From an optimization exercise on the open Yosys and OpenROAD flow, aimed at small area, a short achievable clock period and few clock cycles; shortcuts taken in it are not production practice.
At most, simulation tests tie the RTL to the original design; equivalence was not proved.
The series may have gaps, and a smaller design here may also do less where the tests do not look.
The RTL of runs 2 to 5 was laid out without a check of its function.

==> design/flow/design.v <==
module LASER (
    input CLK,
    input RST,
    input [3:0] X,
    input [3:0] Y,
    output reg [3:0] C1X,
    output reg [3:0] C1Y,
    output reg [3:0] C2X,
    output reg [3:0] C2Y,
    output reg DONE);
  parameter DATA_WIDTH      = 4;
  parameter VALID_POINT_NUM = 40;
  parameter VALID_POINT_NUM_BY_FOUR = 10;
  parameter ITER_NUM        = 4;
  parameter VALID_PTS_WIDTH       = 6;
  parameter RADIUS = 4;
  integer idx,depth;
  reg[6:0] currentState, nextState;
  localparam IDLE         = 7'b0000001;
  localparam RD_DATA      = 7'b0000010;
  localparam FIRST_TRY_C1 = 7'b0000100;
  localparam FIND_C2      = 7'b0001000;
  localparam FIND_C1      = 7'b0010000;
  localparam EVAL         = 7'b0100000;
  localparam FINISH         = 7'b1000000;
  wire state_IDLE         = currentState[0];
  wire state_RD_DATA      = currentState[1];
  wire state_FIRST_TRY_C1 = currentState[2];
  wire state_FIND_C2      = currentState[3];
  wire state_FIND_C1      = currentState[4];
  wire state_EVAL         = currentState[5];
  wire state_DONE         = currentState[6];
  reg[5:0] valid_pts_cnt;
  reg[DATA_WIDTH-1:0] row_ptr,col_ptr;
  reg[2:0] iters_cnt ;
  wire[1:0] rd_data_in_switch = valid_pts_cnt[1:0];
  reg[VALID_PTS_WIDTH-1:0] curr_valid_Num_acc_ff;
  reg[VALID_PTS_WIDTH-1:0] best_Num_ff;
  reg[DATA_WIDTH-1:0] bestC1X_ff,bestC1Y_ff,bestC2X_ff,bestC2Y_ff;
  reg[DATA_WIDTH-1:0] valid_pts_X_cir_buf[0:VALID_POINT_NUM_BY_FOUR-1][0:3];
  reg[DATA_WIDTH-1:0] valid_pts_Y_cir_buf[0:VALID_POINT_NUM_BY_FOUR-1][0:3];
  reg [VALID_PTS_WIDTH-1:0] det_inside_C1;
  reg [VALID_PTS_WIDTH-1:0] det_inside_C2;
  reg [VALID_PTS_WIDTH-1:0] curr_valid_Num_acc_wr;
  wire[3:0] pt_is_in;
  wire[DATA_WIDTH-1:0] current_validX1 = valid_pts_X_cir_buf[VALID_POINT_NUM_BY_FOUR-1][0];
  wire[DATA_WIDTH-1:0] current_validY1 = valid_pts_Y_cir_buf[VALID_POINT_NUM_BY_FOUR-1][0];
  wire[DATA_WIDTH-1:0] current_validX2 = valid_pts_X_cir_buf[VALID_POINT_NUM_BY_FOUR-1][1];
  wire[DATA_WIDTH-1:0] current_validY2 = valid_pts_Y_cir_buf[VALID_POINT_NUM_BY_FOUR-1][1];
  wire[DATA_WIDTH-1:0] current_validX3 = valid_pts_X_cir_buf[VALID_POINT_NUM_BY_FOUR-1][2];
  wire[DATA_WIDTH-1:0] current_validY3 = valid_pts_Y_cir_buf[VALID_POINT_NUM_BY_FOUR-1][2];
  wire[DATA_WIDTH-1:0] current_validX4 = valid_pts_X_cir_buf[VALID_POINT_NUM_BY_FOUR-1][3];
  wire[DATA_WIDTH-1:0] current_validY4 = valid_pts_Y_cir_buf[VALID_POINT_NUM_BY_FOUR-1][3];
  wire rd_data_done_f        = valid_pts_cnt == (VALID_POINT_NUM-1) && state_RD_DATA;
  wire valid_pts_traversed_f = valid_pts_cnt == (VALID_POINT_NUM_BY_FOUR-1) &&
       (state_FIND_C1 || state_FIND_C2 || state_FIRST_TRY_C1) ;
  wire first_try_done_f      = row_ptr == 15 && col_ptr == 15
       && state_FIRST_TRY_C1 && valid_pts_traversed_f;
  wire find_C2_done_f      = row_ptr == 15 && col_ptr == 15 && state_FIND_C2;
  wire find_C1_done_f      = row_ptr == 15 && col_ptr == 15 && state_FIND_C1;
  wire value_converged_f   = curr_valid_Num_acc_ff == best_Num_ff && state_EVAL;
  wire iters_done_f        = iters_cnt == ITER_NUM-1;
  always @(posedge CLK)
  begin
    if(RST)
    begin
      currentState <= RD_DATA;
    end
    else
    begin
      currentState <= nextState;
    end
  end
  always @(*)
  begin
    case (currentState)
      IDLE    :
      begin
        nextState            = RD_DATA;
      end
      RD_DATA :
      begin
        nextState            = rd_data_done_f   ? FIRST_TRY_C1 : RD_DATA;
      end
      FIRST_TRY_C1 :
      begin
        nextState            = first_try_done_f ? FIND_C2 : FIRST_TRY_C1;
      end
      FIND_C2 :
      begin
        nextState            = find_C2_done_f ? FIND_C1 : FIND_C2;
      end
      FIND_C1 :
      begin
        nextState            =  find_C1_done_f ? EVAL : FIND_C1;
      end
      EVAL    :
      begin
        nextState            = (iters_done_f || value_converged_f) ? FINISH:FIND_C2;
      end
      FINISH    :
      begin
        nextState            = IDLE;
      end
      default :
      begin
        nextState            = IDLE;
      end
    endcase
  end
  always @(posedge CLK)
  begin
    if(RST)
    begin
      row_ptr <= 0;
      col_ptr <= 0;
    end
    else if(state_IDLE || currentState != nextState)
    begin
      row_ptr <= 0;
      col_ptr <= 0;
    end
    else
    begin
      if(first_try_done_f || find_C1_done_f || find_C2_done_f)
      begin
        row_ptr  <= 0;
        col_ptr  <= 0;
      end
      else
      begin
        row_ptr  <= (col_ptr == 15) && valid_pts_traversed_f ?
                 row_ptr+1 : row_ptr ;
        col_ptr  <= valid_pts_traversed_f ?
                 ((col_ptr==15) ? 0 :col_ptr+1) : col_ptr;
      end
    end
  end
  always @(posedge CLK)
  begin
    if(RST)
    begin
      valid_pts_cnt <= 0;
    end
    else if(state_IDLE || currentState != nextState || valid_pts_traversed_f)
    begin
      valid_pts_cnt <= 0;
    end
    else if(state_RD_DATA)
    begin
      valid_pts_cnt <= valid_pts_cnt + 1;
    end
    else if(state_FIND_C1 || state_FIND_C2 || state_FIRST_TRY_C1)
    begin
      valid_pts_cnt <= valid_pts_cnt + 1;
    end
    else
    begin
      valid_pts_cnt <= valid_pts_cnt;
    end
  end
  always @(posedge CLK)
  begin
    if(RST)
    begin
      iters_cnt <= 0;
    end
    else if(state_IDLE)
    begin
      iters_cnt <= 0;
    end
    else if(find_C1_done_f)
    begin
      iters_cnt <= iters_cnt + 1;
    end
    else
    begin
      ;
    end
  end
  always @(posedge CLK)
  begin
    if(state_RD_DATA)
    begin
      for ( depth = 0 ; depth < 4 ; depth = depth + 1)
        for(idx = 1 ; idx < VALID_POINT_NUM_BY_FOUR ; idx = idx+1)
        begin
          if(rd_data_in_switch==2'b00)
          begin
            valid_pts_X_cir_buf[idx][depth] <= valid_pts_X_cir_buf[idx-1][depth];
            valid_pts_Y_cir_buf[idx][depth] <= valid_pts_Y_cir_buf[idx-1][depth];
          end
        end
      case(rd_data_in_switch)
        2'b00:
        begin
          valid_pts_X_cir_buf[0][0] <= X;
          valid_pts_Y_cir_buf[0][0] <= Y;
        end
        2'b01:
        begin
          valid_pts_X_cir_buf[0][1] <= X;
          valid_pts_Y_cir_buf[0][1] <= Y;
        end
        2'b10:
        begin
          valid_pts_X_cir_buf[0][2] <= X;
          valid_pts_Y_cir_buf[0][2] <= Y;
        end
        2'b11:
        begin
          valid_pts_X_cir_buf[0][3] <= X;
          valid_pts_Y_cir_buf[0][3] <= Y;
        end
        default:
        begin
          valid_pts_X_cir_buf[0][0] <= 0;
          valid_pts_Y_cir_buf[0][0] <= 0;
        end
      endcase
    end
    else if((state_FIND_C1 || state_FIRST_TRY_C1 || state_FIND_C2))
    begin
      for(depth = 0 ;depth < 4 ; depth= depth + 1)
        for(idx = 1 ; idx < VALID_POINT_NUM_BY_FOUR ; idx = idx+1)
        begin
          valid_pts_X_cir_buf[idx][depth] <= valid_pts_X_cir_buf[idx-1][depth];
          valid_pts_Y_cir_buf[idx][depth] <= valid_pts_Y_cir_buf[idx-1][depth];
          valid_pts_X_cir_buf[0][depth] <= valid_pts_X_cir_buf[VALID_POINT_NUM_BY_FOUR-1][depth];
          valid_pts_Y_cir_buf[0][depth] <= valid_pts_Y_cir_buf[VALID_POINT_NUM_BY_FOUR-1][depth];
        end
    end
    else
    begin
      ;
    end
  end
  always @(posedge CLK)
  begin
    if(RST)
    begin
      bestC1X_ff <= 0;
      bestC1Y_ff <= 0;
      bestC2X_ff <= 0;
      bestC2Y_ff <= 0;
      best_Num_ff <= 0;
    end
    else if(state_IDLE)
    begin
      bestC1X_ff <= 0;
      bestC1Y_ff <= 0;
      bestC2X_ff <= 0;
      bestC2Y_ff <= 0;
      best_Num_ff <= 0;
    end
    else if(state_FIRST_TRY_C1 || state_FIND_C1)
    begin
      if(curr_valid_Num_acc_wr >= best_Num_ff)
      begin
        bestC1X_ff <= col_ptr;
        bestC1Y_ff <= row_ptr;
        best_Num_ff <= curr_valid_Num_acc_wr;
      end
      else
      begin
        ;
      end
    end
    else if(state_FIND_C2)
    begin
      if(curr_valid_Num_acc_wr >= best_Num_ff)
      begin
        bestC2X_ff <= col_ptr;
        bestC2Y_ff <= row_ptr;
        best_Num_ff <= curr_valid_Num_acc_wr;
      end
      else
      begin
        ;
      end
    end
    else
    begin
      bestC1X_ff <= bestC1X_ff;
      bestC1Y_ff <= bestC1Y_ff;
      bestC2X_ff <= bestC2X_ff;
      bestC2Y_ff <= bestC2Y_ff;
      best_Num_ff <= best_Num_ff;
    end
  end
  always @(posedge CLK)
  begin
    if(RST)
    begin
      C1X <= 0;
      C1Y <= 0;
      C2X <= 0;
      C2Y <= 0;
      DONE <= 0;
    end
    else if(state_IDLE)
    begin
      C1X <= 0;
      C1Y <= 0;
      C2X <= 0;
      C2Y <= 0;
      DONE <= 0;
    end
    else if(state_DONE)
    begin
      C1X <= bestC1X_ff;
      C1Y <= bestC1Y_ff;
      C2X <= bestC2X_ff;
      C2Y <= bestC2Y_ff;
      DONE <= 1;
    end
    else
    begin
      ;
    end
  end
  reg[DATA_WIDTH-1:0] C1_Xin;
  reg[DATA_WIDTH-1:0] C1_Yin;
  wire[DATA_WIDTH-1:0] C1_Xin_feed = C1_Xin;
  wire[DATA_WIDTH-1:0] C1_Yin_feed = C1_Yin;
  reg[DATA_WIDTH-1:0] C2_Xin;
  reg[DATA_WIDTH-1:0] C2_Yin;
  wire[DATA_WIDTH-1:0] C2_Xin_feed = C2_Xin;
  wire[DATA_WIDTH-1:0] C2_Yin_feed = C2_Yin;
  always @(*)
  begin:DET_IN_INPUTS
    if(state_FIRST_TRY_C1)
    begin
      C1_Xin = col_ptr;
      C1_Yin = row_ptr;
      C2_Xin = col_ptr;
      C2_Yin = row_ptr;
    end
    else if(state_FIND_C1)
    begin
      C1_Xin = col_ptr;
      C1_Yin = row_ptr;
      C2_Xin = bestC2X_ff;
      C2_Yin = bestC2Y_ff;
    end
    else if(state_FIND_C2)
    begin
      C1_Xin = bestC1X_ff;
      C1_Yin = bestC1Y_ff;
      C2_Xin = col_ptr;
      C2_Yin = row_ptr;
    end
    else
    begin
      C1_Xin = 0;
      C1_Yin = 0;
      C2_Xin = 0;
      C2_Yin = 0;
    end
  end
  always @(posedge CLK )
  begin
    if(RST)
    begin
      curr_valid_Num_acc_ff <= 0;
    end
    else if(state_IDLE || valid_pts_traversed_f||currentState!=nextState)
    begin
      curr_valid_Num_acc_ff <= 0;
    end
    else if(state_FIND_C1 || state_FIND_C2 || state_FIRST_TRY_C1)
    begin
      curr_valid_Num_acc_ff <= curr_valid_Num_acc_wr;
    end
    else
    begin
      curr_valid_Num_acc_ff <= curr_valid_Num_acc_ff;
    end
  end
  always @(*)
  begin
    curr_valid_Num_acc_wr = (pt_is_in[0] + pt_is_in[1]) + (pt_is_in[2] +pt_is_in[3])
                          + curr_valid_Num_acc_ff;
  end
  det_inside
    #(
      .RADIUS (RADIUS )
    )
    u_det_inside0(
      .circle1X (C1_Xin_feed ),
      .circle1Y (C1_Yin_feed ),
      .circle2X (C2_Xin_feed ),
      .circle2Y (C2_Yin_feed ),
      .validX   (current_validX1),
      .validY   (current_validY1),
      .pt_is_in (pt_is_in[0] )
    );
  det_inside
    #(
      .RADIUS (RADIUS )
    )
    u_det_inside1(
      .circle1X (C1_Xin_feed ),
      .circle1Y (C1_Yin_feed ),
      .circle2X (C2_Xin_feed ),
      .circle2Y (C2_Yin_feed ),
      .validX   (current_validX2),
      .validY   (current_validY2),
      .pt_is_in (pt_is_in[1] )
    );
  det_inside
    #(
      .RADIUS (RADIUS )
    )
    u_det_inside2(
      .circle1X (C1_Xin_feed ),
      .circle1Y (C1_Yin_feed ),
      .circle2X (C2_Xin_feed ),
      .circle2Y (C2_Yin_feed ),
      .validX   (current_validX3   ),
      .validY   (current_validY3  ),
      .pt_is_in (pt_is_in[2] )
    );
  det_inside
    #(
      .RADIUS (RADIUS )
    )
    u_det_inside3(
      .circle1X (C1_Xin_feed ),
      .circle1Y (C1_Yin_feed ),
      .circle2X (C2_Xin_feed ),
      .circle2Y (C2_Yin_feed ),
      .validX   (current_validX4   ),
      .validY   (current_validY4   ),
      .pt_is_in (pt_is_in[3] )
    );
endmodule
module det_inside(input[3:0] circle1X,
                    input[3:0] circle1Y,
                    input[3:0] circle2X,
                    input[3:0] circle2Y,
                    input[3:0] validX,
                    input[3:0] validY,
                    output pt_is_in);
  parameter RADIUS = 4;
  reg det_inside_C1,det_inside_C2;
  wire signed[4:0] dispC1X = validX - circle1X;
  reg[3:0] absDispC1X;
  wire signed[4:0] dispC1Y = validY - circle1Y;
  reg[3:0] absDispC1Y;
  wire signed[4:0] dispC2X = validX - circle2X;
  reg[3:0] absDispC2X;
  wire signed[4:0] dispC2Y = validY - circle2Y;
  reg[3:0] absDispC2Y;
  always @(*)
  begin: absoulute
    if(dispC1X > 0)
    begin
      absDispC1X = dispC1X;
    end
    else
    begin
      absDispC1X = ~dispC1X+1;
    end
    if(dispC1Y > 0)
    begin
      absDispC1Y = dispC1Y;
    end
    else
    begin
      absDispC1Y = ~dispC1Y+1;
    end
    if(dispC2X > 0)
    begin
      absDispC2X = dispC2X;
    end
    else
    begin
      absDispC2X = ~dispC2X+1;
    end
    if(dispC2Y > 0)
    begin
      absDispC2Y = dispC2Y;
    end
    else
    begin
      absDispC2Y = ~dispC2Y+1;
    end
  end
  always@(*)
  begin: DET_INSIDE
    det_inside_C1 = ((absDispC1X == RADIUS) && (absDispC1Y == 0))
                  || ((absDispC1X == 0) && (absDispC1Y == RADIUS))
                  || (((absDispC1X <= RADIUS - 1) && (absDispC1Y <= RADIUS - 1))
                      && ~((absDispC1X == RADIUS - 1) && (absDispC1Y == RADIUS - 1)));
    det_inside_C2 = ((absDispC2X == RADIUS) && (absDispC2Y == 0))
                  || ((absDispC2X == 0) && (absDispC2Y == RADIUS))
                  || (((absDispC2X <= RADIUS - 1) && (absDispC2Y <= RADIUS - 1))
                      && ~((absDispC2X == RADIUS - 1) && (absDispC2Y == RADIUS - 1)));
  end
  assign pt_is_in = det_inside_C1 || det_inside_C2;
endmodule
==> design/flow/run.sh <==
#!/bin/bash
# synth_recipe.tcl (not shown) runs the flow's synth.tcl, then flattens the netlist and writes it again
# the make line also repeats each setting of config.mk as NAME=value (left out here)
make -C /OpenROAD-flow-scripts/flow DESIGN_CONFIG=/design/flow/config.mk WORK_HOME=/design/flow/orfs CLKGATE_MAP_FILE= SYNTH_SCRIPT=/design/flow/synth_recipe.tcl finish
==> design/flow/config.mk <==
export PLATFORM = sky130hd
export DESIGN_NAME = LASER
export DESIGN_NICKNAME = LASER
export VERILOG_FILES = /design/flow/design.v
export SDC_FILE = /design/flow/constraint.sdc
export NUM_CORES = 4
export LEC_CHECK = 0
export CAP_MARGIN = 20
export CORE_MARGIN = 2
export CORE_UTILIZATION = 40
export SLEW_MARGIN = 20
==> design/flow/constraint.sdc <==
create_clock -name core_clock -period 6.5 [get_ports {CLK}]
set_input_delay 1.3000 -clock core_clock [delete_from_list [all_inputs] [get_ports {CLK}]]
set_output_delay 1.3000 -clock core_clock [all_outputs]
set_load 0.01 [all_outputs]
Run 1, full-chip view from the flow's report step:
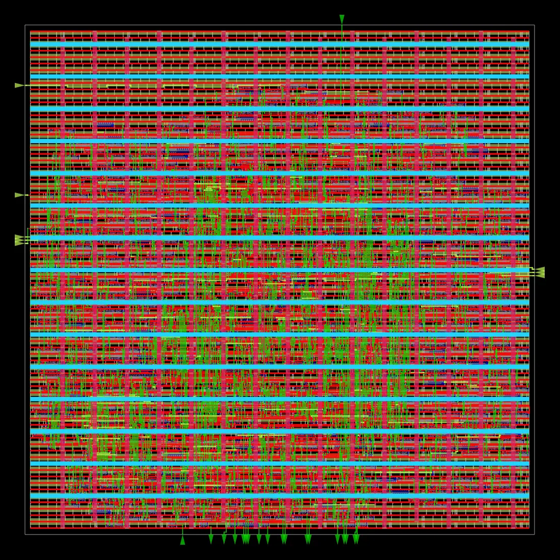
Ports: 27
Finished Layout Cells: 2,169
die width: 214.8 um
final core occ: 48.57%

Run 1, pin placement:
Pins as bars across the die edge, other pins in gray.
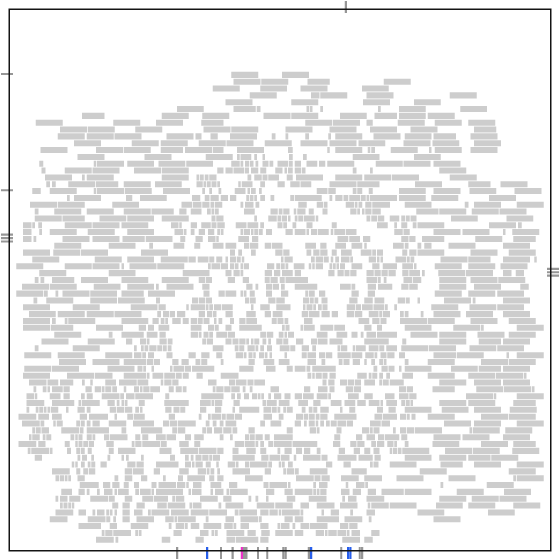
legend:
  `C2Y`:
    color: blue
    pins: 4
    direction: output
    edge: bottom
  `DONE`:
    color: magenta
    pins: 1
    direction: output
    edge: bottom
all pins by edge: 18 bottom, 5 left, 3 right, 1 top
DIE HEIGHT: 214.8 um
port buffer count: 26

==> flow_summary.ini, run 1 <==
[global_route]
grt_pass1_wl_um = 59460
grt_antenna_before_repair = 0
grt_max_degree = 128
grt_util_all_layers_pct = 16.40
grt_pass1_vias = 10760

[clocking]
post_cts_buffers = 1
clockBufferDepth = 3
path_clk_slew_ps = 60
cts_resized = 15
clock_latency_ps = 530
cts_hold_buf = 0
clock_tree.root_cell = clkbuf_16
cts_tree = built
cts_buffers = 40
clock-sinks = 389

[hold_path]
min_path_type = reg2reg
min-delay-start = valid_pts_Y_cir_buf[35][3]
hold_path_depth = 0
hold-path-endpoint = valid_pts_Y_cir_buf[39][3]

[synthesis]
syn_inst = 1380
synth-xor-area-share_pct = 5.172
ys_seq_area_share_pct = 61.81
synth_edf_count = 320
synth-seq-cells = 389
synthSimpleGateAreaFrac_pct = 8.528
yosys_warnings = 4
yosys-top-cells-count = edfxtp_1 (320), nor2_1 (110), ha_1 (99), inv_1 (88), xnor2_1 (72)
ys_types = 78
postSynthAreaPerCell_um2 = 12.89
synth_top_family_by_area = adder cells
yosysMostFrequentCell = edfxtp_1
muxShareOfSynthArea_pct = 3.434
synth.largest_area_cell = edfxtp_1
synth_area_leaders = edfxtp_1 (54%), dfxtp_1 (7.8%), ha_1 (7.0%)
ys_dominant_reg_cell = edfxtp_1
synth_top_cell_area_share_pct = 54.04

[timing]
worst_slew_pin_slew_ps = 1058
setup_viol = 0
fin_crit_sh_pct = 96.17
tns_ps = 0
slew_headroom_pct = 29.48
finalHoldViolCount = 0
setup_ws_ps = 249.2
finalCriticalPeriod_ps = 6251

[setup_path]
r2r-start = currentState[3]
timing.critical_path.depth = 27
crit_buf_inv = 3
reg2reg_setup_slack_ps = 250
cpMostUsedCell = fa_1
cp_top_family = adder cells
critPathLaunch = currentState[3]
crit_type = reg2reg
regToRegEndpoint = bestC2Y_ff[0]
required_ps = 6880
arrival_ps = 6630
critPathCaptureType = flip-flop
start_kind = flip-flop
ff2ff_path_depth = 27
cpMaxStageDelayCell = fa_1
crit_path_max_fanout = 8
endpoint = bestC2Y_ff[0]
max_stage_delay_ps = 510

[routing]
wl_um = 38180
firstDrtPassIters = 5
vias = 11070
remaining_drc_errors = 0
drtIter0Drc = 832
ant_nets = 0
avgViaCountPerCell = 5.103

[layout]
drive_gt1_share_pct = 18.45
syn2layout_area_growth_pct = 20.26
multi_input_area_um2 = 6621
seqCellArea_um2 = 11000
diodes = 0

[placed_design]
dpl_worst_slack_ps = -492.9
place_hpwl_um = 27040
gp_congestion = 0.8823

[floorplan]
coreArea_um2 = 44030
rows = 77
initial_core_util_pct = 40.39

[status]
outcome = timing/DRC/antenna clean

[flow_run]
maxCapViolations = 0
Testbench counts for the RTL of run 1, summed over its fixed seeds: cycles 2,292,608.
Run 1, gate families picked out:
Bar = 50 um.
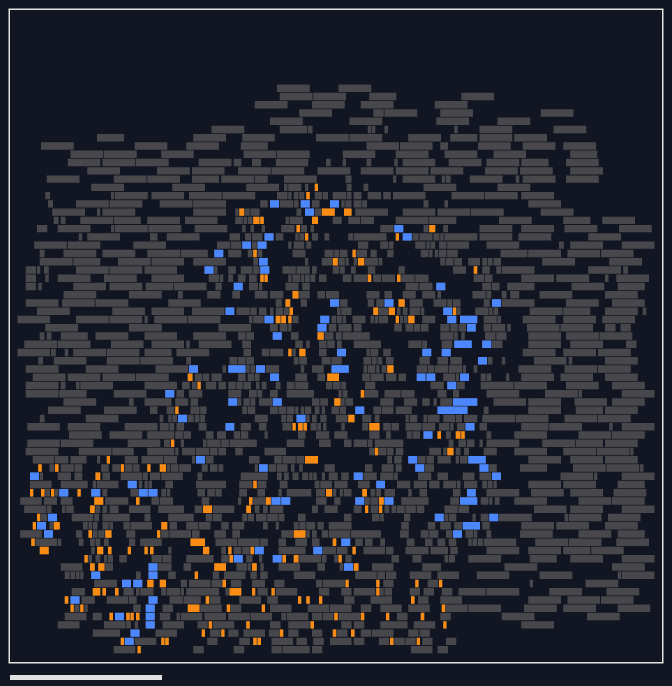
legend:
  xor and xnor cells:
    color: blue
    cells: 100
  nor cells:
    color: orange
    cells: 162
commonest non-fill, non-tap cell in the layout: edfxtp_1
multi-input logic portion of the cell area: 30.96%

run 1: through the flow:
stage / area [um2] / instances / hold WS [ps]
2_1_floorplan: 17780 / 1380 / 400.3
3_3_place_gp: 19650 / 2094 / 401.2
3_5_place_dp: 19650 / 2094 / 404.5
4_1_cts: 21060 / 2167 / 413.4
5_1_grt: 21380 / 2169 / 417.1
6_report: 21380 / 2169 / 411.3
run 1: per-layer routing:
layer	global-route usage [%]	vias to the layer above	part of all wire, %
met5	0	-	0
met4	5.671	0	2.8
met3	2.350	66	3.6
met2	24.94	213	44
met1	24.01	5373	50
li1	-	5416	-
run 1: area by class of cell:
class                      instances  area share [%]
sequential                       389           51.44
clock inverter                    26           1.369
clock buffer                      46           4.886
timing repair buffer             167           6.313
multi-input combinational        860           30.96
inverter                          89           1.562
tap                              592           3.464
run 1: registers in the layout (all words and copies together), names as in the netlist:
register,flops
valid_pts_X_cir_buf,160
valid_pts_Y_cir_buf,160
currentState,7
best_Num_ff,6
curr_valid_Num_acc_ff,6
valid_pts_cnt,6
C1X,4
C1Y,4
C2X,4
C2Y,4
bestC1X_ff,4
bestC1Y_ff,4
bestC2X_ff,4
bestC2Y_ff,4
col_ptr,4
row_ptr,4
iters_cnt,3
DONE,1
## Run 2: large edit since run 1, in outline
design/flow/design.v: 502 -> 1485 lines; modules unchanged: 0
  LASER: edited, 437 -> 1485 lines
  removed: det_inside
Run 2, gate families picked out:
Bar = 100 um.
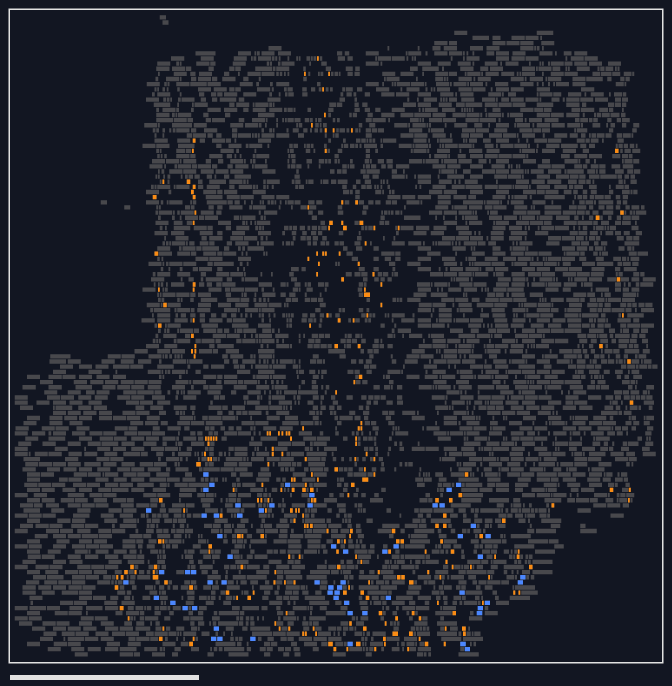
multi-input logic portion of the cell area: 43.65%
Finished Layout Cells: 6,087
commonest non-fill, non-tap cell in the layout: dfxtp_1

Run 2, pin placement:
Pins as bars across the die edge, other pins in gray.
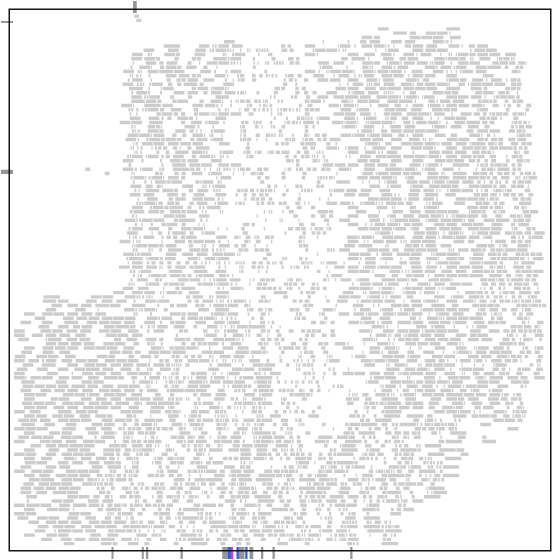
legend:
  `C2Y`:
    color: blue
    pins: 4
    direction: output
    edge: bottom
  `DONE`:
    color: magenta
    pins: 1
    direction: output
    edge: bottom

Run 2, power grid:
Pins as bars on the die edge.
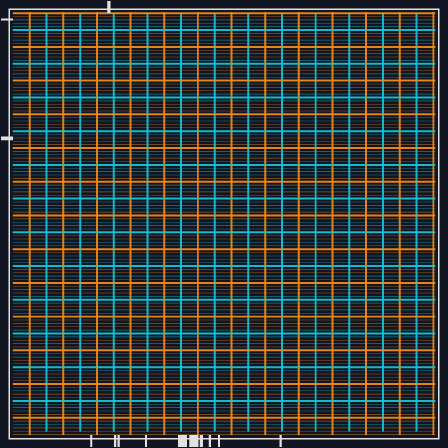
legend:
  VSS:
    color: orange
  VDD:
    color: cyan
met5 straps: 25
met1 rails: 126
rows: 125
met4 straps: 25
signal pins: 27

Run 2, drive-strength map:
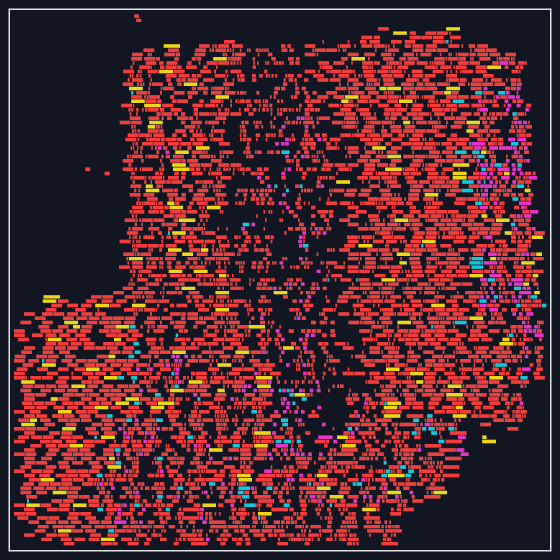
legend:
  x6 and larger:
    color: yellow
    cells: 154
  x2:
    color: cyan
    cells: 117
  x1 and smaller:
    color: red
    cells: 4,030
  x3 and x4:
    color: magenta
    cells: 261
Non-CTS buffers: 254
final setup margin: 91.25 ps
post-route design area: 53,870 um2
synth-to-layout area growth: 15.63%

==> flow_summary.ini, run 2 <==
[status]
outcome = timing/DRC/antenna clean

[synthesis]
yosys-top-cells-count = dfxtp_1 (968), inv_1 (573), fa_1 (356), nand2_1 (347), ha_1 (293)
postSynthAreaPerCell_um2 = 10.83
synth.largest_area_cell = dfxtp_1
ys_seq_area_share_pct = 44.43
synth_top_cell_area_share_pct = 41.60
ys_dominant_reg_cell = dfxtp_1
synth_edf_count = 44
synthesis.nets = 4961
yosysMostFrequentCell = dfxtp_1
syn_inst = 4302
yosys_warnings = 14
synth-seq-cells = 1012
synth-xor-area-share_pct = 1.147
synthSimpleGateAreaFrac_pct = 8.148
muxShareOfSynthArea_pct = 4.474
synth_top_family_by_area = adder cells
syn-cell-area_um2 = 46590
synth-compound-area-share_pct = 12.49
ys_types = 80
async_reset_ff_share_pct = 0
synthAdderAreaFrac_pct = 23.21
synth_area_leaders = dfxtp_1 (42%), fa_1 (15%), ha_1 (7.9%)

[setup_path]
critPathCaptureType = flip-flop
cp_top_family = compound AO/OA/AOI/OAI gates
cpMaxStageDelayCell = dfxtp_2
r2r-start = nR[1][0]
crit_buf_inv = 5
reg2reg_setup_slack_ps = 90
crit_type = reg2reg
required_ps = 7060
arrival_ps = 6970
regToRegEndpoint = rxM[0]
max_stage_delay_ps = 330
start_kind = flip-flop
cpMostUsedCell = a21o_1
crit_path_max_fanout = 7
ff2ff_path_depth = 39

[timing]
setup_viol = 0
rsz0062_at_grt = yes
slew_headroom_pct = 19.94
tns_ps = 0
clock_skew_ps = 87.63
report.final.slew_viol_count = 0
fmax_mhz = 156.0
finalHoldViolCount = 0
finalCriticalPeriod_ps = 6409
fin_crit_sh_pct = 98.60
worst_slew_pin_slew_ps = 1199

[layout]
top_area_cell_class = multi-input combinational cells
final_util_pct = 46.48
clk_share_pct = 6.482
num-clock-buffers = 147
diodes = 1
top_register = bm
seq_cell_count = 1012
final_cell_mix = dfxtp_1 (957), inv_1 (569), fa_1 (356)
reg_top3 = bm x256, pa x160, pb x160
fillers = 10670
layout.nets = 5140
multi_input_gates = 2537
buf_share_pct = 3.856
seqCellArea_um2 = 20710
drive_gt1_share_pct = 11.66
largest_reg_flops = 256
multi_input_area_um2 = 23510
layout.non_clock_inverters = 575
seq_share_pct = 38.45

[placed_design]
dpl_worst_slack_ps = -186.7
gp_congestion = 1.053
place_hpwl_um = 103300
io_buffers = 26

[clocking]
h-tree-depth = 3
path_clk_slew_ps = 60
cts_buffers = 101
clock_tree.root_cell = clkbuf_16
clockBufferDepth = 3
clock_latency_ps = 750
cts_hold_buf = 0
cts_tree = built
clock-sinks = 1012

[hold_path]
min-delay-start = pb[16][6]
hold-path-endpoint = pb[17][6]
min_path_type = reg2reg
hold_path_depth = 0

[routing]
ant_nets = 0
wire_per_inst_um = 22.17
drtIter0Drc = 2839
firstDrtPassIters = 6
avgViaCountPerCell = 5.227
vias = 31820
remaining_drc_errors = 0
wl_um = 134900

[floorplan]
die_x_um = 345.3
taps = 1524
rows = 125
die_area_um2 = 119200
io_pins = 27
initial_core_util_pct = 40.20
coreArea_um2 = 115900
die_height_um = 345.3

[global_route]
grt_max_degree = 162
grt_util_all_layers_pct = 22.40
grt_pass1_vias = 31650
grt_pass1_wl_um = 201900
grt_antenna_before_repair = 1
grt_overflow = 0

[flow_run]
maxCapViolations = 0
==> run 2: worst max-delay path by stage <==
stage,to,start,cells after the start,slack [ps]
after floorplan,rmM[5],nR[5][0],40,10
after global placement,rmM[5],nR[9][0],40,20
after detailed placement,rxM[0],nR[7][0],40,-190
after CTS,rxM[0],nR[4][1],40,7
after global routing,rxM[0],nR[9][0],40,-320
final,rxM[0],nR[1][0],39,90
==> run 2: routing by layer <==
metal | vias up | global-route usage [%] | wire [um]
met1 | 15550 | 30.68 | 60390
met3 | 317 | 3.900 | 8389
met5 | - | 0 | 7
li1 | 14860 | - | -
met4 | 2 | 8.333 | 5324
met2 | 1089 | 35.50 | 60810
==> run 2: timing repair <==
item | in CTS | in global routing
buffers inserted | 15 | 10
pin swaps | 49 | 24
setup endpoints to repair | 10 | 35
resized for setup | 47 | 43
==> run 2: stage by stage <==
stage / std cells / hold slack (ps) / instance area [um2]
2_1_floorplan: 4302 / 309.6 / 46680
3_3_place_gp: 5878 / 310.0 / 49790
3_5_place_dp: 5878 / 312.1 / 49790
4_1_cts: 6076 / 235.1 / 53600
5_1_grt: 6086 / 266.3 / 53870
6_report: 6087 / 253.2 / 53870
==> inputs of run 3 (changes only) <==
--- a/design/flow/design.v
+++ b/design/flow/design.v
@@ -82,118 +82,122 @@
   wire [3:0] ffy = fpass[0] ? C1Y : C2Y;
   wire [16:0] fg = therm(ffx);
-  wire [15:0] m0, m2, m3, m4;                  
-  assign m0[0] = 1'b1 & !fg[1];
-  assign m2[0] = 1'b1 & !fg[3];
-  assign m3[0] = 1'b1 & !fg[4];
-  assign m4[0] = 1'b1 & !fg[5];
-  assign m0[1] = fg[1] & !fg[2];
-  assign m2[1] = 1'b1 & !fg[4];
-  assign m3[1] = 1'b1 & !fg[5];
-  assign m4[1] = 1'b1 & !fg[6];
-  assign m0[2] = fg[2] & !fg[3];
-  assign m2[2] = 1'b1 & !fg[5];
-  assign m3[2] = 1'b1 & !fg[6];
-  assign m4[2] = 1'b1 & !fg[7];
-  assign m0[3] = fg[3] & !fg[4];
-  assign m2[3] = fg[1] & !fg[6];
-  assign m3[3] = 1'b1 & !fg[7];
-  assign m4[3] = 1'b1 & !fg[8];
-  assign m0[4] = fg[4] & !fg[5];
-  assign m2[4] = fg[2] & !fg[7];
-  assign m3[4] = fg[1] & !fg[8];
-  assign m4[4] = 1'b1 & !fg[9];
-  assign m0[5] = fg[5] & !fg[6];
-  assign m2[5] = fg[3] & !fg[8];
-  assign m3[5] = fg[2] & !fg[9];
-  assign m4[5] = fg[1] & !fg[10];
-  assign m0[6] = fg[6] & !fg[7];
-  assign m2[6] = fg[4] & !fg[9];
-  assign m3[6] = fg[3] & !fg[10];
-  assign m4[6] = fg[2] & !fg[11];
-  assign m0[7] = fg[7] & !fg[8];
-  assign m2[7] = fg[5] & !fg[10];
-  assign m3[7] = fg[4] & !fg[11];
-  assign m4[7] = fg[3] & !fg[12];
-  assign m0[8] = fg[8] & !fg[9];
-  assign m2[8] = fg[6] & !fg[11];
-  assign m3[8] = fg[5] & !fg[12];
-  assign m4[8] = fg[4] & !fg[13];
-  assign m0[9] = fg[9] & !fg[10];
-  assign m2[9] = fg[7] & !fg[12];
-  assign m3[9] = fg[6] & !fg[13];
-  assign m4[9] = fg[5] & !fg[14];
-  assign m0[10] = fg[10] & !fg[11];
-  assign m2[10] = fg[8] & !fg[13];
-  assign m3[10] = fg[7] & !fg[14];
-  assign m4[10] = fg[6] & !fg[15];
-  assign m0[11] = fg[11] & !fg[12];
-  assign m2[11] = fg[9] & !fg[14];
-  assign m3[11] = fg[8] & !fg[15];
-  assign m4[11] = fg[7] & !1'b0;
-  assign m0[12] = fg[12] & !fg[13];
-  assign m2[12] = fg[10] & !fg[15];
-  assign m3[12] = fg[9] & !1'b0;
-  assign m4[12] = fg[8] & !1'b0;
-  assign m0[13] = fg[13] & !fg[14];
-  assign m2[13] = fg[11] & !1'b0;
-  assign m3[13] = fg[10] & !1'b0;
-  assign m4[13] = fg[9] & !1'b0;
-  assign m0[14] = fg[14] & !fg[15];
-  assign m2[14] = fg[12] & !1'b0;
-  assign m3[14] = fg[11] & !1'b0;
-  assign m4[14] = fg[10] & !1'b0;
-  assign m0[15] = fg[15] & !1'b0;
-  assign m2[15] = fg[13] & !1'b0;
-  assign m3[15] = fg[12] & !1'b0;
-  assign m4[15] = fg[11] & !1'b0;
-  wire signed [5:0] fq = $signed({2'b00, cyn}) - $signed({2'b00, ffy});
+  wire [15:0] mc0, mc2, mc3, mc4;              
+  reg  [15:0] m0, m2, m3, m4;
+  always @(posedge CLK) begin
+    m0 <= mc0; m2 <= mc2; m3 <= mc3; m4 <= mc4;
+  end
+  assign mc0[0] = 1'b1 & !fg[1];
+  assign mc2[0] = 1'b1 & !fg[3];
+  assign mc3[0] = 1'b1 & !fg[4];
+  assign mc4[0] = 1'b1 & !fg[5];
+  assign mc0[1] = fg[1] & !fg[2];
+  assign mc2[1] = 1'b1 & !fg[4];
+  assign mc3[1] = 1'b1 & !fg[5];
+  assign mc4[1] = 1'b1 & !fg[6];
+  assign mc0[2] = fg[2] & !fg[3];
+  assign mc2[2] = 1'b1 & !fg[5];
+  assign mc3[2] = 1'b1 & !fg[6];
+  assign mc4[2] = 1'b1 & !fg[7];
+  assign mc0[3] = fg[3] & !fg[4];
+  assign mc2[3] = fg[1] & !fg[6];
+  assign mc3[3] = 1'b1 & !fg[7];
+  assign mc4[3] = 1'b1 & !fg[8];
+  assign mc0[4] = fg[4] & !fg[5];
+  assign mc2[4] = fg[2] & !fg[7];
+  assign mc3[4] = fg[1] & !fg[8];
+  assign mc4[4] = 1'b1 & !fg[9];
+  assign mc0[5] = fg[5] & !fg[6];
+  assign mc2[5] = fg[3] & !fg[8];
+  assign mc3[5] = fg[2] & !fg[9];
+  assign mc4[5] = fg[1] & !fg[10];
+  assign mc0[6] = fg[6] & !fg[7];
+  assign mc2[6] = fg[4] & !fg[9];
+  assign mc3[6] = fg[3] & !fg[10];
+  assign mc4[6] = fg[2] & !fg[11];
+  assign mc0[7] = fg[7] & !fg[8];
+  assign mc2[7] = fg[5] & !fg[10];
+  assign mc3[7] = fg[4] & !fg[11];
+  assign mc4[7] = fg[3] & !fg[12];
+  assign mc0[8] = fg[8] & !fg[9];
+  assign mc2[8] = fg[6] & !fg[11];
+  assign mc3[8] = fg[5] & !fg[12];
+  assign mc4[8] = fg[4] & !fg[13];
+  assign mc0[9] = fg[9] & !fg[10];
+  assign mc2[9] = fg[7] & !fg[12];
+  assign mc3[9] = fg[6] & !fg[13];
+  assign mc4[9] = fg[5] & !fg[14];
+  assign mc0[10] = fg[10] & !fg[11];
+  assign mc2[10] = fg[8] & !fg[13];
+  assign mc3[10] = fg[7] & !fg[14];
+  assign mc4[10] = fg[6] & !fg[15];
+  assign mc0[11] = fg[11] & !fg[12];
+  assign mc2[11] = fg[9] & !fg[14];
+  assign mc3[11] = fg[8] & !fg[15];
+  assign mc4[11] = fg[7] & !1'b0;
+  assign mc0[12] = fg[12] & !fg[13];
+  assign mc2[12] = fg[10] & !fg[15];
+  assign mc3[12] = fg[9] & !1'b0;
+  assign mc4[12] = fg[8] & !1'b0;
+  assign mc0[13] = fg[13] & !fg[14];
+  assign mc2[13] = fg[11] & !1'b0;
+  assign mc3[13] = fg[10] & !1'b0;
+  assign mc4[13] = fg[9] & !1'b0;
+  assign mc0[14] = fg[14] & !fg[15];
+  assign mc2[14] = fg[12] & !1'b0;
+  assign mc3[14] = fg[11] & !1'b0;
+  assign mc4[14] = fg[10] & !1'b0;
+  assign mc0[15] = fg[15] & !1'b0;
+  assign mc2[15] = fg[13] & !1'b0;
+  assign mc3[15] = fg[12] & !1'b0;
+  assign mc4[15] = fg[11] & !1'b0;
+  wire [5:0] fq = {2'b00, cyn} - {2'b00, ffy};    
   reg [8:0] pe0, pe12, pe3, pe4, pvr;
   reg       pfen;
   always @(posedge CLK) begin
     pfen <= fen;
-    pe0[0] <= fen && fq == (4);
-    pe12[0] <= fen && (fq == (5) || fq == (6) || fq == (3) || fq == (2));
-    pe3[0] <= fen && (fq == (7) || fq == (1));
-    pe4[0] <= fen && (fq == (8) || fq == (0));
+    pe0[0] <= fen && fq == 6'd4;
+    pe12[0] <= fen && (fq == 6'd5 || fq == 6'd6 || fq == 6'd3 || fq == 6'd2);
+    pe3[0] <= fen && (fq == 6'd7 || fq == 6'd1);
+    pe4[0] <= fen && (fq == 6'd8 || fq == 6'd0);
     pvr[0] <= cyn >= 4'd4;
-    pe0[1] <= fen && fq == (3);
-    pe12[1] <= fen && (fq == (4) || fq == (5) || fq == (2) || fq == (1));
-    pe3[1] <= fen && (fq == (6) || fq == (0));
-    pe4[1] <= fen && (fq == (7) || fq == (-1));
+    pe0[1] <= fen && fq == 6'd3;
+    pe12[1] <= fen && (fq == 6'd4 || fq == 6'd5 || fq == 6'd2 || fq == 6'd1);
+    pe3[1] <= fen && (fq == 6'd6 || fq == 6'd0);
+    pe4[1] <= fen && (fq == 6'd7 || fq == 6'd63);
     pvr[1] <= cyn >= 4'd3;
-    pe0[2] <= fen && fq == (2);
-    pe12[2] <= fen && (fq == (3) || fq == (4) || fq == (1) || fq == (0));
-    pe3[2] <= fen && (fq == (5) || fq == (-1));
-    pe4[2] <= fen && (fq == (6) || fq == (-2));
+    pe0[2] <= fen && fq == 6'd2;
+    pe12[2] <= fen && (fq == 6'd3 || fq == 6'd4 || fq == 6'd1 || fq == 6'd0);
+    pe3[2] <= fen && (fq == 6'd5 || fq == 6'd63);
+    pe4[2] <= fen && (fq == 6'd6 || fq == 6'd62);
     pvr[2] <= cyn >= 4'd2;
-    pe0[3] <= fen && fq == (1);
-    pe12[3] <= fen && (fq == (2) || fq == (3) || fq == (0) || fq == (-1));
-    pe3[3] <= fen && (fq == (4) || fq == (-2));
-    pe4[3] <= fen && (fq == (5) || fq == (-3));
+    pe0[3] <= fen && fq == 6'd1;
+    pe12[3] <= fen && (fq == 6'd2 || fq == 6'd3 || fq == 6'd0 || fq == 6'd63);
+    pe3[3] <= fen && (fq == 6'd4 || fq == 6'd62);
+    pe4[3] <= fen && (fq == 6'd5 || fq == 6'd61);
     pvr[3] <= cyn >= 4'd1;
-    pe0[4] <= fen && fq == (0);
-    pe12[4] <= fen && (fq == (1) || fq == (2) || fq == (-1) || fq == (-2));
-    pe3[4] <= fen && (fq == (3) || fq == (-3));
-    pe4[4] <= fen && (fq == (4) || fq == (-4));
+    pe0[4] <= fen && fq == 6'd0;
+    pe12[4] <= fen && (fq == 6'd1 || fq == 6'd2 || fq == 6'd63 || fq == 6'd62);
+    pe3[4] <= fen && (fq == 6'd3 || fq == 6'd61);
+    pe4[4] <= fen && (fq == 6'd4 || fq == 6'd60);
     pvr[4] <= 1'b1;
-    pe0[5] <= fen && fq == (-1);
-    pe12[5] <= fen && (fq == (0) || fq == (1) || fq == (-2) || fq == (-3));
-    pe3[5] <= fen && (fq == (2) || fq == (-4));
-    pe4[5] <= fen && (fq == (3) || fq == (-5));
+    pe0[5] <= fen && fq == 6'd63;
+    pe12[5] <= fen && (fq == 6'd0 || fq == 6'd1 || fq == 6'd62 || fq == 6'd61);
+    pe3[5] <= fen && (fq == 6'd2 || fq == 6'd60);
+    pe4[5] <= fen && (fq == 6'd3 || fq == 6'd59);
     pvr[5] <= cyn <= 4'd14;
-    pe0[6] <= fen && fq == (-2);
-    pe12[6] <= fen && (fq == (-1) || fq == (0) || fq == (-3) || fq == (-4));
-    pe3[6] <= fen && (fq == (1) || fq == (-5));
-    pe4[6] <= fen && (fq == (2) || fq == (-6));
+    pe0[6] <= fen && fq == 6'd62;
+    pe12[6] <= fen && (fq == 6'd63 || fq == 6'd0 || fq == 6'd61 || fq == 6'd60);
+    pe3[6] <= fen && (fq == 6'd1 || fq == 6'd59);
+    pe4[6] <= fen && (fq == 6'd2 || fq == 6'd58);
     pvr[6] <= cyn <= 4'd13;
-    pe0[7] <= fen && fq == (-3);
-    pe12[7] <= fen && (fq == (-2) || fq == (-1) || fq == (-4) || fq == (-5));
-    pe3[7] <= fen && (fq == (0) || fq == (-6));
-    pe4[7] <= fen && (fq == (1) || fq == (-7));
+    pe0[7] <= fen && fq == 6'd61;
+    pe12[7] <= fen && (fq == 6'd62 || fq == 6'd63 || fq == 6'd60 || fq == 6'd59);
+    pe3[7] <= fen && (fq == 6'd0 || fq == 6'd58);
+    pe4[7] <= fen && (fq == 6'd1 || fq == 6'd57);
     pvr[7] <= cyn <= 4'd12;
-    pe0[8] <= fen && fq == (-4);
-    pe12[8] <= fen && (fq == (-3) || fq == (-2) || fq == (-5) || fq == (-6));
-    pe3[8] <= fen && (fq == (-1) || fq == (-7));
-    pe4[8] <= fen && (fq == (0) || fq == (-8));
+    pe0[8] <= fen && fq == 6'd60;
+    pe12[8] <= fen && (fq == 6'd61 || fq == 6'd62 || fq == 6'd59 || fq == 6'd58);
+    pe3[8] <= fen && (fq == 6'd63 || fq == 6'd57);
+    pe4[8] <= fen && (fq == 6'd0 || fq == 6'd56);
     pvr[8] <= cyn <= 4'd11;
   end
@@ -1346,22 +1350,18 @@
     kR <= k2;
   end
-  reg [5:0] m1v [0:7];  reg [3:0] m1i [0:7];
-  reg [5:0] m2v [0:3];  reg [3:0] m2i [0:3];
-  reg [5:0] m3v [0:1];  reg [3:0] m3i [0:1];
-  reg [5:0] m4v;        reg [3:0] m4i;
+  reg [15:0] am [0:6];
+  reg [5:0]  m4v;
+  reg [3:0]  m4i;
+  reg [15:0] tb;
   always @(*) begin
-    for (i = 0; i < 7; i = i + 1)
-      if (nR[2*i+1] >= nR[2*i]) begin m1v[i] = nR[2*i+1]; m1i[i] = 2*i+1; end
-      else begin m1v[i] = nR[2*i]; m1i[i] = 2*i; end
-    if (!kR && nR[15] >= nR[14]) begin m1v[7] = nR[15]; m1i[7] = 4'd15; end
-    else begin m1v[7] = nR[14]; m1i[7] = 4'd14; end
-    for (i = 0; i < 4; i = i + 1)
-      if (m1v[2*i+1] >= m1v[2*i]) begin m2v[i] = m1v[2*i+1]; m2i[i] = m1i[2*i+1]; end
-      else begin m2v[i] = m1v[2*i]; m2i[i] = m1i[2*i]; end
-    for (i = 0; i < 2; i = i + 1)
-      if (m2v[2*i+1] >= m2v[2*i]) begin m3v[i] = m2v[2*i+1]; m3i[i] = m2i[2*i+1]; end
-      else begin m3v[i] = m2v[2*i]; m3i[i] = m2i[2*i]; end
-    if (m3v[1] >= m3v[0]) begin m4v = m3v[1]; m4i = m3i[1]; end
-    else begin m4v = m3v[0]; m4i = m3i[0]; end
+    am[6] = {!kR, 15'h7fff};
+    for (s = 5; s >= 0; s = s - 1) begin
+      for (i = 0; i < 16; i = i + 1) tb[i] = am[s+1][i] & nR[i][s];
+      m4v[s] = |tb;
+      am[s] = m4v[s] ? tb : am[s+1];
+    end
+    m4i = 4'd0;
+    for (i = 0; i < 16; i = i + 1)
+      if (am[0][i]) m4i = i;
   end
   always @(posedge CLK) begin
@@ -1377,6 +1377,9 @@
   wire [3:0] fbx  = tupd ? rxM : bx;
   wire [3:0] fby  = tupd ? ryM : by;
-  wire [6:0] nstar = {1'b0, fmax} + (fen ? {1'b0, acc} : 7'd0);
-  wire       fupd = nstar >= {1'b0, best};
+  wire [5:0] acce = fen ? acc : 6'd0;
+  wire [6:0] nstar = {1'b0, fmax} + {1'b0, acce};
+  reg  [6:0] thr;
+  always @(posedge CLK) thr <= {1'b0, best} - {1'b0, acce};
+  wire       fupd = thr[6] || fmax >= thr[5:0];
   wire [3:0] gxo = fpass[0] ? C2X : C1X;    
   wire [3:0] gyo = fpass[0] ? C2Y : C1Y;
@@ -1393,8 +1396,12 @@
   wire covB = (incirc(scx, scy, pb[0][7:4], pb[0][3:0]) ||
                (sfen && incirc(sfx, sfy, pb[0][7:4], pb[0][3:0]))) && (!s1515 || sb_in);
-  wire [5:0] stot = sacc + covA + covB;
+  reg        sgap;        
+  wire       stest = smode && !sgap;
+  reg        tA, tB, tlast, tfin, tpar;
+  reg  [3:0] tcx, tcy;
+  wire [5:0] stot = sacc + tA + tB;
   wire fend = fmode && fk == 5'd19;
   wire goslow = fend && fpass == 3'd0 && (acc != 6'd40 || fmax < 6'd5);
-  wire sstep = smode && ssub == 5'd19;
+  wire sstep = stest && ssub == 5'd19;
   always @(posedge CLK) begin
     if (RST) begin
@@ -1403,4 +1410,7 @@
       fmode <= 1'b0;
       smode <= 1'b0;
+      sgap <= 1'b0;
+      tlast <= 1'b0;
+      tfin <= 1'b0;
       DONE <= 1'b0;
       v2 <= 1'b0;
@@ -1440,5 +1450,7 @@
       end
       if (goslow) smode <= 1'b1;
-      if (smode) begin
+      sgap <= 1'b0;
+      if (tfin) DONE <= 1'b1;
+      if (stest) begin
         ssub <= sstep ? 5'd0 : ssub + 5'd1;
         if (sstep) begin
@@ -1446,11 +1458,9 @@
           if (scx == 4'd15 && scy == 4'd15) begin
             spass <= spass + 3'd1;
-            if (spass == 3'd6) begin
-              smode <= 1'b0;
-              DONE <= 1'b1;
-            end
+            sgap <= 1'b1;
+            if (spass == 3'd6) smode <= 1'b0;
           end
         end
-      end else begin
+      end else if (!smode) begin
         ssub <= 5'd0;
         spass <= 3'd0;
@@ -1469,5 +1479,14 @@
       by <= ryM;
     end
-    sacc <= sstep || !smode ? 6'd0 : stot;
+    tA <= stest && covA;
+    tB <= stest && covB;
+    tcx <= scx;
+    tcy <= scy;
+    tpar <= spass[0];
+    if (!RST) begin
+      tlast <= sstep;
+      tfin <= sstep && scx == 4'd15 && scy == 4'd15 && spass == 3'd6;
+    end
+    sacc <= tlast || !smode ? 6'd0 : stot;
     if (inph || goslow) begin
       best <= 6'd0;
@@ -1477,8 +1496,8 @@
       if (!fpass[0]) begin C1X <= fbx; C1Y <= fby; end
       else begin C2X <= fbx; C2Y <= fby; end
-    end else if (sstep && stot >= best) begin
+    end else if (tlast && stot >= best) begin
       best <= stot;
-      if (!spass[0]) begin C1X <= scx; C1Y <= scy; end
-      else begin C2X <= scx; C2Y <= scy; end
+      if (!tpar) begin C1X <= tcx; C1Y <= tcy; end
+      else begin C2X <= tcx; C2Y <= tcy; end
     end
   end
--- a/design/flow/config.mk
+++ b/design/flow/config.mk
@@ -6,6 +6,8 @@
 export NUM_CORES = 4
 export LEC_CHECK = 0
+export ABC_CLOCK_PERIOD_IN_PS = 4000
 export CAP_MARGIN = 20
 export CORE_MARGIN = 2
 export CORE_UTILIZATION = 40
+export SETUP_SLACK_MARGIN = 2.0
 export SLEW_MARGIN = 20
Run 3, clock wiring as the flow saved it:
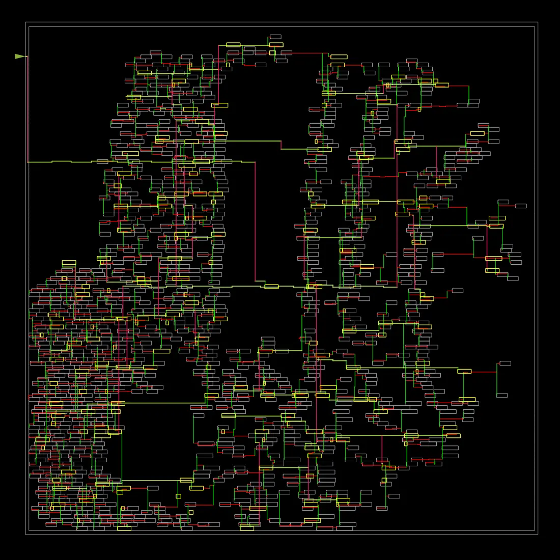
clock sink total: 1,087
clk_skew: 88.13 ps

Run 3, drive-strength map:
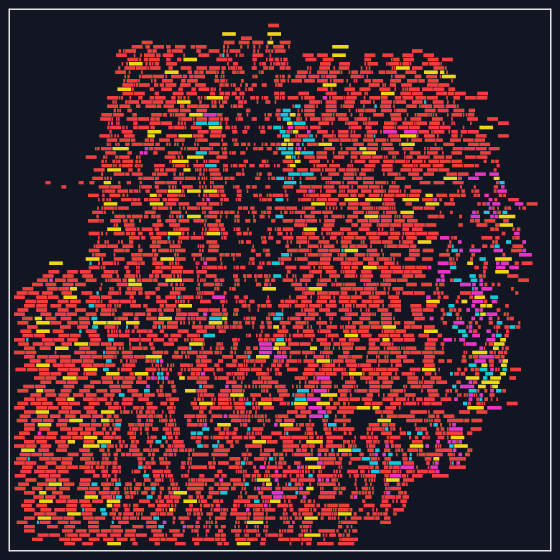
legend:
  x3 and x4:
    color: magenta
    cells: 153
  x1 and smaller:
    color: red
    cells: 3,892
  x2:
    color: cyan
    cells: 161
  x6 and larger:
    color: yellow
    cells: 190
synth-to-layout area growth: 15.40%
post-route design area: 53,940 um2

Run 3, power grid:
Pins as bars on the die edge.
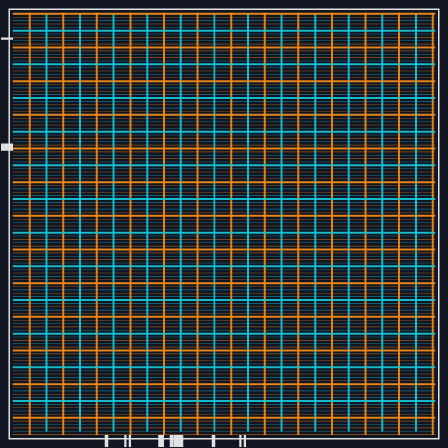
legend:
  VDD:
    color: cyan
  VSS:
    color: orange
met5 straps: 25
rows: 125
met4 straps: 25
signal pins: 27
met1 rails: 126
die width: 345.8 um
DIE HEIGHT: 345.8 um

Run 3, gate families picked out:
Bar = 100 um.
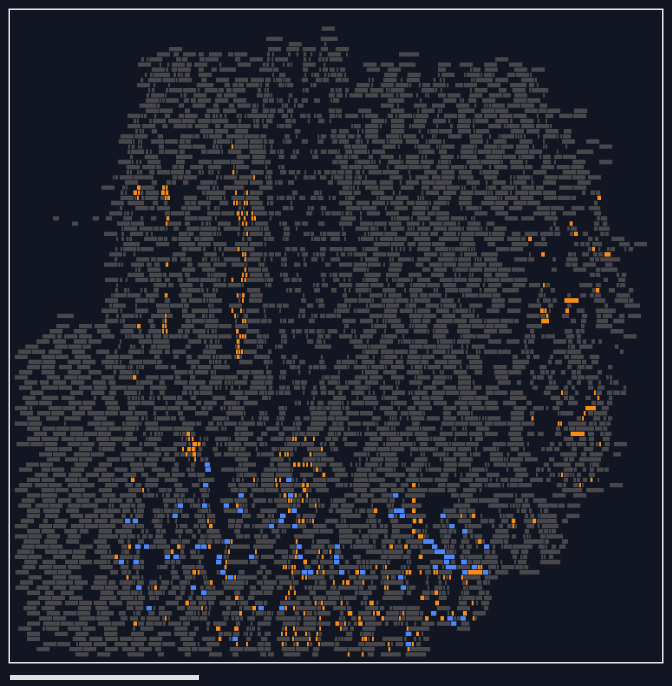
legend:
  nor cells:
    color: orange
    cells: 293
  xor and xnor cells:
    color: blue
    cells: 75

==> flow_summary.ini, run 3 <==
[status]
outcome = timing/DRC/antenna clean

[routing]
wl_um = 133400
ant_nets = 0
route.met3.wl_um = 8189
avgViaCountPerCell = 5.367
vias = 31780
firstDrtPassIters = 12
met2WireLength_um = 61780
wire_per_inst_um = 22.52
remaining_drc_errors = 0
drtIter0Drc = 3897
m1WireLength_um = 59000
highest_layer = met4

[synthesis]
synthSimpleGateAreaFrac_pct = 9.661
synth-seq-cells = 1087
muxShareOfSynthArea_pct = 1.804
synthAdderAreaFrac_pct = 20.92
ys_types = 76
yosys-top-cells-count = dfxtp_1 (1,043), inv_1 (532), nand2_1 (360), fa_1 (357), ha_1 (208)
synth.largest_area_cell = dfxtp_1
ys_seq_area_share_pct = 47.50
ys_dominant_reg_cell = dfxtp_1
synth_edf_count = 44
synth-compound-area-share_pct = 12.58
synth_area_leaders = dfxtp_1 (45%), fa_1 (15%), ha_1 (5.6%)
postSynthAreaPerCell_um2 = 10.96
syn-cell-area_um2 = 46740
yosys_warnings = 9
async_reset_ff_share_pct = 0
syn_inst = 4264
synthesis.nets = 4839
synth-xor-area-share_pct = 1.405
yosysMostFrequentCell = dfxtp_1
synth_top_family_by_area = adder cells
synth_top_cell_area_share_pct = 44.67

[setup_path]
crit_path_cell_trace = or4_4 > a21oi_4 > and2_4 > inv_4 > o21a_4 > buf_6 > o221a_4 > a21o_1 > a211oi_2 > a31oi_4 > a211oi_4 > buf_6 > o221a_4 > a22o_1 > nor3_4 > buf_12 > o211a_1 > a2111o_1 > nor4_4 > buf_6 > buf_6 > o221ai_4 > a311o_1 > a31o_1
cpMostUsedCell = buf_6
required_ps = 7120
cpMaxStageDelayCell = or4_4
start_kind = flip-flop
crit_path_max_fanout = 7
cp_top_family = compound AO/OA/AOI/OAI gates
max_stage_delay_ps = 550
crit_buf_inv = 6
crit_type = reg2reg
arrival_ps = 6060
critPathCaptureType = flip-flop

[timing]
fmax_mhz = 183.8
fin_crit_sh_pct = 83.71
setup_viol = 0
setup_ws_ps = 1059
report.final.slew_viol_count = 0
worst_slew_pin_slew_ps = 1105
rsz0062_at_grt = yes
slew_headroom_pct = 26.34
finalCriticalPeriod_ps = 5441
whs_ps = 315.3
tns_ps = 0
finalHoldViolCount = 0

[clocking]
clockBufferDepth = 3
cts_tree = built
path_clk_slew_ps = 70
cts_buffers = 110
cts_hold_buf = 0
h-tree-depth = 3
clock_latency_ps = 770
clock_tree.root_cell = clkbuf_16

[layout]
nonClockBufferCount = 144
layout.nets = 4881
multi_input_area_share_pct = 41.68
drive_gt1_share_pct = 11.46
top_register = bm
fin_cells = 5921
final_cell_mix = dfxtp_1 (1,028), inv_1 (522), nand2_1 (355)
seqCellArea_um2 = 22240
layout.non_clock_inverters = 537
seq_share_pct = 41.23
fillers = 10690
largest_reg_flops = 256
multi_input_gates = 2426
diodes = 1
clk_share_pct = 7.231
reg_top3 = bm x256, pa x160, pb x160
seq_cell_count = 1087
num-clock-buffers = 143
buf_share_pct = 2.563
multi_input_area_um2 = 22480
layout_commonest_cell = dfxtp_1
top_area_cell_class = multi-input combinational cells
final_util_pct = 46.48

[global_route]
grt_overflow = 0
grt-busiest-layer = met2
use_met1_pct = 29.91
grt_util_all_layers_pct = 21.87
grt_max_degree = 240
grt_pass1_vias = 31160
grtUsageMet2_pct = 35.50
grt_util_met3_pct = 3.077
grt_antenna_before_repair = 1
grt_pass1_wl_um = 198900

[floorplan]
initial_core_util_pct = 40.28
taps = 1524
die_area_um2 = 119600
io_pins = 27
coreArea_um2 = 116000
rows = 125

[placed_design]
place_area_um2 = 48540
dp_cells = 5635
gp_congestion = 0.9429
dpl_worst_slack_ps = 460.8
io_buffers = 26
place_hpwl_um = 102600

[flow_run]
maxCapViolations = 0

[hold_path]
min_path_type = reg2reg
## run 3: cell count changes in the layout (fill, tap and decap cells not counted), sizes merged, moves of 60 or more
| cell | delta |
|---|---|
| a222oi | +120 |
| buf | -112 |
| mux2i | -103 |
| ha | -85 |
| dfxtp | +75 |
| and4 | +60 |
## run 3: logic make-up after synthesis
| group | after synthesis |
|---|---|
| AOI/OAI and AO/OA | 777 |
| buffers and inverters | 752 |
| adders and majority gates | 568 |
| and+or+nand+nor | 924 |
| xor gates and xnor gates | 75 |
| muxes | 81 |
| DFF | 1087 |
## run 3: what timing repair did
action,in CTS,in global routing
endpoints found under the setup margin,36,38
cloned,4,2
buffers inserted,50,27
resized for setup,124,84
pin swaps,53,53
## run 3: final timing paths
check	from	to	slack (ps)	depth (start not counted)
min reg2reg	pa[6][7]	pa[7][7]	320	0
max	nR[13][5]	rxM[1]	1060	24
min	pa[6][7]	pa[7][7]	320	0
max reg2reg	nR[13][5]	rxM[1]	1060	24
==> inputs of run 4 (changes only) <==
--- a/design/flow/design.v
+++ b/design/flow/design.v
@@ -1328,4 +1328,5 @@
   reg [5:0] rmM;
   reg [5:0] acc;         
+  reg [4:0] cpcR;
   always @(posedge CLK) begin
     nR[0] <= cnt0;
@@ -1350,18 +1351,28 @@
     kR <= k2;
   end
-  reg [15:0] am [0:6];
-  reg [5:0]  m4v;
-  reg [3:0]  m4i;
-  reg [15:0] tb;
+  function automatic [5:0] sel4(input [5:0] a, input [5:0] b, input [5:0] c,
+                                input [5:0] d, input va, input vb, input vc, input vd);
+    reg pd, pc, pb;
+    begin
+      pd = vd && (!vc || d >= c) && (!vb || d >= b) && (!va || d >= a);
+      pc = !pd && vc && (!vb || c >= b) && (!va || c >= a);
+      pb = !pd && !pc && vb && (!va || b >= a);
+      sel4 = {pd, pc, pb, 3'b000};
+    end
+  endfunction
+  reg [5:0] gv [0:3];
+  reg [3:0] gi [0:3];
+  reg [5:0] ps;
+  reg [5:0] m4v;
+  reg [3:0] m4i;
   always @(*) begin
-    am[6] = {!kR, 15'h7fff};
-    for (s = 5; s >= 0; s = s - 1) begin
-      for (i = 0; i < 16; i = i + 1) tb[i] = am[s+1][i] & nR[i][s];
-      m4v[s] = |tb;
-      am[s] = m4v[s] ? tb : am[s+1];
+    for (i = 0; i < 4; i = i + 1) begin
+      ps = sel4(nR[4*i], nR[4*i+1], nR[4*i+2], nR[4*i+3], 1'b1, 1'b1, 1'b1, !(i == 3 && kR));
+      gv[i] = ps[5] ? nR[4*i+3] : ps[4] ? nR[4*i+2] : ps[3] ? nR[4*i+1] : nR[4*i];
+      gi[i] = 4*i + (ps[5] ? 3 : ps[4] ? 2 : ps[3] ? 1 : 0);
     end
-    m4i = 4'd0;
-    for (i = 0; i < 16; i = i + 1)
-      if (am[0][i]) m4i = i;
+    ps = sel4(gv[0], gv[1], gv[2], gv[3], 1'b1, 1'b1, 1'b1, 1'b1);
+    m4v = ps[5] ? gv[3] : ps[4] ? gv[2] : ps[3] ? gv[1] : gv[0];
+    m4i = ps[5] ? gi[3] : ps[4] ? gi[2] : ps[3] ? gi[1] : gi[0];
   end
   always @(posedge CLK) begin
@@ -1469,6 +1480,7 @@
       end
     end
-    if (evalid)
-      acc <= (fk == 5'd1 ? 6'd0 : acc) + {1'b0, cpc};
+    cpcR <= cpc;
+    if (v2)
+      acc <= (fk == 5'd2 ? 6'd0 : acc) + {1'b0, cpcR};
     if (fk == 5'd0)
       found <= 1'b0;
--- a/design/flow/config.mk
+++ b/design/flow/config.mk
@@ -6,8 +6,8 @@
 export NUM_CORES = 4
 export LEC_CHECK = 0
-export ABC_CLOCK_PERIOD_IN_PS = 4000
+export ABC_CLOCK_PERIOD_IN_PS = 3500
 export CAP_MARGIN = 20
 export CORE_MARGIN = 2
 export CORE_UTILIZATION = 40
-export SETUP_SLACK_MARGIN = 2.0
+export SETUP_SLACK_MARGIN = 2.5
 export SLEW_MARGIN = 20
Run 4, drive-strength map:
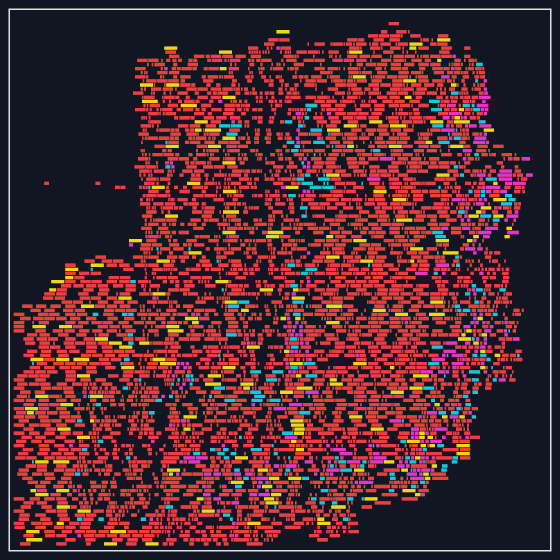
legend:
  x6 and larger:
    color: yellow
    cells: 208
  x1 and smaller:
    color: red
    cells: 4,179
  x3 and x4:
    color: magenta
    cells: 253
  x2:
    color: cyan
    cells: 222

Run 4, gate families picked out:
Bar = 100 um.
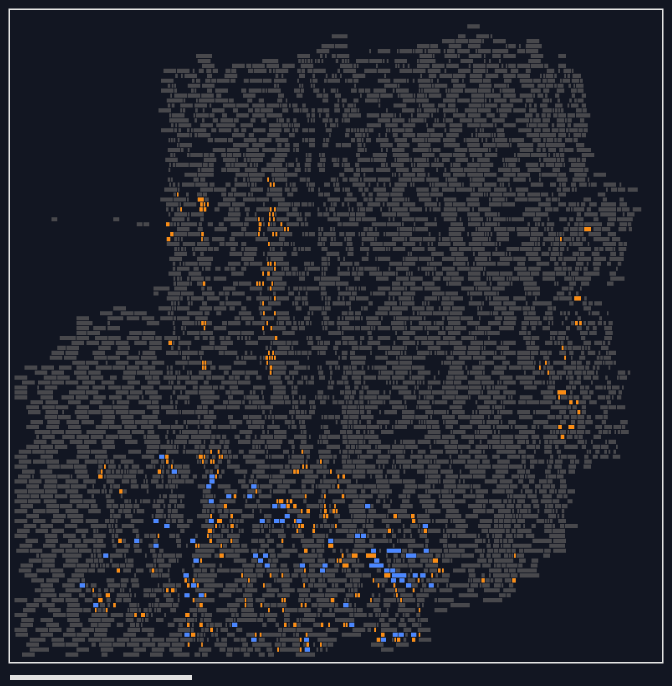
legend:
  xor and xnor cells:
    color: blue
    cells: 68
  nor cells:
    color: orange
    cells: 259

Run 4, power grid:
Pins as bars on the die edge.
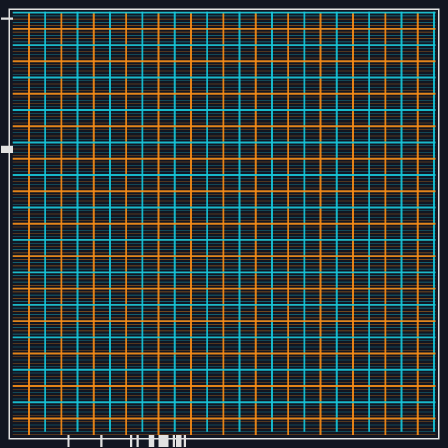
Core Region: 125,200 um2
DIE HEIGHT: 358.5 um
die width: 358.5 um

Run 4, clock wiring as the flow saved it:
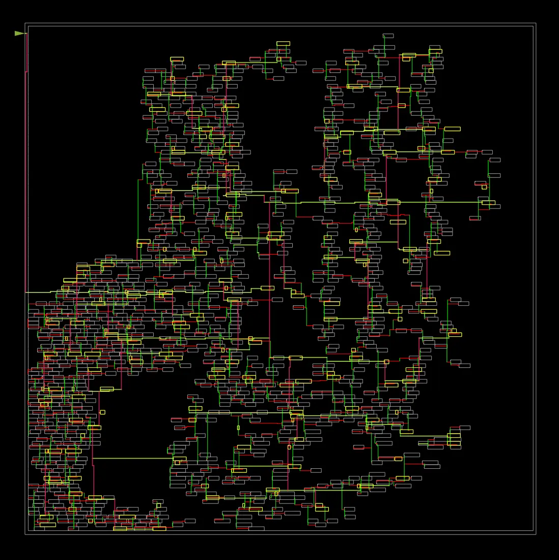
Seq cells: 1,092
clk_skew: 72.82 ps
Clock buffer cells: 145
clock sink total: 1,092

==> flow_summary.ini, run 4 <==
[layout]
reg_top3 = bm x256, pa x160, pb x160
multi_input_area_um2 = 26170
final_util_pct = 47.04
seqCellArea_um2 = 22360
layout_commonest_cell = dfxtp_1
syn2layout_area_growth_pct = 17.20
final_cell_mix = dfxtp_1 (1,011), inv_1 (587), nand2_1 (376)
fillers = 11390
top_register = bm
largest_reg_flops = 256
final_area_um2 = 58920
drive_gt1_share_pct = 14.05
layout.nets = 5523

[synthesis]
synth.largest_area_cell = dfxtp_1
postSynthAreaPerCell_um2 = 10.84
synth-xor-area-share_pct = 1.267
synth_top_family_by_area = adder cells
synth_edf_count = 44
async_reset_ff_share_pct = 0
synth-seq-cells = 1092
synth_top_cell_area_share_pct = 41.73
synthSimpleGateAreaFrac_pct = 9.112
syn-cell-area_um2 = 50270
yosys-top-cells-count = dfxtp_1 (1,048), inv_1 (609), ha_1 (388), nand2_1 (386), fa_1 (357)
ys_seq_area_share_pct = 44.36
ys_types = 78
muxShareOfSynthArea_pct = 3.636
syn_inst = 4638
synthesis.nets = 5393
synth_area_leaders = dfxtp_1 (42%), fa_1 (14%), ha_1 (9.7%)
ys_dominant_reg_cell = dfxtp_1
yosysMostFrequentCell = dfxtp_1
synthAdderAreaFrac_pct = 23.91
synth-compound-area-share_pct = 11.61
yosys_warnings = 10

[setup_path]
r2r-start = maxE[5]
max_stage_delay_ps = 430
endpoint = fmode
reg2reg_setup_slack_ps = 2160
cpMostUsedCell = inv_2
critPathCaptureType = flip-flop
critPathLaunch = maxE[5]
crit_type = reg2reg
required_ps = 7110
ff2ff_path_depth = 19
arrival_ps = 4940
cpMaxStageDelayCell = edfxtp_1
regToRegEndpoint = fmode
crit_path_max_fanout = 3
crit_path_cell_trace = inv_2 > ha_1 > and4_1 > a221o_1 > a311oi_4 > buf_4 > mux2i_4 > inv_2 > ha_4 > fa_2 > a21o_1 > a21oi_2 > xnor3_1 > nor3_2 > nand2_1 > mux2i_2 > inv_2 > o31ai_4 > a211oi_1
start_kind = flip-flop

[timing]
report.final.slew_viol_count = 0
worst_slew_pin_slew_ps = 947.8
fin_crit_sh_pct = 66.71
finalCriticalPeriod_ps = 4336
fmax_mhz = 230.6
slew_headroom_pct = 36.73
rsz0062_at_grt = yes
setup_viol = 0
whs_ps = 319.3
tns_ps = 0
finalHoldViolCount = 0

[hold_path]
hold-path-endpoint = pa[8][6]
hold_path_depth = 0
min-delay-start = pa[7][6]
min_path_type = reg2reg

[floorplan]
initial_core_util_pct = 40.14
rows = 130
io_pins = 27
die_area_um2 = 128500

[clocking]
clock_latency_ps = 730
post_cts_buffers = 113
cts_hold_buf = 0
cts_buffers = 110
cts_tree = built
clockBufferDepth = 3
h-tree-depth = 3
clock_tree.root_cell = clkbuf_16
cts_resized = 159
path_clk_slew_ps = 60

[placed_design]
place_hpwl_um = 101100
gp_congestion = 0.9510
io_buffers = 26
place_area_um2 = 52240

[global_route]
grt_pass1_vias = 34330
grt_max_degree = 205
grt_overflow = 0
grt_util_all_layers_pct = 20.78
grt_pass1_wl_um = 205600
grt_antenna_before_repair = 4

[routing]
drtIter0Drc = 3536
remaining_drc_errors = 0
ant_nets = 0
avgViaCountPerCell = 5.277
wl_um = 133700
wire_per_inst_um = 20.54
vias = 34370
firstDrtPassIters = 15

[status]
outcome = timing/DRC/antenna clean

[flow_run]
maxCapViolations = 0
[run 4: cell count changes after synthesis, sizes merged, moves of 37 or more]
cell,delta
mux2i,+68
a21oi,+37
a21o,+42
ha,+180
inv,+76
[run 4: per-stage QoR]
stage               setup WS, ps  instances
floorplan                   2206       4638
finish                      2164       6513
CTS                         2129       6460
global route                1947       6512
detailed placement          1345       6139
global placement            1391       6139
[run 4: cell type report]
class | instances | area share, %
multi-input cells | 2733 | 44.42
flip-flops and latches | 1092 | 37.95
clock buffers | 145 | 5.220
inverters | 614 | 3.935
well taps | 1650 | 3.504
repair buffers | 217 | 3.430
clock inverters | 61 | 1.529
diodes | 1 | 0.004247
[run 4: metal layers]
layer	vias to the layer above	track usage (%)	part of all wire, %
met5	-	0	0.030
met4	6	7.125	3.8
met3	364	2.802	5.5
met2	1214	34.37	47
met1	16690	27.98	44
li1	16090	-	-
[run 4: worst max-delay path: cells and delay by family, from the launching register on]
family / cells / cell delay (ps)
compound gates: 6 / 1340
fa+ha+maj: 3 / 830
simple gates: 3 / 470
mux: 2 / 460
buf+inv: 4 / 450
flops: 1 / 430
xor+xnor: 1 / 230
## Run 5: large edit since run 4, in outline
design/flow/design.v: 1516 -> 1562 lines; modules unchanged: 0
  LASER: edited, 1516 -> 1562 lines
--- a/design/flow/config.mk
+++ b/design/flow/config.mk
@@ -6,8 +6,7 @@
 export NUM_CORES = 4
 export LEC_CHECK = 0
-export ABC_CLOCK_PERIOD_IN_PS = 3500
 export CAP_MARGIN = 20
 export CORE_MARGIN = 2
 export CORE_UTILIZATION = 40
-export SETUP_SLACK_MARGIN = 2.5
+export SETUP_SLACK_MARGIN = 3.0
 export SLEW_MARGIN = 20
Run 5, clock wiring as the flow saved it:
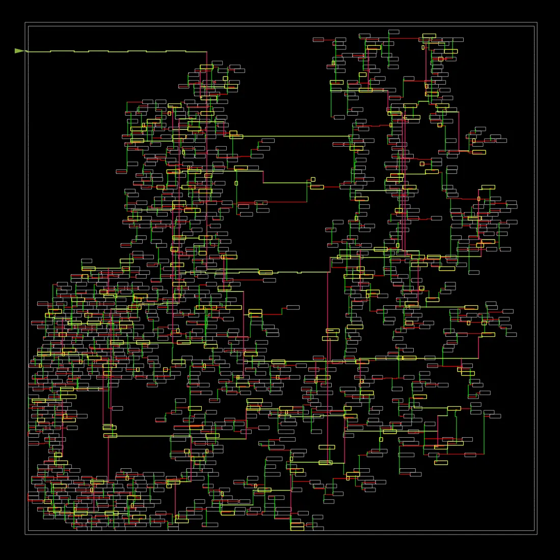
Worst-Skew Late Latency: 770 ps
clock sink total: 1,090

Run 5, full-chip view from the flow's report step:
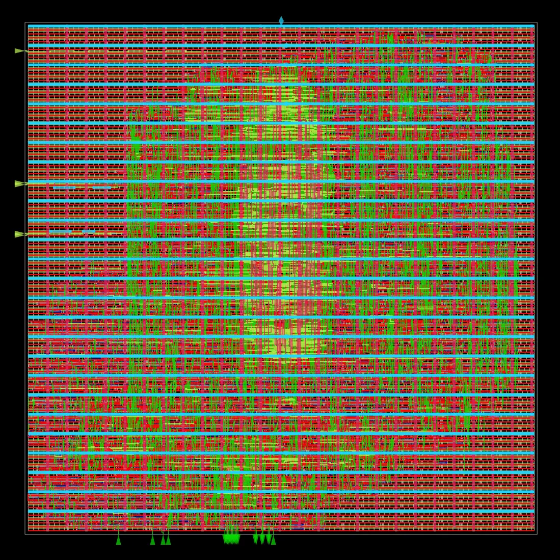
Finished Layout Cells: 6,640
DIE HEIGHT: 359.0 um
Post-Route WL: 143,600 um
die area: 128,900 um2
final core occ: 47.86%

Run 5, gate families picked out:
Bar = 100 um.
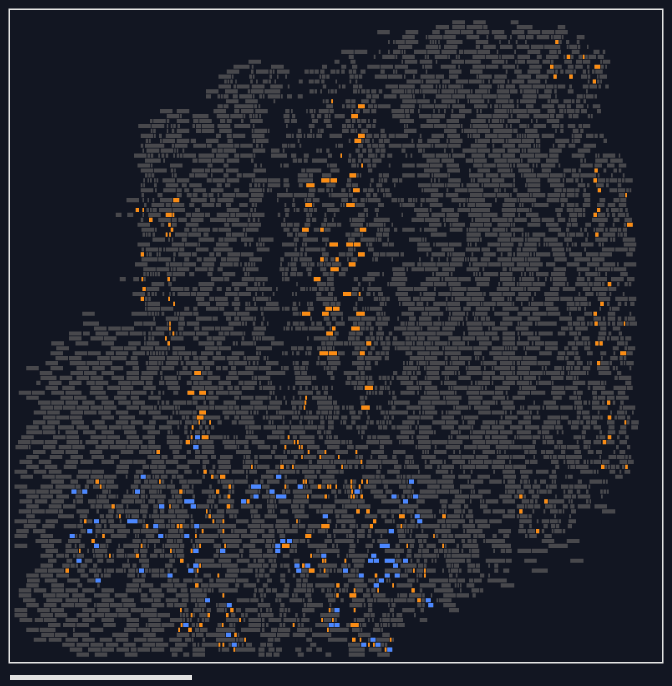
legend:
  xor and xnor cells:
    color: blue
    cells: 77
  nor cells:
    color: orange
    cells: 255
    where: widely spread

Run 5, power grid:
Pins as bars on the die edge.
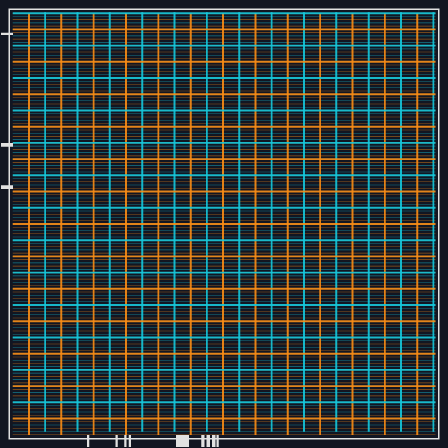
die width: 359.0 um
Core Region: 125,400 um2

==> flow_summary.ini, run 5 <==
[status]
outcome = timing/DRC/antenna clean

[clocking]
clock_tree.root_cell = clkbuf_16
cts_tree = built

[placed_design]
gp_congestion = 0.9773

[layout]
largest_reg_flops = 256
num-clock-buffers = 160
multi_input_gates = 2772
top_register = bm
clk_share_pct = 6.650
layout.non_clock_inverters = 651
drive_gt1_share_pct = 18.58
top_area_cell_class = multi-input combinational cells
syn2layout_area_growth_pct = 19.08
layout_commonest_cell = dfxtp_1
final_cell_mix = dfxtp_1 (967), inv_1 (559), nand2_1 (358)

[global_route]
grt_pass1_wl_um = 217100
grt_max_degree = 257
grt_util_all_layers_pct = 21.99
grt_antenna_before_repair = 7
grt_pass1_vias = 35020

[setup_path]
crit_buf_inv = 3
arrival_ps = 4590
crit_type = reg2reg
endpoint = cpcR[3]
regToRegEndpoint = cpcR[3]
cp_top_family = adder cells
cpMostUsedCell = fa_1
cpMaxStageDelayCell = fa_1

[hold_path]
hold_path_depth = 0
min-delay-start = pb[8][5]
hold-path-endpoint = pb[9][5]
min_path_type = reg2reg

[routing]
avgViaCountPerCell = 5.254
remaining_drc_errors = 0
vias = 34890
firstDrtPassIters = 14
wire_per_inst_um = 21.63

[synthesis]
ys_types = 77
syn-cell-area_um2 = 50400
synth_top_cell_area_share_pct = 41.54
synth_area_leaders = dfxtp_1 (42%), fa_1 (15%), ha_1 (9.4%)
synth_edf_count = 44
ys_dominant_reg_cell = dfxtp_1
synthesis.nets = 5452
yosys-top-cells-count = dfxtp_1 (1,046), inv_1 (647), ha_1 (378), fa_1 (372), nand2_1 (372)

[timing]
tns_ps = 0
clock_skew_ps = 95.10
fin_crit_sh_pct = 60.82
setup_viol = 0
rsz0062_at_grt = yes
slew_headroom_pct = 11.69
whs_ps = 309.4
report.final.slew_viol_count = 0

[floorplan]
initial_core_util_pct = 40.19
run 5: cell types whose count changed after synthesis, moves of 28 or more:
cell | previous run | this run
a22oi_1 | 15 | 46
inv_1 | 609 | 647
a21oi_1 | 121 | 149
a222oi_1 | 128 | 66
nor2b_1 | 27 | 70
nand3_1 | 48 | 76
and4_1 | 66 | 19
run 5: timing repair:
action | CTS | global route
buffers inserted | 153 | 43
gates resized for setup | 359 | 145
setup endpoints to repair | 334 | 351
gates cloned | 1 | 2
pin swaps | 109 | 66
run 5: logic make-up (layout without fill, tap and decap cells):
group	after synthesis	count (layout)	share of synthesized area, %
simple gates	920	922	8.755
buf+inv	832	1128	6.226
compound gates	874	874	12.27
flops	1090	1090	44.17
fa+ha+maj	754	754	24.24
mux	145	145	3.011
xor+xnor	77	77	1.338
run 5: per-layer routing:
metal  track usage, %  share of wire [%]
met5                0              0.032
met4            8.728                4.5
met3            4.623                7.7
met2            34.89                 45
met1            29.31                 43
run 5: metrics by stage:
stage	instances	instance area [um2]	setup slack, ps
2_1_floorplan	4692	51030	2584
3_3_place_gp	6230	52740	1866
3_5_place_dp	6231	52760	1764
4_1_cts	6594	59130	2569
5_1_grt	6640	60020	2478
6_report	6640	60020	2546
==> inputs of run 6 (changes only) <==
--- a/design/flow/design.v
+++ b/design/flow/design.v
@@ -31,5 +31,5 @@
     pa[0] <= (inph && incnt < 6'd20) ? {X, Y} : pa[19];
     pb[0] <= (inph && incnt >= 6'd20) ? {X, Y} : pb[19];
-    hix <= (inph || hix == 5'd19) ? 5'd0 : hix + 5'd1;
+    hix <= (inph || hix == 5'd19) ? (inph ? 5'd19 : 5'd0) : hix + 5'd1;
   end
   reg [15:0] bm [0:15];
@@ -1503,5 +1503,5 @@
         end
       end else begin
-        fk <= 5'd0;
+        fk <= (inph && incnt == 6'd39) ? 5'd1 : 5'd0;
         fpass <= 3'd0;
       end
@@ -1529,5 +1529,5 @@
     if (v2)
       acc <= (fk == 5'd2 ? 6'd0 : acc) + {1'b0, cpcR};
-    if (fk == 5'd0)
+    if (fk == 5'd0 || !fmode)
       found <= 1'b0;
     else if (tupd) begin
--- a/design/flow/config.mk
+++ b/design/flow/config.mk
@@ -8,5 +8,5 @@
 export CAP_MARGIN = 20
 export CORE_MARGIN = 2
-export CORE_UTILIZATION = 40
+export CORE_UTILIZATION = 60
 export SETUP_SLACK_MARGIN = 3.0
 export SLEW_MARGIN = 20
Run 6, power grid:
Pins as bars on the die edge.
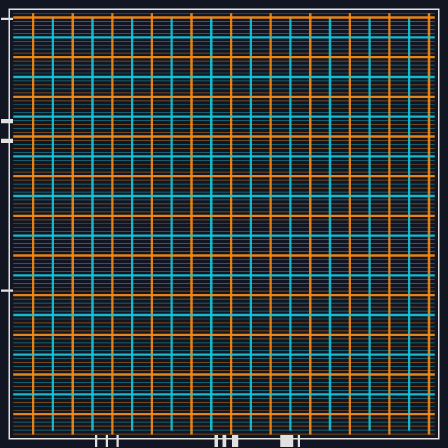
legend:
  VSS:
    color: orange
  VDD:
    color: cyan
met5 straps: 21
met4 straps: 21
signal pins: 27
rows: 106
met1 rails: 107
DIE HEIGHT: 293.5 um
die width: 293.5 um

Run 6, full-chip view from the flow's report step:
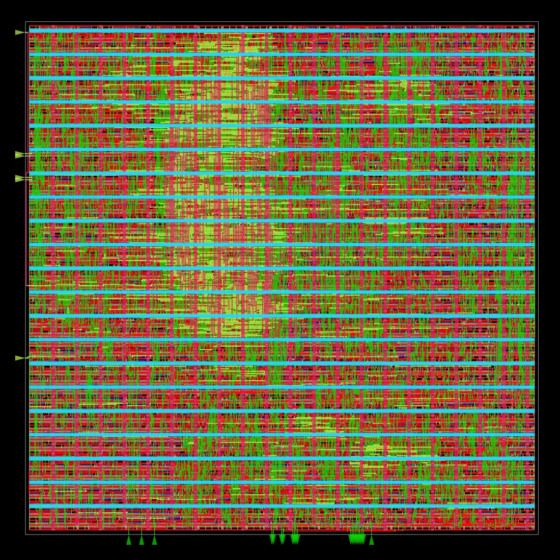
post-route design area: 59,200 um2
Finished Layout Cells: 6,071
# rows: 106
Post-Route WL: 144,100 um

Run 6, gate families picked out:
Bar = 100 um.
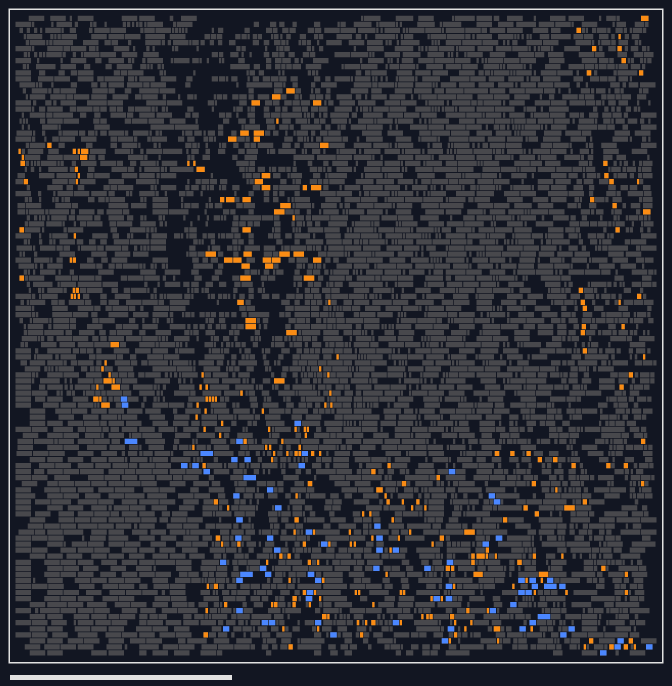
multi-input logic portion of the cell area: 44.66%

Run 6, clock wiring as the flow saved it:
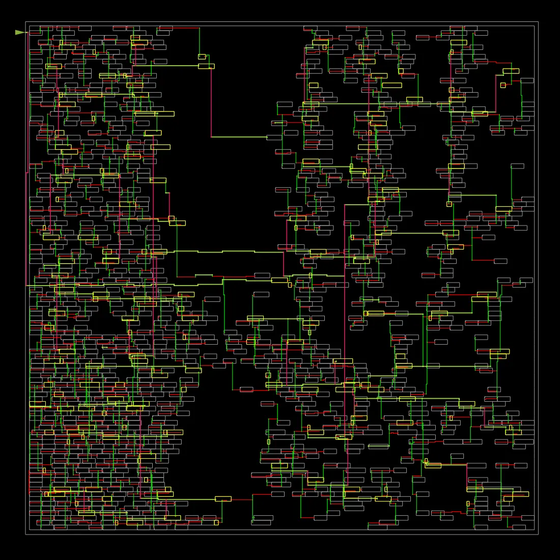
Worst-Skew Late Latency: 700 ps
clk_skew: 57.05 ps
Seq cells: 1,090

==> flow_summary.ini, run 6 <==
[synthesis]
async_reset_ff_share_pct = 0
synthesis.nets = 5414
synth_edf_count = 44
synth-xor-area-share_pct = 1.307
muxShareOfSynthArea_pct = 3.781
synthAdderAreaFrac_pct = 24.34
synth-seq-cells = 1090
ys_dominant_reg_cell = dfxtp_1
ys_seq_area_share_pct = 44.28
yosysMostFrequentCell = dfxtp_1
yosys-top-cells-count = dfxtp_1 (1,046), inv_1 (638), ha_1 (378), fa_1 (373), nand2_1 (367)
synth.largest_area_cell = dfxtp_1
synthSimpleGateAreaFrac_pct = 8.480
synth_top_cell_area_share_pct = 41.66
syn_inst = 4653
ys_types = 65
synth_top_family_by_area = adder cells

[timing]
fin_crit_sh_pct = 67.22
finalHoldViolCount = 0
fmax_mhz = 228.9
rsz0062_at_grt = yes
setup_ws_ps = 2131
worst_slew_pin_slew_ps = 1393
setup_viol = 0
report.final.slew_viol_count = 0

[routing]
drtIter0Drc = 3914
vias = 35300
route.met3.wl_um = 12970
ant_nets = 0
m1WireLength_um = 62850

[setup_path]
crit_path_max_fanout = 5
critPathCaptureType = flip-flop
crit_path_cell_trace = inv_2 > ha_4 > nor2b_4 > o211ai_1 > a211oi_2 > a311oi_4 > buf_6 > mux2_4 > fa_2 > a21oi_2 > nor2_1 > nor2_1 > xnor2_1 > xnor2_1 > o2111ai_2 > or4_4 > o41ai_4 > o2111ai_2 > nor3b_2
cp_top_family = compound AO/OA/AOI/OAI gates
max_stage_delay_ps = 540
cpMaxStageDelayCell = or4_4
arrival_ps = 4950
crit_buf_inv = 2
required_ps = 7080

[placed_design]
gp_congestion = 0.9756
dp_cells = 5618
dpl_worst_slack_ps = 1400
io_buffers = 26
place_area_um2 = 51910

[global_route]
grt_util_met3_pct = 7.595
grt_antenna_before_repair = 1
grt_util_all_layers_pct = 32.63
grt_max_degree = 166
grt-busiest-layer = met2
grt_overflow = 0
use_met1_pct = 46.41
grt_pass1_vias = 34650

[status]
outcome = timing/DRC/antenna clean

[layout]
syn2layout_area_growth_pct = 17.77
layout.nets = 5662
final_cell_mix = dfxtp_1 (972), inv_1 (551), nand2_1 (351)
reg_top3 = bm x256, pa x160, pb x160
layout_commonest_cell = dfxtp_1
drive_gt1_share_pct = 19.42
fillers = 5978
final_util_pct = 71.08

[clocking]
path_clk_slew_ps = 70
cts_hold_buf = 0
h-tree-depth = 3

[flow_run]
maxCapViolations = 0

[hold_path]
min_path_type = reg2reg
Testbench counts for the RTL of run 6, summed over its fixed seeds: cycles 16,565.
==> run 6: cell count changes after synthesis, sizes merged, moves of 7 or more <==
cell    delta
nor3       +8
nand3     -27
o221ai    -22
nor2      +11
a21o       -8
xor2       -9
a21oi      -8
inv        -8
mux2i     +18
mux2      +20
nand2b     -7
xnor2      +7
==> run 6: path summary, 6_finish.rpt <==
path               end  cells after the start       from
min          pb[17][7]                      0  pb[16][7]
max              fmode                     19      by[1]
max reg2reg      fmode                     19      by[1]
min reg2reg  pb[17][7]                      0  pb[16][7]
==> run 6: area by class of cell <==
type,count,share of cell area (%)
clock buffers,157,5.077
clock inverters,39,0.9870
multi-input cells,2747,44.66
diodes,1,0.004227
repair buffers,315,4.880
inverters,642,4.168
well taps,1080,2.283
flip-flops and latches,1090,37.95
==> run 6: what timing repair did <==
| item | CTS | global route |
|---|---|---|
| cloned | 2 | 2 |
| resized for setup | 292 | 224 |
| setup endpoints to repair | 314 | 378 |
| pin swaps | 77 | 104 |
| buffers inserted | 160 | 92 |
==> inputs of run 7 (changes only) <==
--- a/design/flow/config.mk
+++ b/design/flow/config.mk
@@ -8,5 +8,5 @@
 export CAP_MARGIN = 20
 export CORE_MARGIN = 2
-export CORE_UTILIZATION = 60
+export CORE_UTILIZATION = 40
 export SETUP_SLACK_MARGIN = 3.0
 export SLEW_MARGIN = 20
Run 7, full-chip view from the flow's report step:
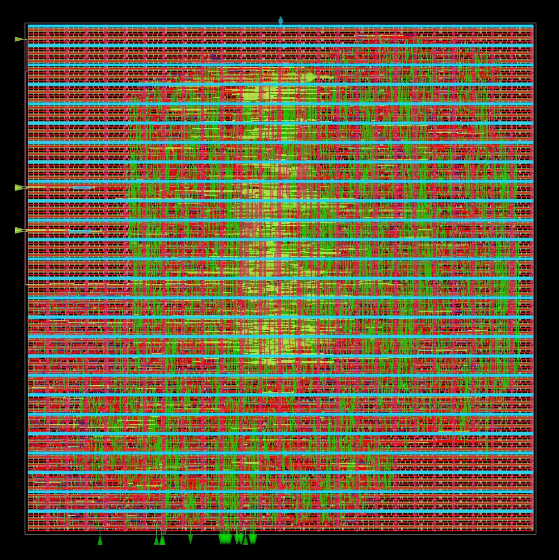
DIE HEIGHT: 358.5 um
# rows: 130
Post-Route WL: 144,000 um
die area: 128,500 um2
Finished Layout Cells: 6,690

Run 7, gate families picked out:
Bar = 100 um.
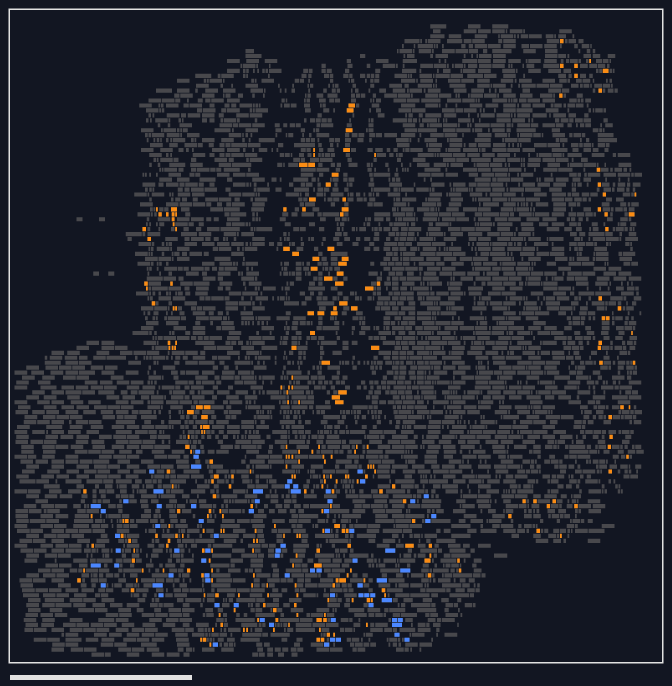
legend:
  nor cells:
    color: orange
    cells: 277
  xor and xnor cells:
    color: blue
    cells: 75
multi-input logic portion of the cell area: 43.50%

Run 7, pin placement:
Pins as bars across the die edge, other pins in gray.
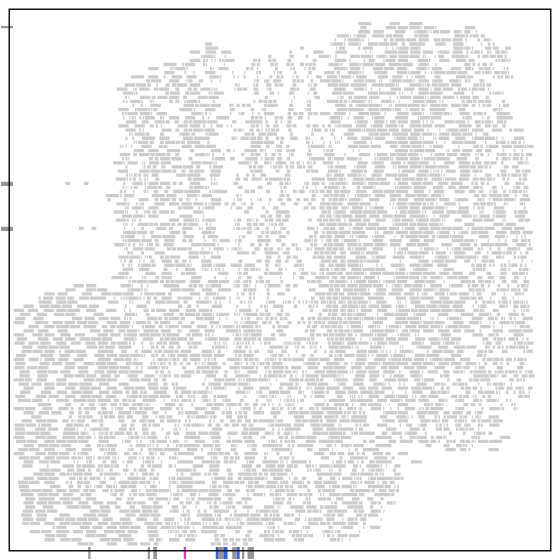
legend:
  `DONE`:
    color: magenta
    pins: 1
    direction: output
    edge: bottom
  `C2Y`:
    color: blue
    pins: 4
    direction: output
    edge: bottom
all pins by edge: 22 bottom, 5 left
die width: 358.5 um

Run 7, drive-strength map:
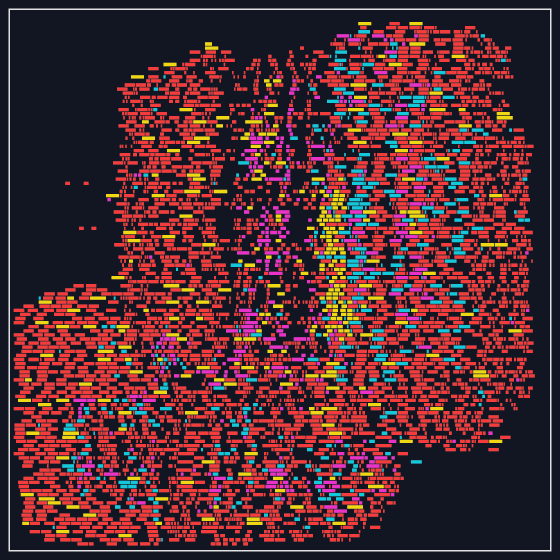
legend:
  x6 and larger:
    color: yellow
    cells: 297
  x3 and x4:
    color: magenta
    cells: 353
  x2:
    color: cyan
    cells: 399
  x1 and smaller:
    color: red
    cells: 3,990
final setup margin: 2159 ps
post-route design area: 60,920 um2
synth-to-layout area growth: 21.19%
Non-CTS buffers: 363

==> flow_summary.ini, run 7 <==
[synthesis]
synth.largest_area_cell = dfxtp_1
yosys_warnings = 12
synthSimpleGateAreaFrac_pct = 8.480
synth-compound-area-share_pct = 11.68
synth_top_cell_area_share_pct = 41.66
synthesis.nets = 5414
syn-cell-area_um2 = 50270
synth_area_leaders = dfxtp_1 (42%), fa_1 (15%), ha_1 (9.4%)
ys_types = 65
synth-seq-cells = 1090
yosysMostFrequentCell = dfxtp_1
synth-xor-area-share_pct = 1.307

[floorplan]
io_pins = 27

[layout]
largest_reg_flops = 256
final_util_pct = 48.64
top_register = bm
drive_gt1_share_pct = 20.82
layout.nets = 5714
reg_top3 = bm x256, pa x160, pb x160

[timing]
setup_viol = 0
report.final.slew_viol_count = 0
tns_ps = 0
whs_ps = 225.6
finalHoldViolCount = 0
fin_crit_sh_pct = 66.79

[routing]
vias = 34750
highest_layer = met5
ant_nets = 0
m1WireLength_um = 63130
drtIter0Drc = 2996
met2WireLength_um = 64780
avgViaCountPerCell = 5.195
remaining_drc_errors = 0

[global_route]
grt_overflow = 0
use_met1_pct = 29.61
grt_pass1_vias = 34760
grt_util_all_layers_pct = 22.15
grt_max_degree = 257

[flow_run]
maxCapViolations = 0

[placed_design]
dp_cells = 6200
io_buffers = 26
dpl_worst_slack_ps = 1514

[setup_path]
crit_type = reg2reg
crit_path_cell_trace = inv_2 > ha_4 > nor2b_4 > o211ai_1 > a211oi_2 > a311oi_4 > mux2_4 > ha_4 > a21o_1 > a21oi_4 > xnor2_2 > xnor2_1 > nor4_1 > o2111ai_1 > or4_4 > o41ai_4 > o2111ai_2 > nor3b_2
crit_path_max_fanout = 6
cp_top_family = compound AO/OA/AOI/OAI gates
arrival_ps = 4930
cpMostUsedCell = ha_4
cpMaxStageDelayCell = or4_4
reg2reg_setup_slack_ps = 2160

[clocking]
clockBufferDepth = 3
cts_buffers = 110
cts_tree = built
h-tree-depth = 3
clock-sinks = 1090

[hold_path]
min_path_type = reg2reg

[status]
outcome = timing/DRC/antenna clean
## run 7: worst min-delay path by stage
stage               startpoint   endpoint  slack, ps  cells after the start
floorplan                   k2         kR        310                      0
global placement     pb[16][2]  pb[17][2]        310                      0
detailed placement    pa[9][0]  pa[10][0]        310                      0
CTS                  pa[14][7]  pa[15][7]        220                      0
global route         pa[14][7]  pa[15][7]        240                      0
finish               pa[10][7]  pa[11][7]        230                      0
## run 7: area by class of cell
| type | count | area [um2] |
|---|---|---|
| clock buffer | 140 | 3055 |
| inverter | 642 | 2474 |
| tap | 1650 | 2064 |
| antenna | 1 | 2.502 |
| multi-input combinational | 2746 | 26500 |
| clock inverter | 58 | 867.1 |
| sequential | 1090 | 22470 |
| fill | 11250 | 64320 |
| timing repair buffer | 363 | 3487 |
## run 7: kinds of logic after synthesis
logic type               after synthesis
flip-flops                          1090
AND/OR/NAND/NOR                      898
AO/OA/AOI/OAI                        836
buffers and inverters                817
adder cells (fa/ha/maj)              755
multiplexers                         182
XOR/XNOR                              75
## run 7: timing repair
item	in CTS	in global routing
pin swaps	83	107
gates resized for setup	321	272
buffers inserted	195	94
endpoints found under the setup margin	319	348
cloned	1	1
--- run 8: outline of the changes from run 7 ---
design/flow/design.v: 1562 -> 1670 lines; modules unchanged: 0
  LASER: edited, 1562 -> 1670 lines
--- a/design/flow/config.mk
+++ b/design/flow/config.mk
@@ -9,4 +9,4 @@
 export CORE_MARGIN = 2
 export CORE_UTILIZATION = 40
-export SETUP_SLACK_MARGIN = 3.0
+export SETUP_SLACK_MARGIN = 2.0
 export SLEW_MARGIN = 20
Run 8, pin placement:
Pins as bars across the die edge, other pins in gray.
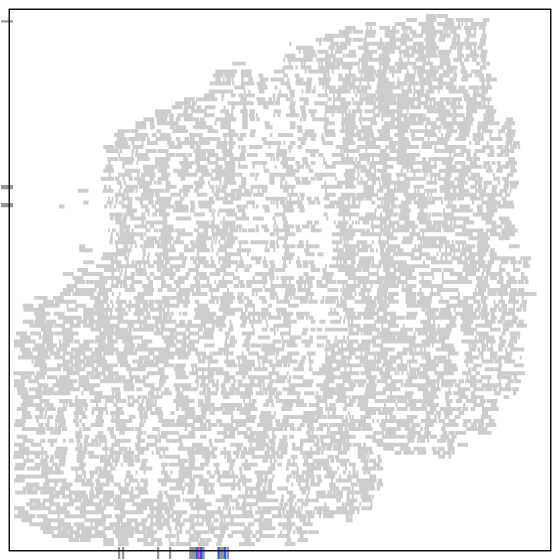
die width: 369.9 um
DIE HEIGHT: 369.9 um

Run 8, gate families picked out:
Bar = 100 um.
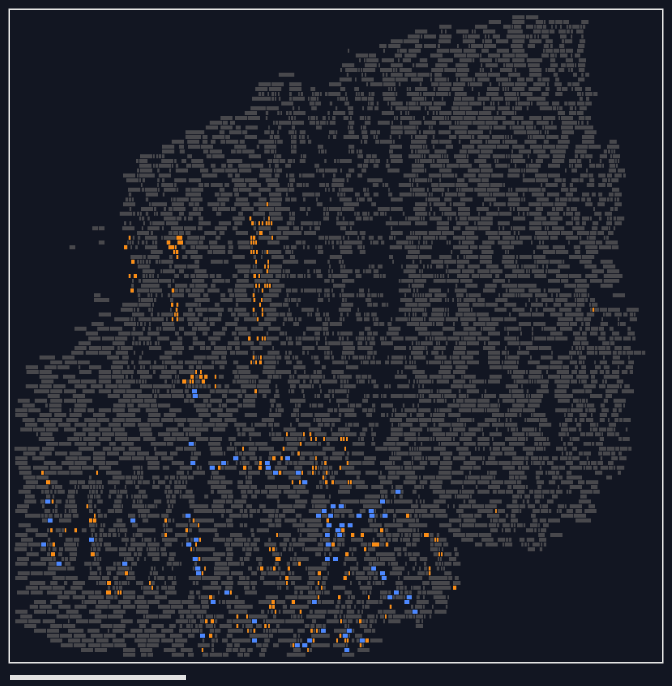
legend:
  xor and xnor cells:
    color: blue
    cells: 68
    where: bottom middle
  nor cells:
    color: orange
    cells: 226

Run 8, clock wiring as the flow saved it:
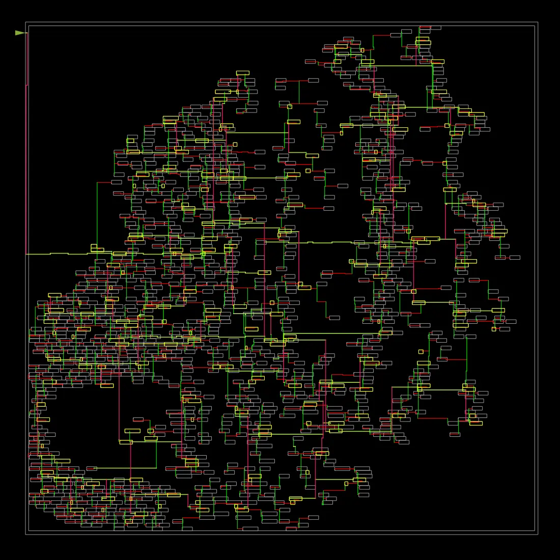
clk_skew: 102.0 ps
Worst-Skew Late Latency: 790 ps

Run 8, drive-strength map:
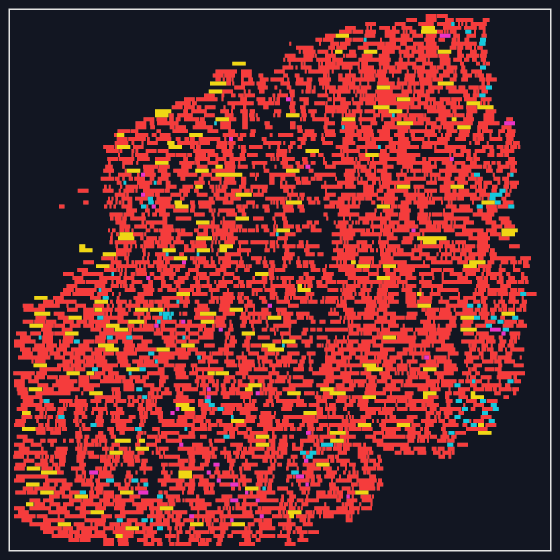
synth-to-layout area growth: 11.38%
Non-CTS buffers: 43
post-route design area: 59,660 um2
final setup margin: 2496 ps

==> flow_summary.ini, run 8 <==
[status]
outcome = timing/DRC/antenna clean

[timing]
fin_crit_sh_pct = 61.59
finalHoldViolCount = 0
fmax_mhz = 249.8
finalCriticalPeriod_ps = 4004
tns_ps = 0
slew_headroom_pct = 27.88
worst_slew_pin_slew_ps = 1061
rsz0062_at_grt = no
setup_viol = 0
report.final.slew_viol_count = 0

[synthesis]
synthSimpleGateAreaFrac_pct = 8.281
ys_types = 84
synth-compound-area-share_pct = 11.94
ys_seq_area_share_pct = 43.62
muxShareOfSynthArea_pct = 3.537
synth_edf_count = 44
synth_top_cell_area_share_pct = 41.15
ys_dominant_reg_cell = dfxtp_1
synth_area_leaders = dfxtp_1 (41%), fa_1 (16%), ha_1 (9.2%)
yosys-top-cells-count = dfxtp_1 (1,101), inv_1 (721), fa_1 (421), ha_1 (393), nand2_1 (390)
synthAdderAreaFrac_pct = 24.92
async_reset_ff_share_pct = 0
synth.largest_area_cell = dfxtp_1
syn-cell-area_um2 = 53560
synth_top_family_by_area = adder cells
yosys_warnings = 12
synthesis.nets = 5727
synth-xor-area-share_pct = 1.112
postSynthAreaPerCell_um2 = 10.92
syn_inst = 4903
yosysMostFrequentCell = dfxtp_1
synth-seq-cells = 1145

[routing]
vias = 35060
m1WireLength_um = 62410
route.met3.wl_um = 8856
drtIter0Drc = 3893
ant_nets = 0
avgViaCountPerCell = 5.215
wl_um = 137700
wire_per_inst_um = 20.47
highest_layer = met5
firstDrtPassIters = 12
remaining_drc_errors = 0
met2WireLength_um = 62490

[clocking]
clock_tree.root_cell = clkbuf_16
clock-sinks = 1145
clockBufferDepth = 3
cts_resized = 0
cts_buffers = 115
cts_tree = built
cts_hold_buf = 0
h-tree-depth = 3
path_clk_slew_ps = 70
post_cts_buffers = 0

[placed_design]
place_hpwl_um = 109000
gp_congestion = 0.9324
dpl_worst_slack_ps = 1765
io_buffers = 26
dp_cells = 6501

[layout]
final_util_pct = 44.81
fillers = 12450
reg_top3 = bm x256, pa x160, pb x160
fin_cells = 6724
top_register = bm
drive_gt1_share_pct = 6.338
seqCellArea_um2 = 23360
final_cell_mix = dfxtp_1 (1,101), inv_1 (721), fa_1 (421)
multi_input_area_um2 = 26700
layout.nets = 5675
largest_reg_flops = 256
layout_commonest_cell = dfxtp_1

[floorplan]
initial_core_util_pct = 40.23
coreArea_um2 = 133100
die_area_um2 = 136800
rows = 134
io_pins = 27

[setup_path]
cp_top_family = buffers and inverters
crit_path_cell_trace = buf_4 > clkinv_1 > ha_1 > nor2b_1 > inv_1 > nand2_1 > inv_1 > ha_1 > a211oi_1 > o21bai_1 > a21oi_1 > xnor2_1 > a21oi_1 > a311o_1 > a21oi_1
crit_type = reg2reg
start_kind = flip-flop
critPathCaptureType = flip-flop
arrival_ps = 4730
max_stage_delay_ps = 450
crit_path_max_fanout = 31
cpMostUsedCell = a21oi_1
cpMaxStageDelayCell = clkinv_1
required_ps = 7230
crit_buf_inv = 4

[flow_run]
maxCapViolations = 0

[global_route]
grt_max_degree = 99
use_met1_pct = 28.09
grt_util_all_layers_pct = 20.20
grtUsageMet2_pct = 32.18
grt_pass1_vias = 35200
grt_antenna_before_repair = 3
grt-busiest-layer = met2
grt_util_met3_pct = 3.382
grt_overflow = 0
grt_pass1_wl_um = 213100

[hold_path]
min_path_type = reg2reg
Testbench counts for the RTL of run 8, summed over its fixed seeds: cycles 16,565.
## run 8: cell types whose count changed after synthesis, sizes merged, moves of 27 or more
cell    previous run  this run
inv              640       721
a222oi            66       128
dfxtp           1046      1101
nor2b             76        22
fa               373       421
a21oi            143        97
a22oi             44         2
and4              19        49
nand4             66        93
## run 8: per-stage QoR
stage / area [um2] / hold WS, ps
global route: 59650 / 245.9
detailed placement: 55350 / 312.1
floorplan: 53560 / 309.6
finish: 59660 / 234.6
CTS: 59630 / 225.1
global placement: 55330 / 309.9
## run 8: path summary, 6_finish.rpt
| kind | from | endpoint | slack, ps | depth (start not counted) |
|---|---|---|---|---|
| worst max-delay path | fpass[0] | best[5] | 2500 | 15 |
| worst min-delay path | ry2[0] | ryR[0] | 230 | 0 |
| worst min register to register | ry2[0] | ryR[0] | 230 | 0 |
| worst max register to register | fpass[0] | best[5] | 2500 | 15 |
## run 8: area by class of cell
cell class	count	area share, %
antenna	2	0.008389
clock buffer	147	5.350
clock inverter	73	1.823
inverter	722	4.543
multi-input combinational	2824	44.76
sequential	1145	39.16
tap	1768	3.708
timing repair buffer	43	0.6502
==> inputs of run 9 (changes only) <==
--- a/design/flow/config.mk
+++ b/design/flow/config.mk
@@ -9,4 +9,4 @@
 export CORE_MARGIN = 2
 export CORE_UTILIZATION = 40
-export SETUP_SLACK_MARGIN = 2.0
+export SETUP_SLACK_MARGIN = 4.0
 export SLEW_MARGIN = 20
Run 9, full-chip view from the flow's report step:
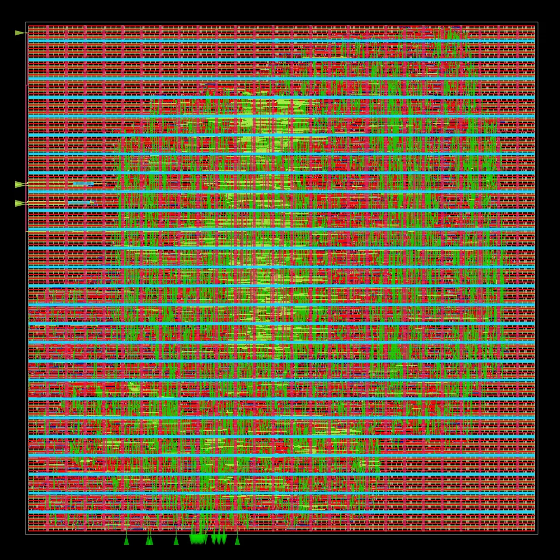
Finished Layout Cells: 6,988
die area: 136,800 um2
final core occ: 49.35%

Run 9, drive-strength map:
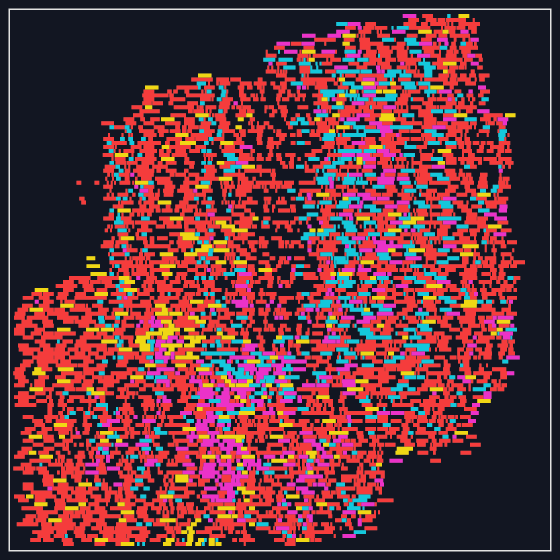
legend:
  x6 and larger:
    color: yellow
    cells: 278
  x1 and smaller:
    color: red
    cells: 3,815
  x2:
    color: cyan
    cells: 649
  x3 and x4:
    color: magenta
    cells: 476
Non-CTS buffers: 310
post-route design area: 65,690 um2

Run 9, clock wiring as the flow saved it:
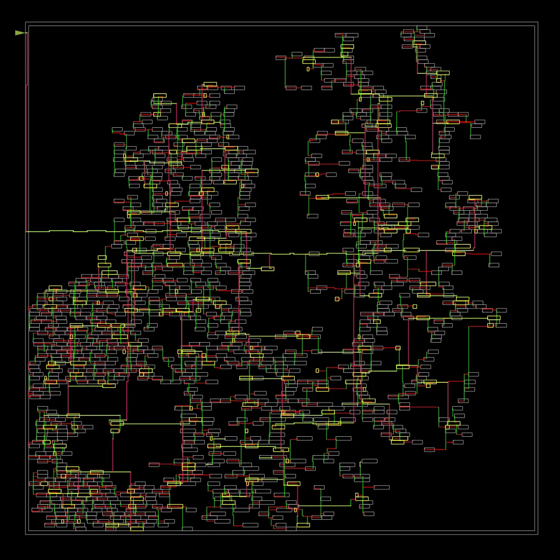
clk_skew: 97.67 ps
Worst-Skew Late Latency: 770 ps

Run 9, power grid:
Pins as bars on the die edge.
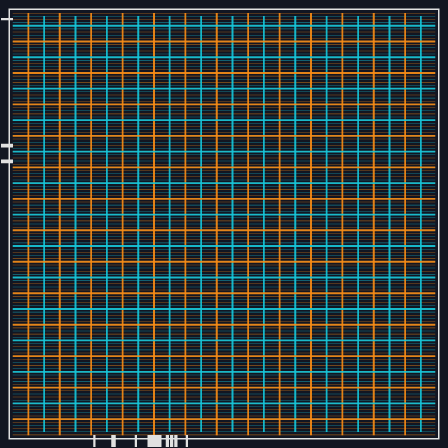
Core Region: 133,100 um2

==> flow_summary.ini, run 9 <==
[routing]
remaining_drc_errors = 0
wl_um = 146300
vias = 36780
ant_nets = 0
wire_per_inst_um = 20.93
firstDrtPassIters = 9
drtIter0Drc = 4185
avgViaCountPerCell = 5.263

[hold_path]
min_path_type = reg2reg
hold_path_depth = 0
min-delay-start = ryM1[0]
hold-path-endpoint = ryM[0]

[global_route]
grt_antenna_before_repair = 7
grt_pass1_vias = 36430
grt_pass1_wl_um = 219500
grt_util_all_layers_pct = 20.84
grt_max_degree = 257
grt_overflow = 0

[placed_design]
io_buffers = 26
dp_cells = 6496
dpl_worst_slack_ps = 1900
place_area_um2 = 56560
gp_congestion = 0.9857
place_hpwl_um = 108500

[setup_path]
critPathCaptureType = flip-flop
crit_buf_inv = 2
cp_top_family = adder cells
timing.critical_path.depth = 9
arrival_ps = 4190
crit_path_cell_trace = fa_1 > fa_1 > inv_2 > fa_1 > inv_1 > fa_1 > ha_4 > fa_2 > fa_2
start_kind = flip-flop
cpMostUsedCell = fa_1
endpoint = nR[11][4]
crit_path_max_fanout = 3
max_stage_delay_ps = 520
cpMaxStageDelayCell = fa_2
regToRegEndpoint = nR[11][4]
crit_type = reg2reg
critPathLaunch = v7R[10][2]
required_ps = 7160
r2r-start = v7R[10][2]
ff2ff_path_depth = 9
reg2reg_setup_slack_ps = 2970

[layout]
largest_reg_flops = 256
multi_input_area_um2 = 29940
drive_gt1_share_pct = 26.89
fillers = 11730
reg_top3 = bm x256, pa x160, pb x160
layout_commonest_cell = dfxtp_1
layout.nets = 5946
seqCellArea_um2 = 23740
syn2layout_area_growth_pct = 22.65
top_register = bm
final_cell_mix = dfxtp_1 (952), inv_1 (586), nand2_1 (373)

[synthesis]
synthSimpleGateAreaFrac_pct = 8.281
synth_edf_count = 44
synth_area_leaders = dfxtp_1 (41%), fa_1 (16%), ha_1 (9.2%)
synth_top_family_by_area = adder cells
ys_seq_area_share_pct = 43.62
yosys-top-cells-count = dfxtp_1 (1,101), inv_1 (721), fa_1 (421), ha_1 (393), nand2_1 (390)
async_reset_ff_share_pct = 0
ys_dominant_reg_cell = dfxtp_1
synth.largest_area_cell = dfxtp_1
synthesis.nets = 5727
yosys_warnings = 12
muxShareOfSynthArea_pct = 3.537
postSynthAreaPerCell_um2 = 10.92
synth-compound-area-share_pct = 11.94
syn-cell-area_um2 = 53560
synth-seq-cells = 1145
syn_inst = 4903
ys_types = 84
synthAdderAreaFrac_pct = 24.92
synth-xor-area-share_pct = 1.112
yosysMostFrequentCell = dfxtp_1
synth_top_cell_area_share_pct = 41.15

[timing]
whs_ps = 281.4
worst_slew_pin_slew_ps = 1194
fmax_mhz = 283.4
rsz0062_at_grt = yes
finalHoldViolCount = 0
report.final.slew_viol_count = 0
setup_ws_ps = 2971
tns_ps = 0
slew_headroom_pct = 20.42
setup_viol = 0
finalCriticalPeriod_ps = 3529
fin_crit_sh_pct = 54.29

[clocking]
clock_tree.root_cell = clkbuf_16
cts_hold_buf = 0
cts_tree = built
post_cts_buffers = 181
h-tree-depth = 3
cts_buffers = 111
path_clk_slew_ps = 60
clockBufferDepth = 3
cts_resized = 548
clock-sinks = 1145

[flow_run]
maxCapViolations = 0

[floorplan]
die_x_um = 369.9
io_pins = 27
initial_core_util_pct = 40.23
die_height_um = 369.9
rows = 134

[status]
outcome = timing/DRC/antenna clean
run 9: changes by cell type in the layout (fill, tap and decap cells not counted), sizes merged, moves of 2 or more:
cell | previous run | this run
buf | 17 | 302
clkdlybuf4s50 | 26 | 1
inv | 736 | 722
clkinvlp | 6 | 15
bufinv | 18 | 12
dlygate4sd2 | 0 | 4
nand2 | 390 | 394
nand3 | 43 | 46
clkbuf | 147 | 149
run 9: area by class of cell:
type                    instances  area share, %
inverters                     722          4.209
flip-flops and latches       1145          36.14
repair buffers                310          4.657
clock inverters                61          1.295
multi-input cells            2832          45.57
well taps                    1768          3.367
clock buffers                 148          4.748
diodes                          2       0.007618
run 9: per-layer routing:
| metal | track usage, % | vias up | part of all wire (%) |
|---|---|---|---|
| met1 | 28.08 | 18120 | 44 |
| met3 | 3.515 | 304 | 6.0 |
| met5 | 0 | - | 0.018 |
| li1 | - | 17150 | - |
| met4 | 6.692 | 4 | 3.2 |
| met2 | 34.05 | 1202 | 47 |
==> inputs of run 10 (changes only) <==
--- a/design/flow/config.mk
+++ b/design/flow/config.mk
@@ -9,4 +9,4 @@
 export CORE_MARGIN = 2
 export CORE_UTILIZATION = 40
-export SETUP_SLACK_MARGIN = 4.0
+export SETUP_SLACK_MARGIN = 3.0
 export SLEW_MARGIN = 20
Run 10, gate families picked out:
Bar = 100 um.
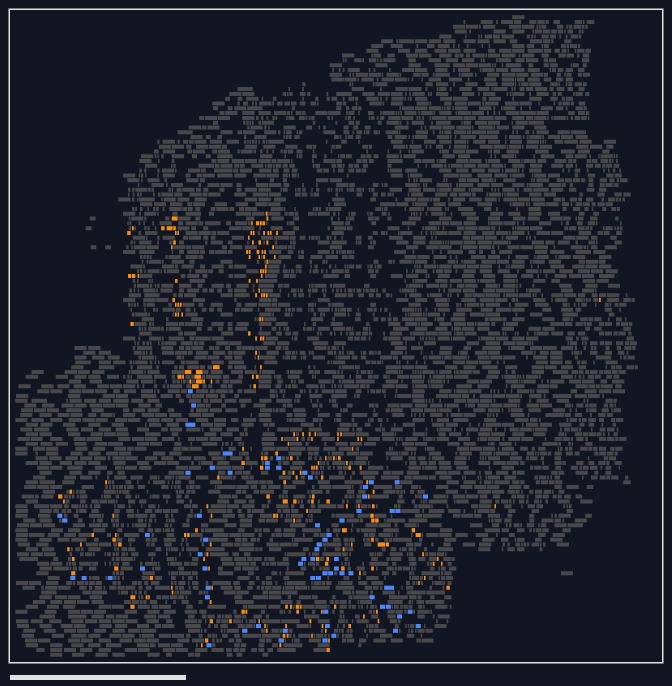
legend:
  xor and xnor cells:
    color: blue
    cells: 68
    where: bottom middle
  nor cells:
    color: orange
    cells: 226

Run 10, pin placement:
Pins as bars across the die edge, other pins in gray.
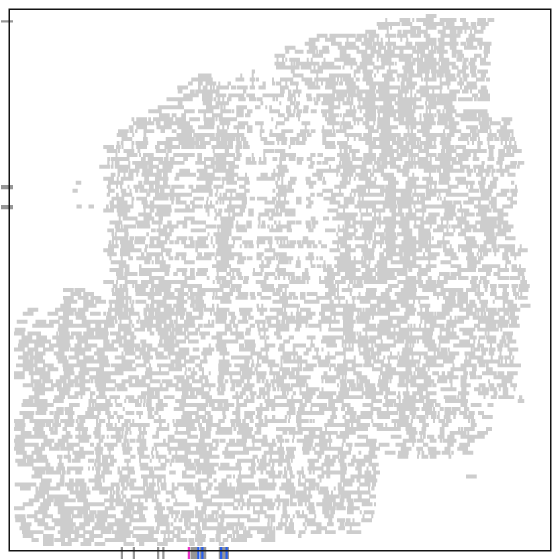
legend:
  `DONE`:
    color: magenta
    pins: 1
    direction: output
    edge: bottom
  `C2Y`:
    color: blue
    pins: 4
    direction: output
    edge: bottom

Run 10, clock wiring as the flow saved it:
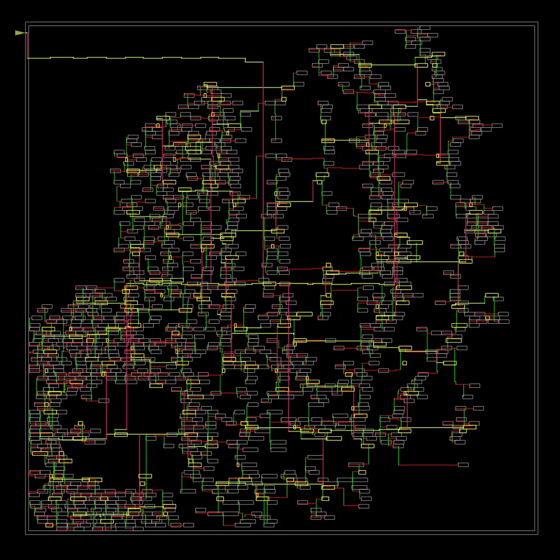
Worst-Skew Late Latency: 760 ps
TritonCTS Buffers: 115
clock sink total: 1,145
Clock buffer cells: 156

Run 10, full-chip view from the flow's report step:
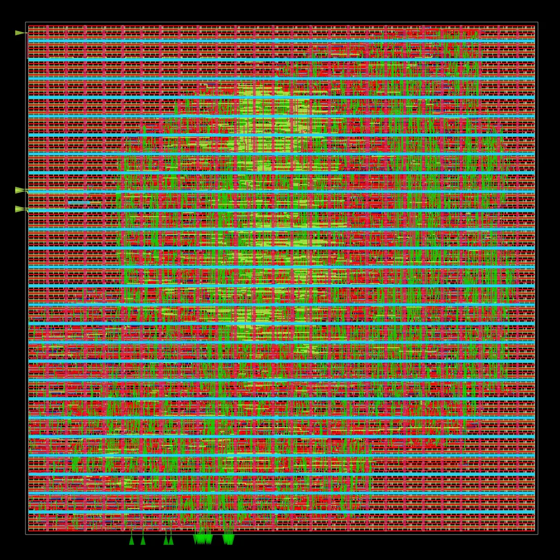
final core occ: 45.06%
# rows: 134
Post-Route WL: 139,300 um
post-route design area: 59,980 um2
Finished Layout Cells: 6,739

==> flow_summary.ini, run 10 <==
[floorplan]
die_area_um2 = 136800
initial_core_util_pct = 40.23
die_x_um = 369.9
coreArea_um2 = 133100
io_pins = 27
die_height_um = 369.9

[synthesis]
synthesis.nets = 5727
syn_inst = 4903
synth.largest_area_cell = dfxtp_1
synth_top_cell_area_share_pct = 41.15
ys_dominant_reg_cell = dfxtp_1
yosys-top-cells-count = dfxtp_1 (1,101), inv_1 (721), fa_1 (421), ha_1 (393), nand2_1 (390)
async_reset_ff_share_pct = 0
ys_types = 84
yosysMostFrequentCell = dfxtp_1
synth_edf_count = 44
ys_seq_area_share_pct = 43.62
synth_area_leaders = dfxtp_1 (41%), fa_1 (16%), ha_1 (9.2%)
postSynthAreaPerCell_um2 = 10.92
syn-cell-area_um2 = 53560
synth-seq-cells = 1145
yosys_warnings = 12

[global_route]
grtUsageMet2_pct = 32.33
grt-busiest-layer = met2
grt_antenna_before_repair = 4
grt_pass1_vias = 35330
grt_util_met3_pct = 3.875
grt_pass1_wl_um = 213800
grt_max_degree = 257
grt_util_all_layers_pct = 20.24
use_met1_pct = 27.97
grt_overflow = 0

[routing]
vias = 35180
met2WireLength_um = 63140
remaining_drc_errors = 0
drtIter0Drc = 3777
route.met3.wl_um = 9380
wire_per_inst_um = 20.67
m1WireLength_um = 63220
firstDrtPassIters = 12
highest_layer = met5
avgViaCountPerCell = 5.221
ant_nets = 0

[setup_path]
timing.critical_path.depth = 9
critPathLaunch = v7R[2][2]
endpoint = nR[4][4]
crit_type = reg2reg
arrival_ps = 4190
max_stage_delay_ps = 540
crit_path_cell_trace = fa_1 > fa_1 > inv_2 > fa_1 > inv_1 > fa_1 > ha_2 > fa_2 > fa_2
start_kind = flip-flop
required_ps = 7170
critPathCaptureType = flip-flop
reg2reg_setup_slack_ps = 2980
r2r-start = v7R[2][2]
cp_top_family = adder cells
cpMostUsedCell = fa_1
regToRegEndpoint = nR[4][4]
crit_buf_inv = 2
ff2ff_path_depth = 9
crit_path_max_fanout = 3
cpMaxStageDelayCell = fa_1

[timing]
fmax_mhz = 283.9
worst_slew_pin_slew_ps = 1222
report.final.slew_viol_count = 0
tns_ps = 0
whs_ps = 306.9
slew_headroom_pct = 18.56
rsz0062_at_grt = yes
finalHoldViolCount = 0
setup_viol = 0
clock_skew_ps = 76.13
finalCriticalPeriod_ps = 3523
fin_crit_sh_pct = 54.20
setup_ws_ps = 2977

[flow_run]
maxCapViolations = 0

[layout]
largest_reg_flops = 256
drive_gt1_share_pct = 9.879
syn2layout_area_growth_pct = 11.99
final_cell_mix = dfxtp_1 (1,036), inv_1 (694), ha_1 (384)
fillers = 12330
layout.nets = 5705
layout_commonest_cell = dfxtp_1
reg_top3 = bm x256, pa x160, pb x160
top_register = bm

[placed_design]
gp_congestion = 0.9268
place_hpwl_um = 108700
dp_cells = 6498
place_area_um2 = 55350
io_buffers = 26
dpl_worst_slack_ps = 1799

[hold_path]
hold_path_depth = 0
min_path_type = reg2reg
min-delay-start = pa[14][5]
hold-path-endpoint = pa[15][5]

[clocking]
clock_tree.root_cell = clkbuf_16
cts_tree = built
cts_hold_buf = 0
h-tree-depth = 3
path_clk_slew_ps = 70
clockBufferDepth = 3

[status]
outcome = timing/DRC/antenna clean
-- run 10: cell counts after synthesis --
Identical to the previous run, type by type.
-- run 10: cell type report --
cell class	instances	area [um2]	share of cell area, %
Tap cell	1768	2212	3.688
Timing Repair Buffer	72	676.9	1.128
Clock inverter	50	614.3	1.024
Clock buffer	156	3254	5.426
Antenna cell	1	2.502	0.004172
Inverter	722	2713	4.522
Sequential cell	1145	23510	39.19
Multi-Input combinational cell	2825	27000	45.01
-- run 10: repair_timing --
action | in CTS | in global routing
cloned | 0 | 2
buffers inserted | 20 | 12
pin swaps | 18 | 30
setup endpoints to repair | 239 | 305
gates resized for setup | 130 | 87
-- run 10: kinds of logic (layout without fill, tap and decap cells) --
logic type | count (synthesis) | count (layout) | synth area share, %
and+or+nand+nor | 912 | 913 | 8.281
other | 0 | 1 | 0
DFF | 1145 | 1145 | 43.62
AOI/OAI and AO/OA | 850 | 850 | 11.94
xor gates and xnor gates | 68 | 68 | 1.112
adders and majority gates | 814 | 814 | 24.92
muxes | 180 | 180 | 3.537
buffers and inverters | 934 | 1000 | 6.592

[afterwards: timing with drivers on the ports]
No port has a modelled driver above. Below, the same layouts with a new extraction and two added sets of constraints.
Step 1 assumes that a clkbuf_16 drives the clock port and a buf_2 every other input.
Step 2 also shifts input and output timing later by t, the mid clock arrival at the registers, as if the neighbouring blocks saw the same clock.
Slacks: no drivers / after step 1 / after step 2; pairs: no drivers / after step 1.
| run | t (ns) | slack for setup (ns) | hold WS [ns] |
|---|---|---|---|
| run 1 | 0.573 | 0.249 / 0.249 / 0.249 | 0.411 / 0.411 / 0.411 |
| run 2 | 0.781 | 0.091 / 0.091 / 0.091 | 0.253 / 0.253 / 0.253 |
| run 3 | 0.792 | 1.059 / 1.059 / 1.059 | 0.315 / 0.315 / 0.315 |
| run 4 | 0.762 | 2.164 / 2.164 / 2.043 | 0.319 / 0.319 / 0.319 |
| run 5 | 0.794 | 2.546 / 2.546 / 2.285 | 0.309 / 0.309 / 0.309 |
| run 6 | 0.745 | 2.131 / 2.131 / 2.131 | 0.310 / 0.310 / 0.310 |
| run 7 | 0.761 | 2.159 / 2.159 / 2.159 | 0.226 / 0.226 / 0.226 |
| run 8 | 0.806 | 2.496 / 2.496 / 1.852 | 0.235 / 0.235 / 0.235 |
| run 9 | 0.788 | 2.971 / 2.971 / 2.768 | 0.281 / 0.281 / 0.281 |
| run 10 | 0.801 | 2.977 / 2.977 / 2.408 | 0.307 / 0.307 / 0.307 |
After both steps every run listed still meets setup and hold. The setup slack of run 8, which loses most, moves by 0.000 ns with the drivers and by -0.644 ns with both steps.
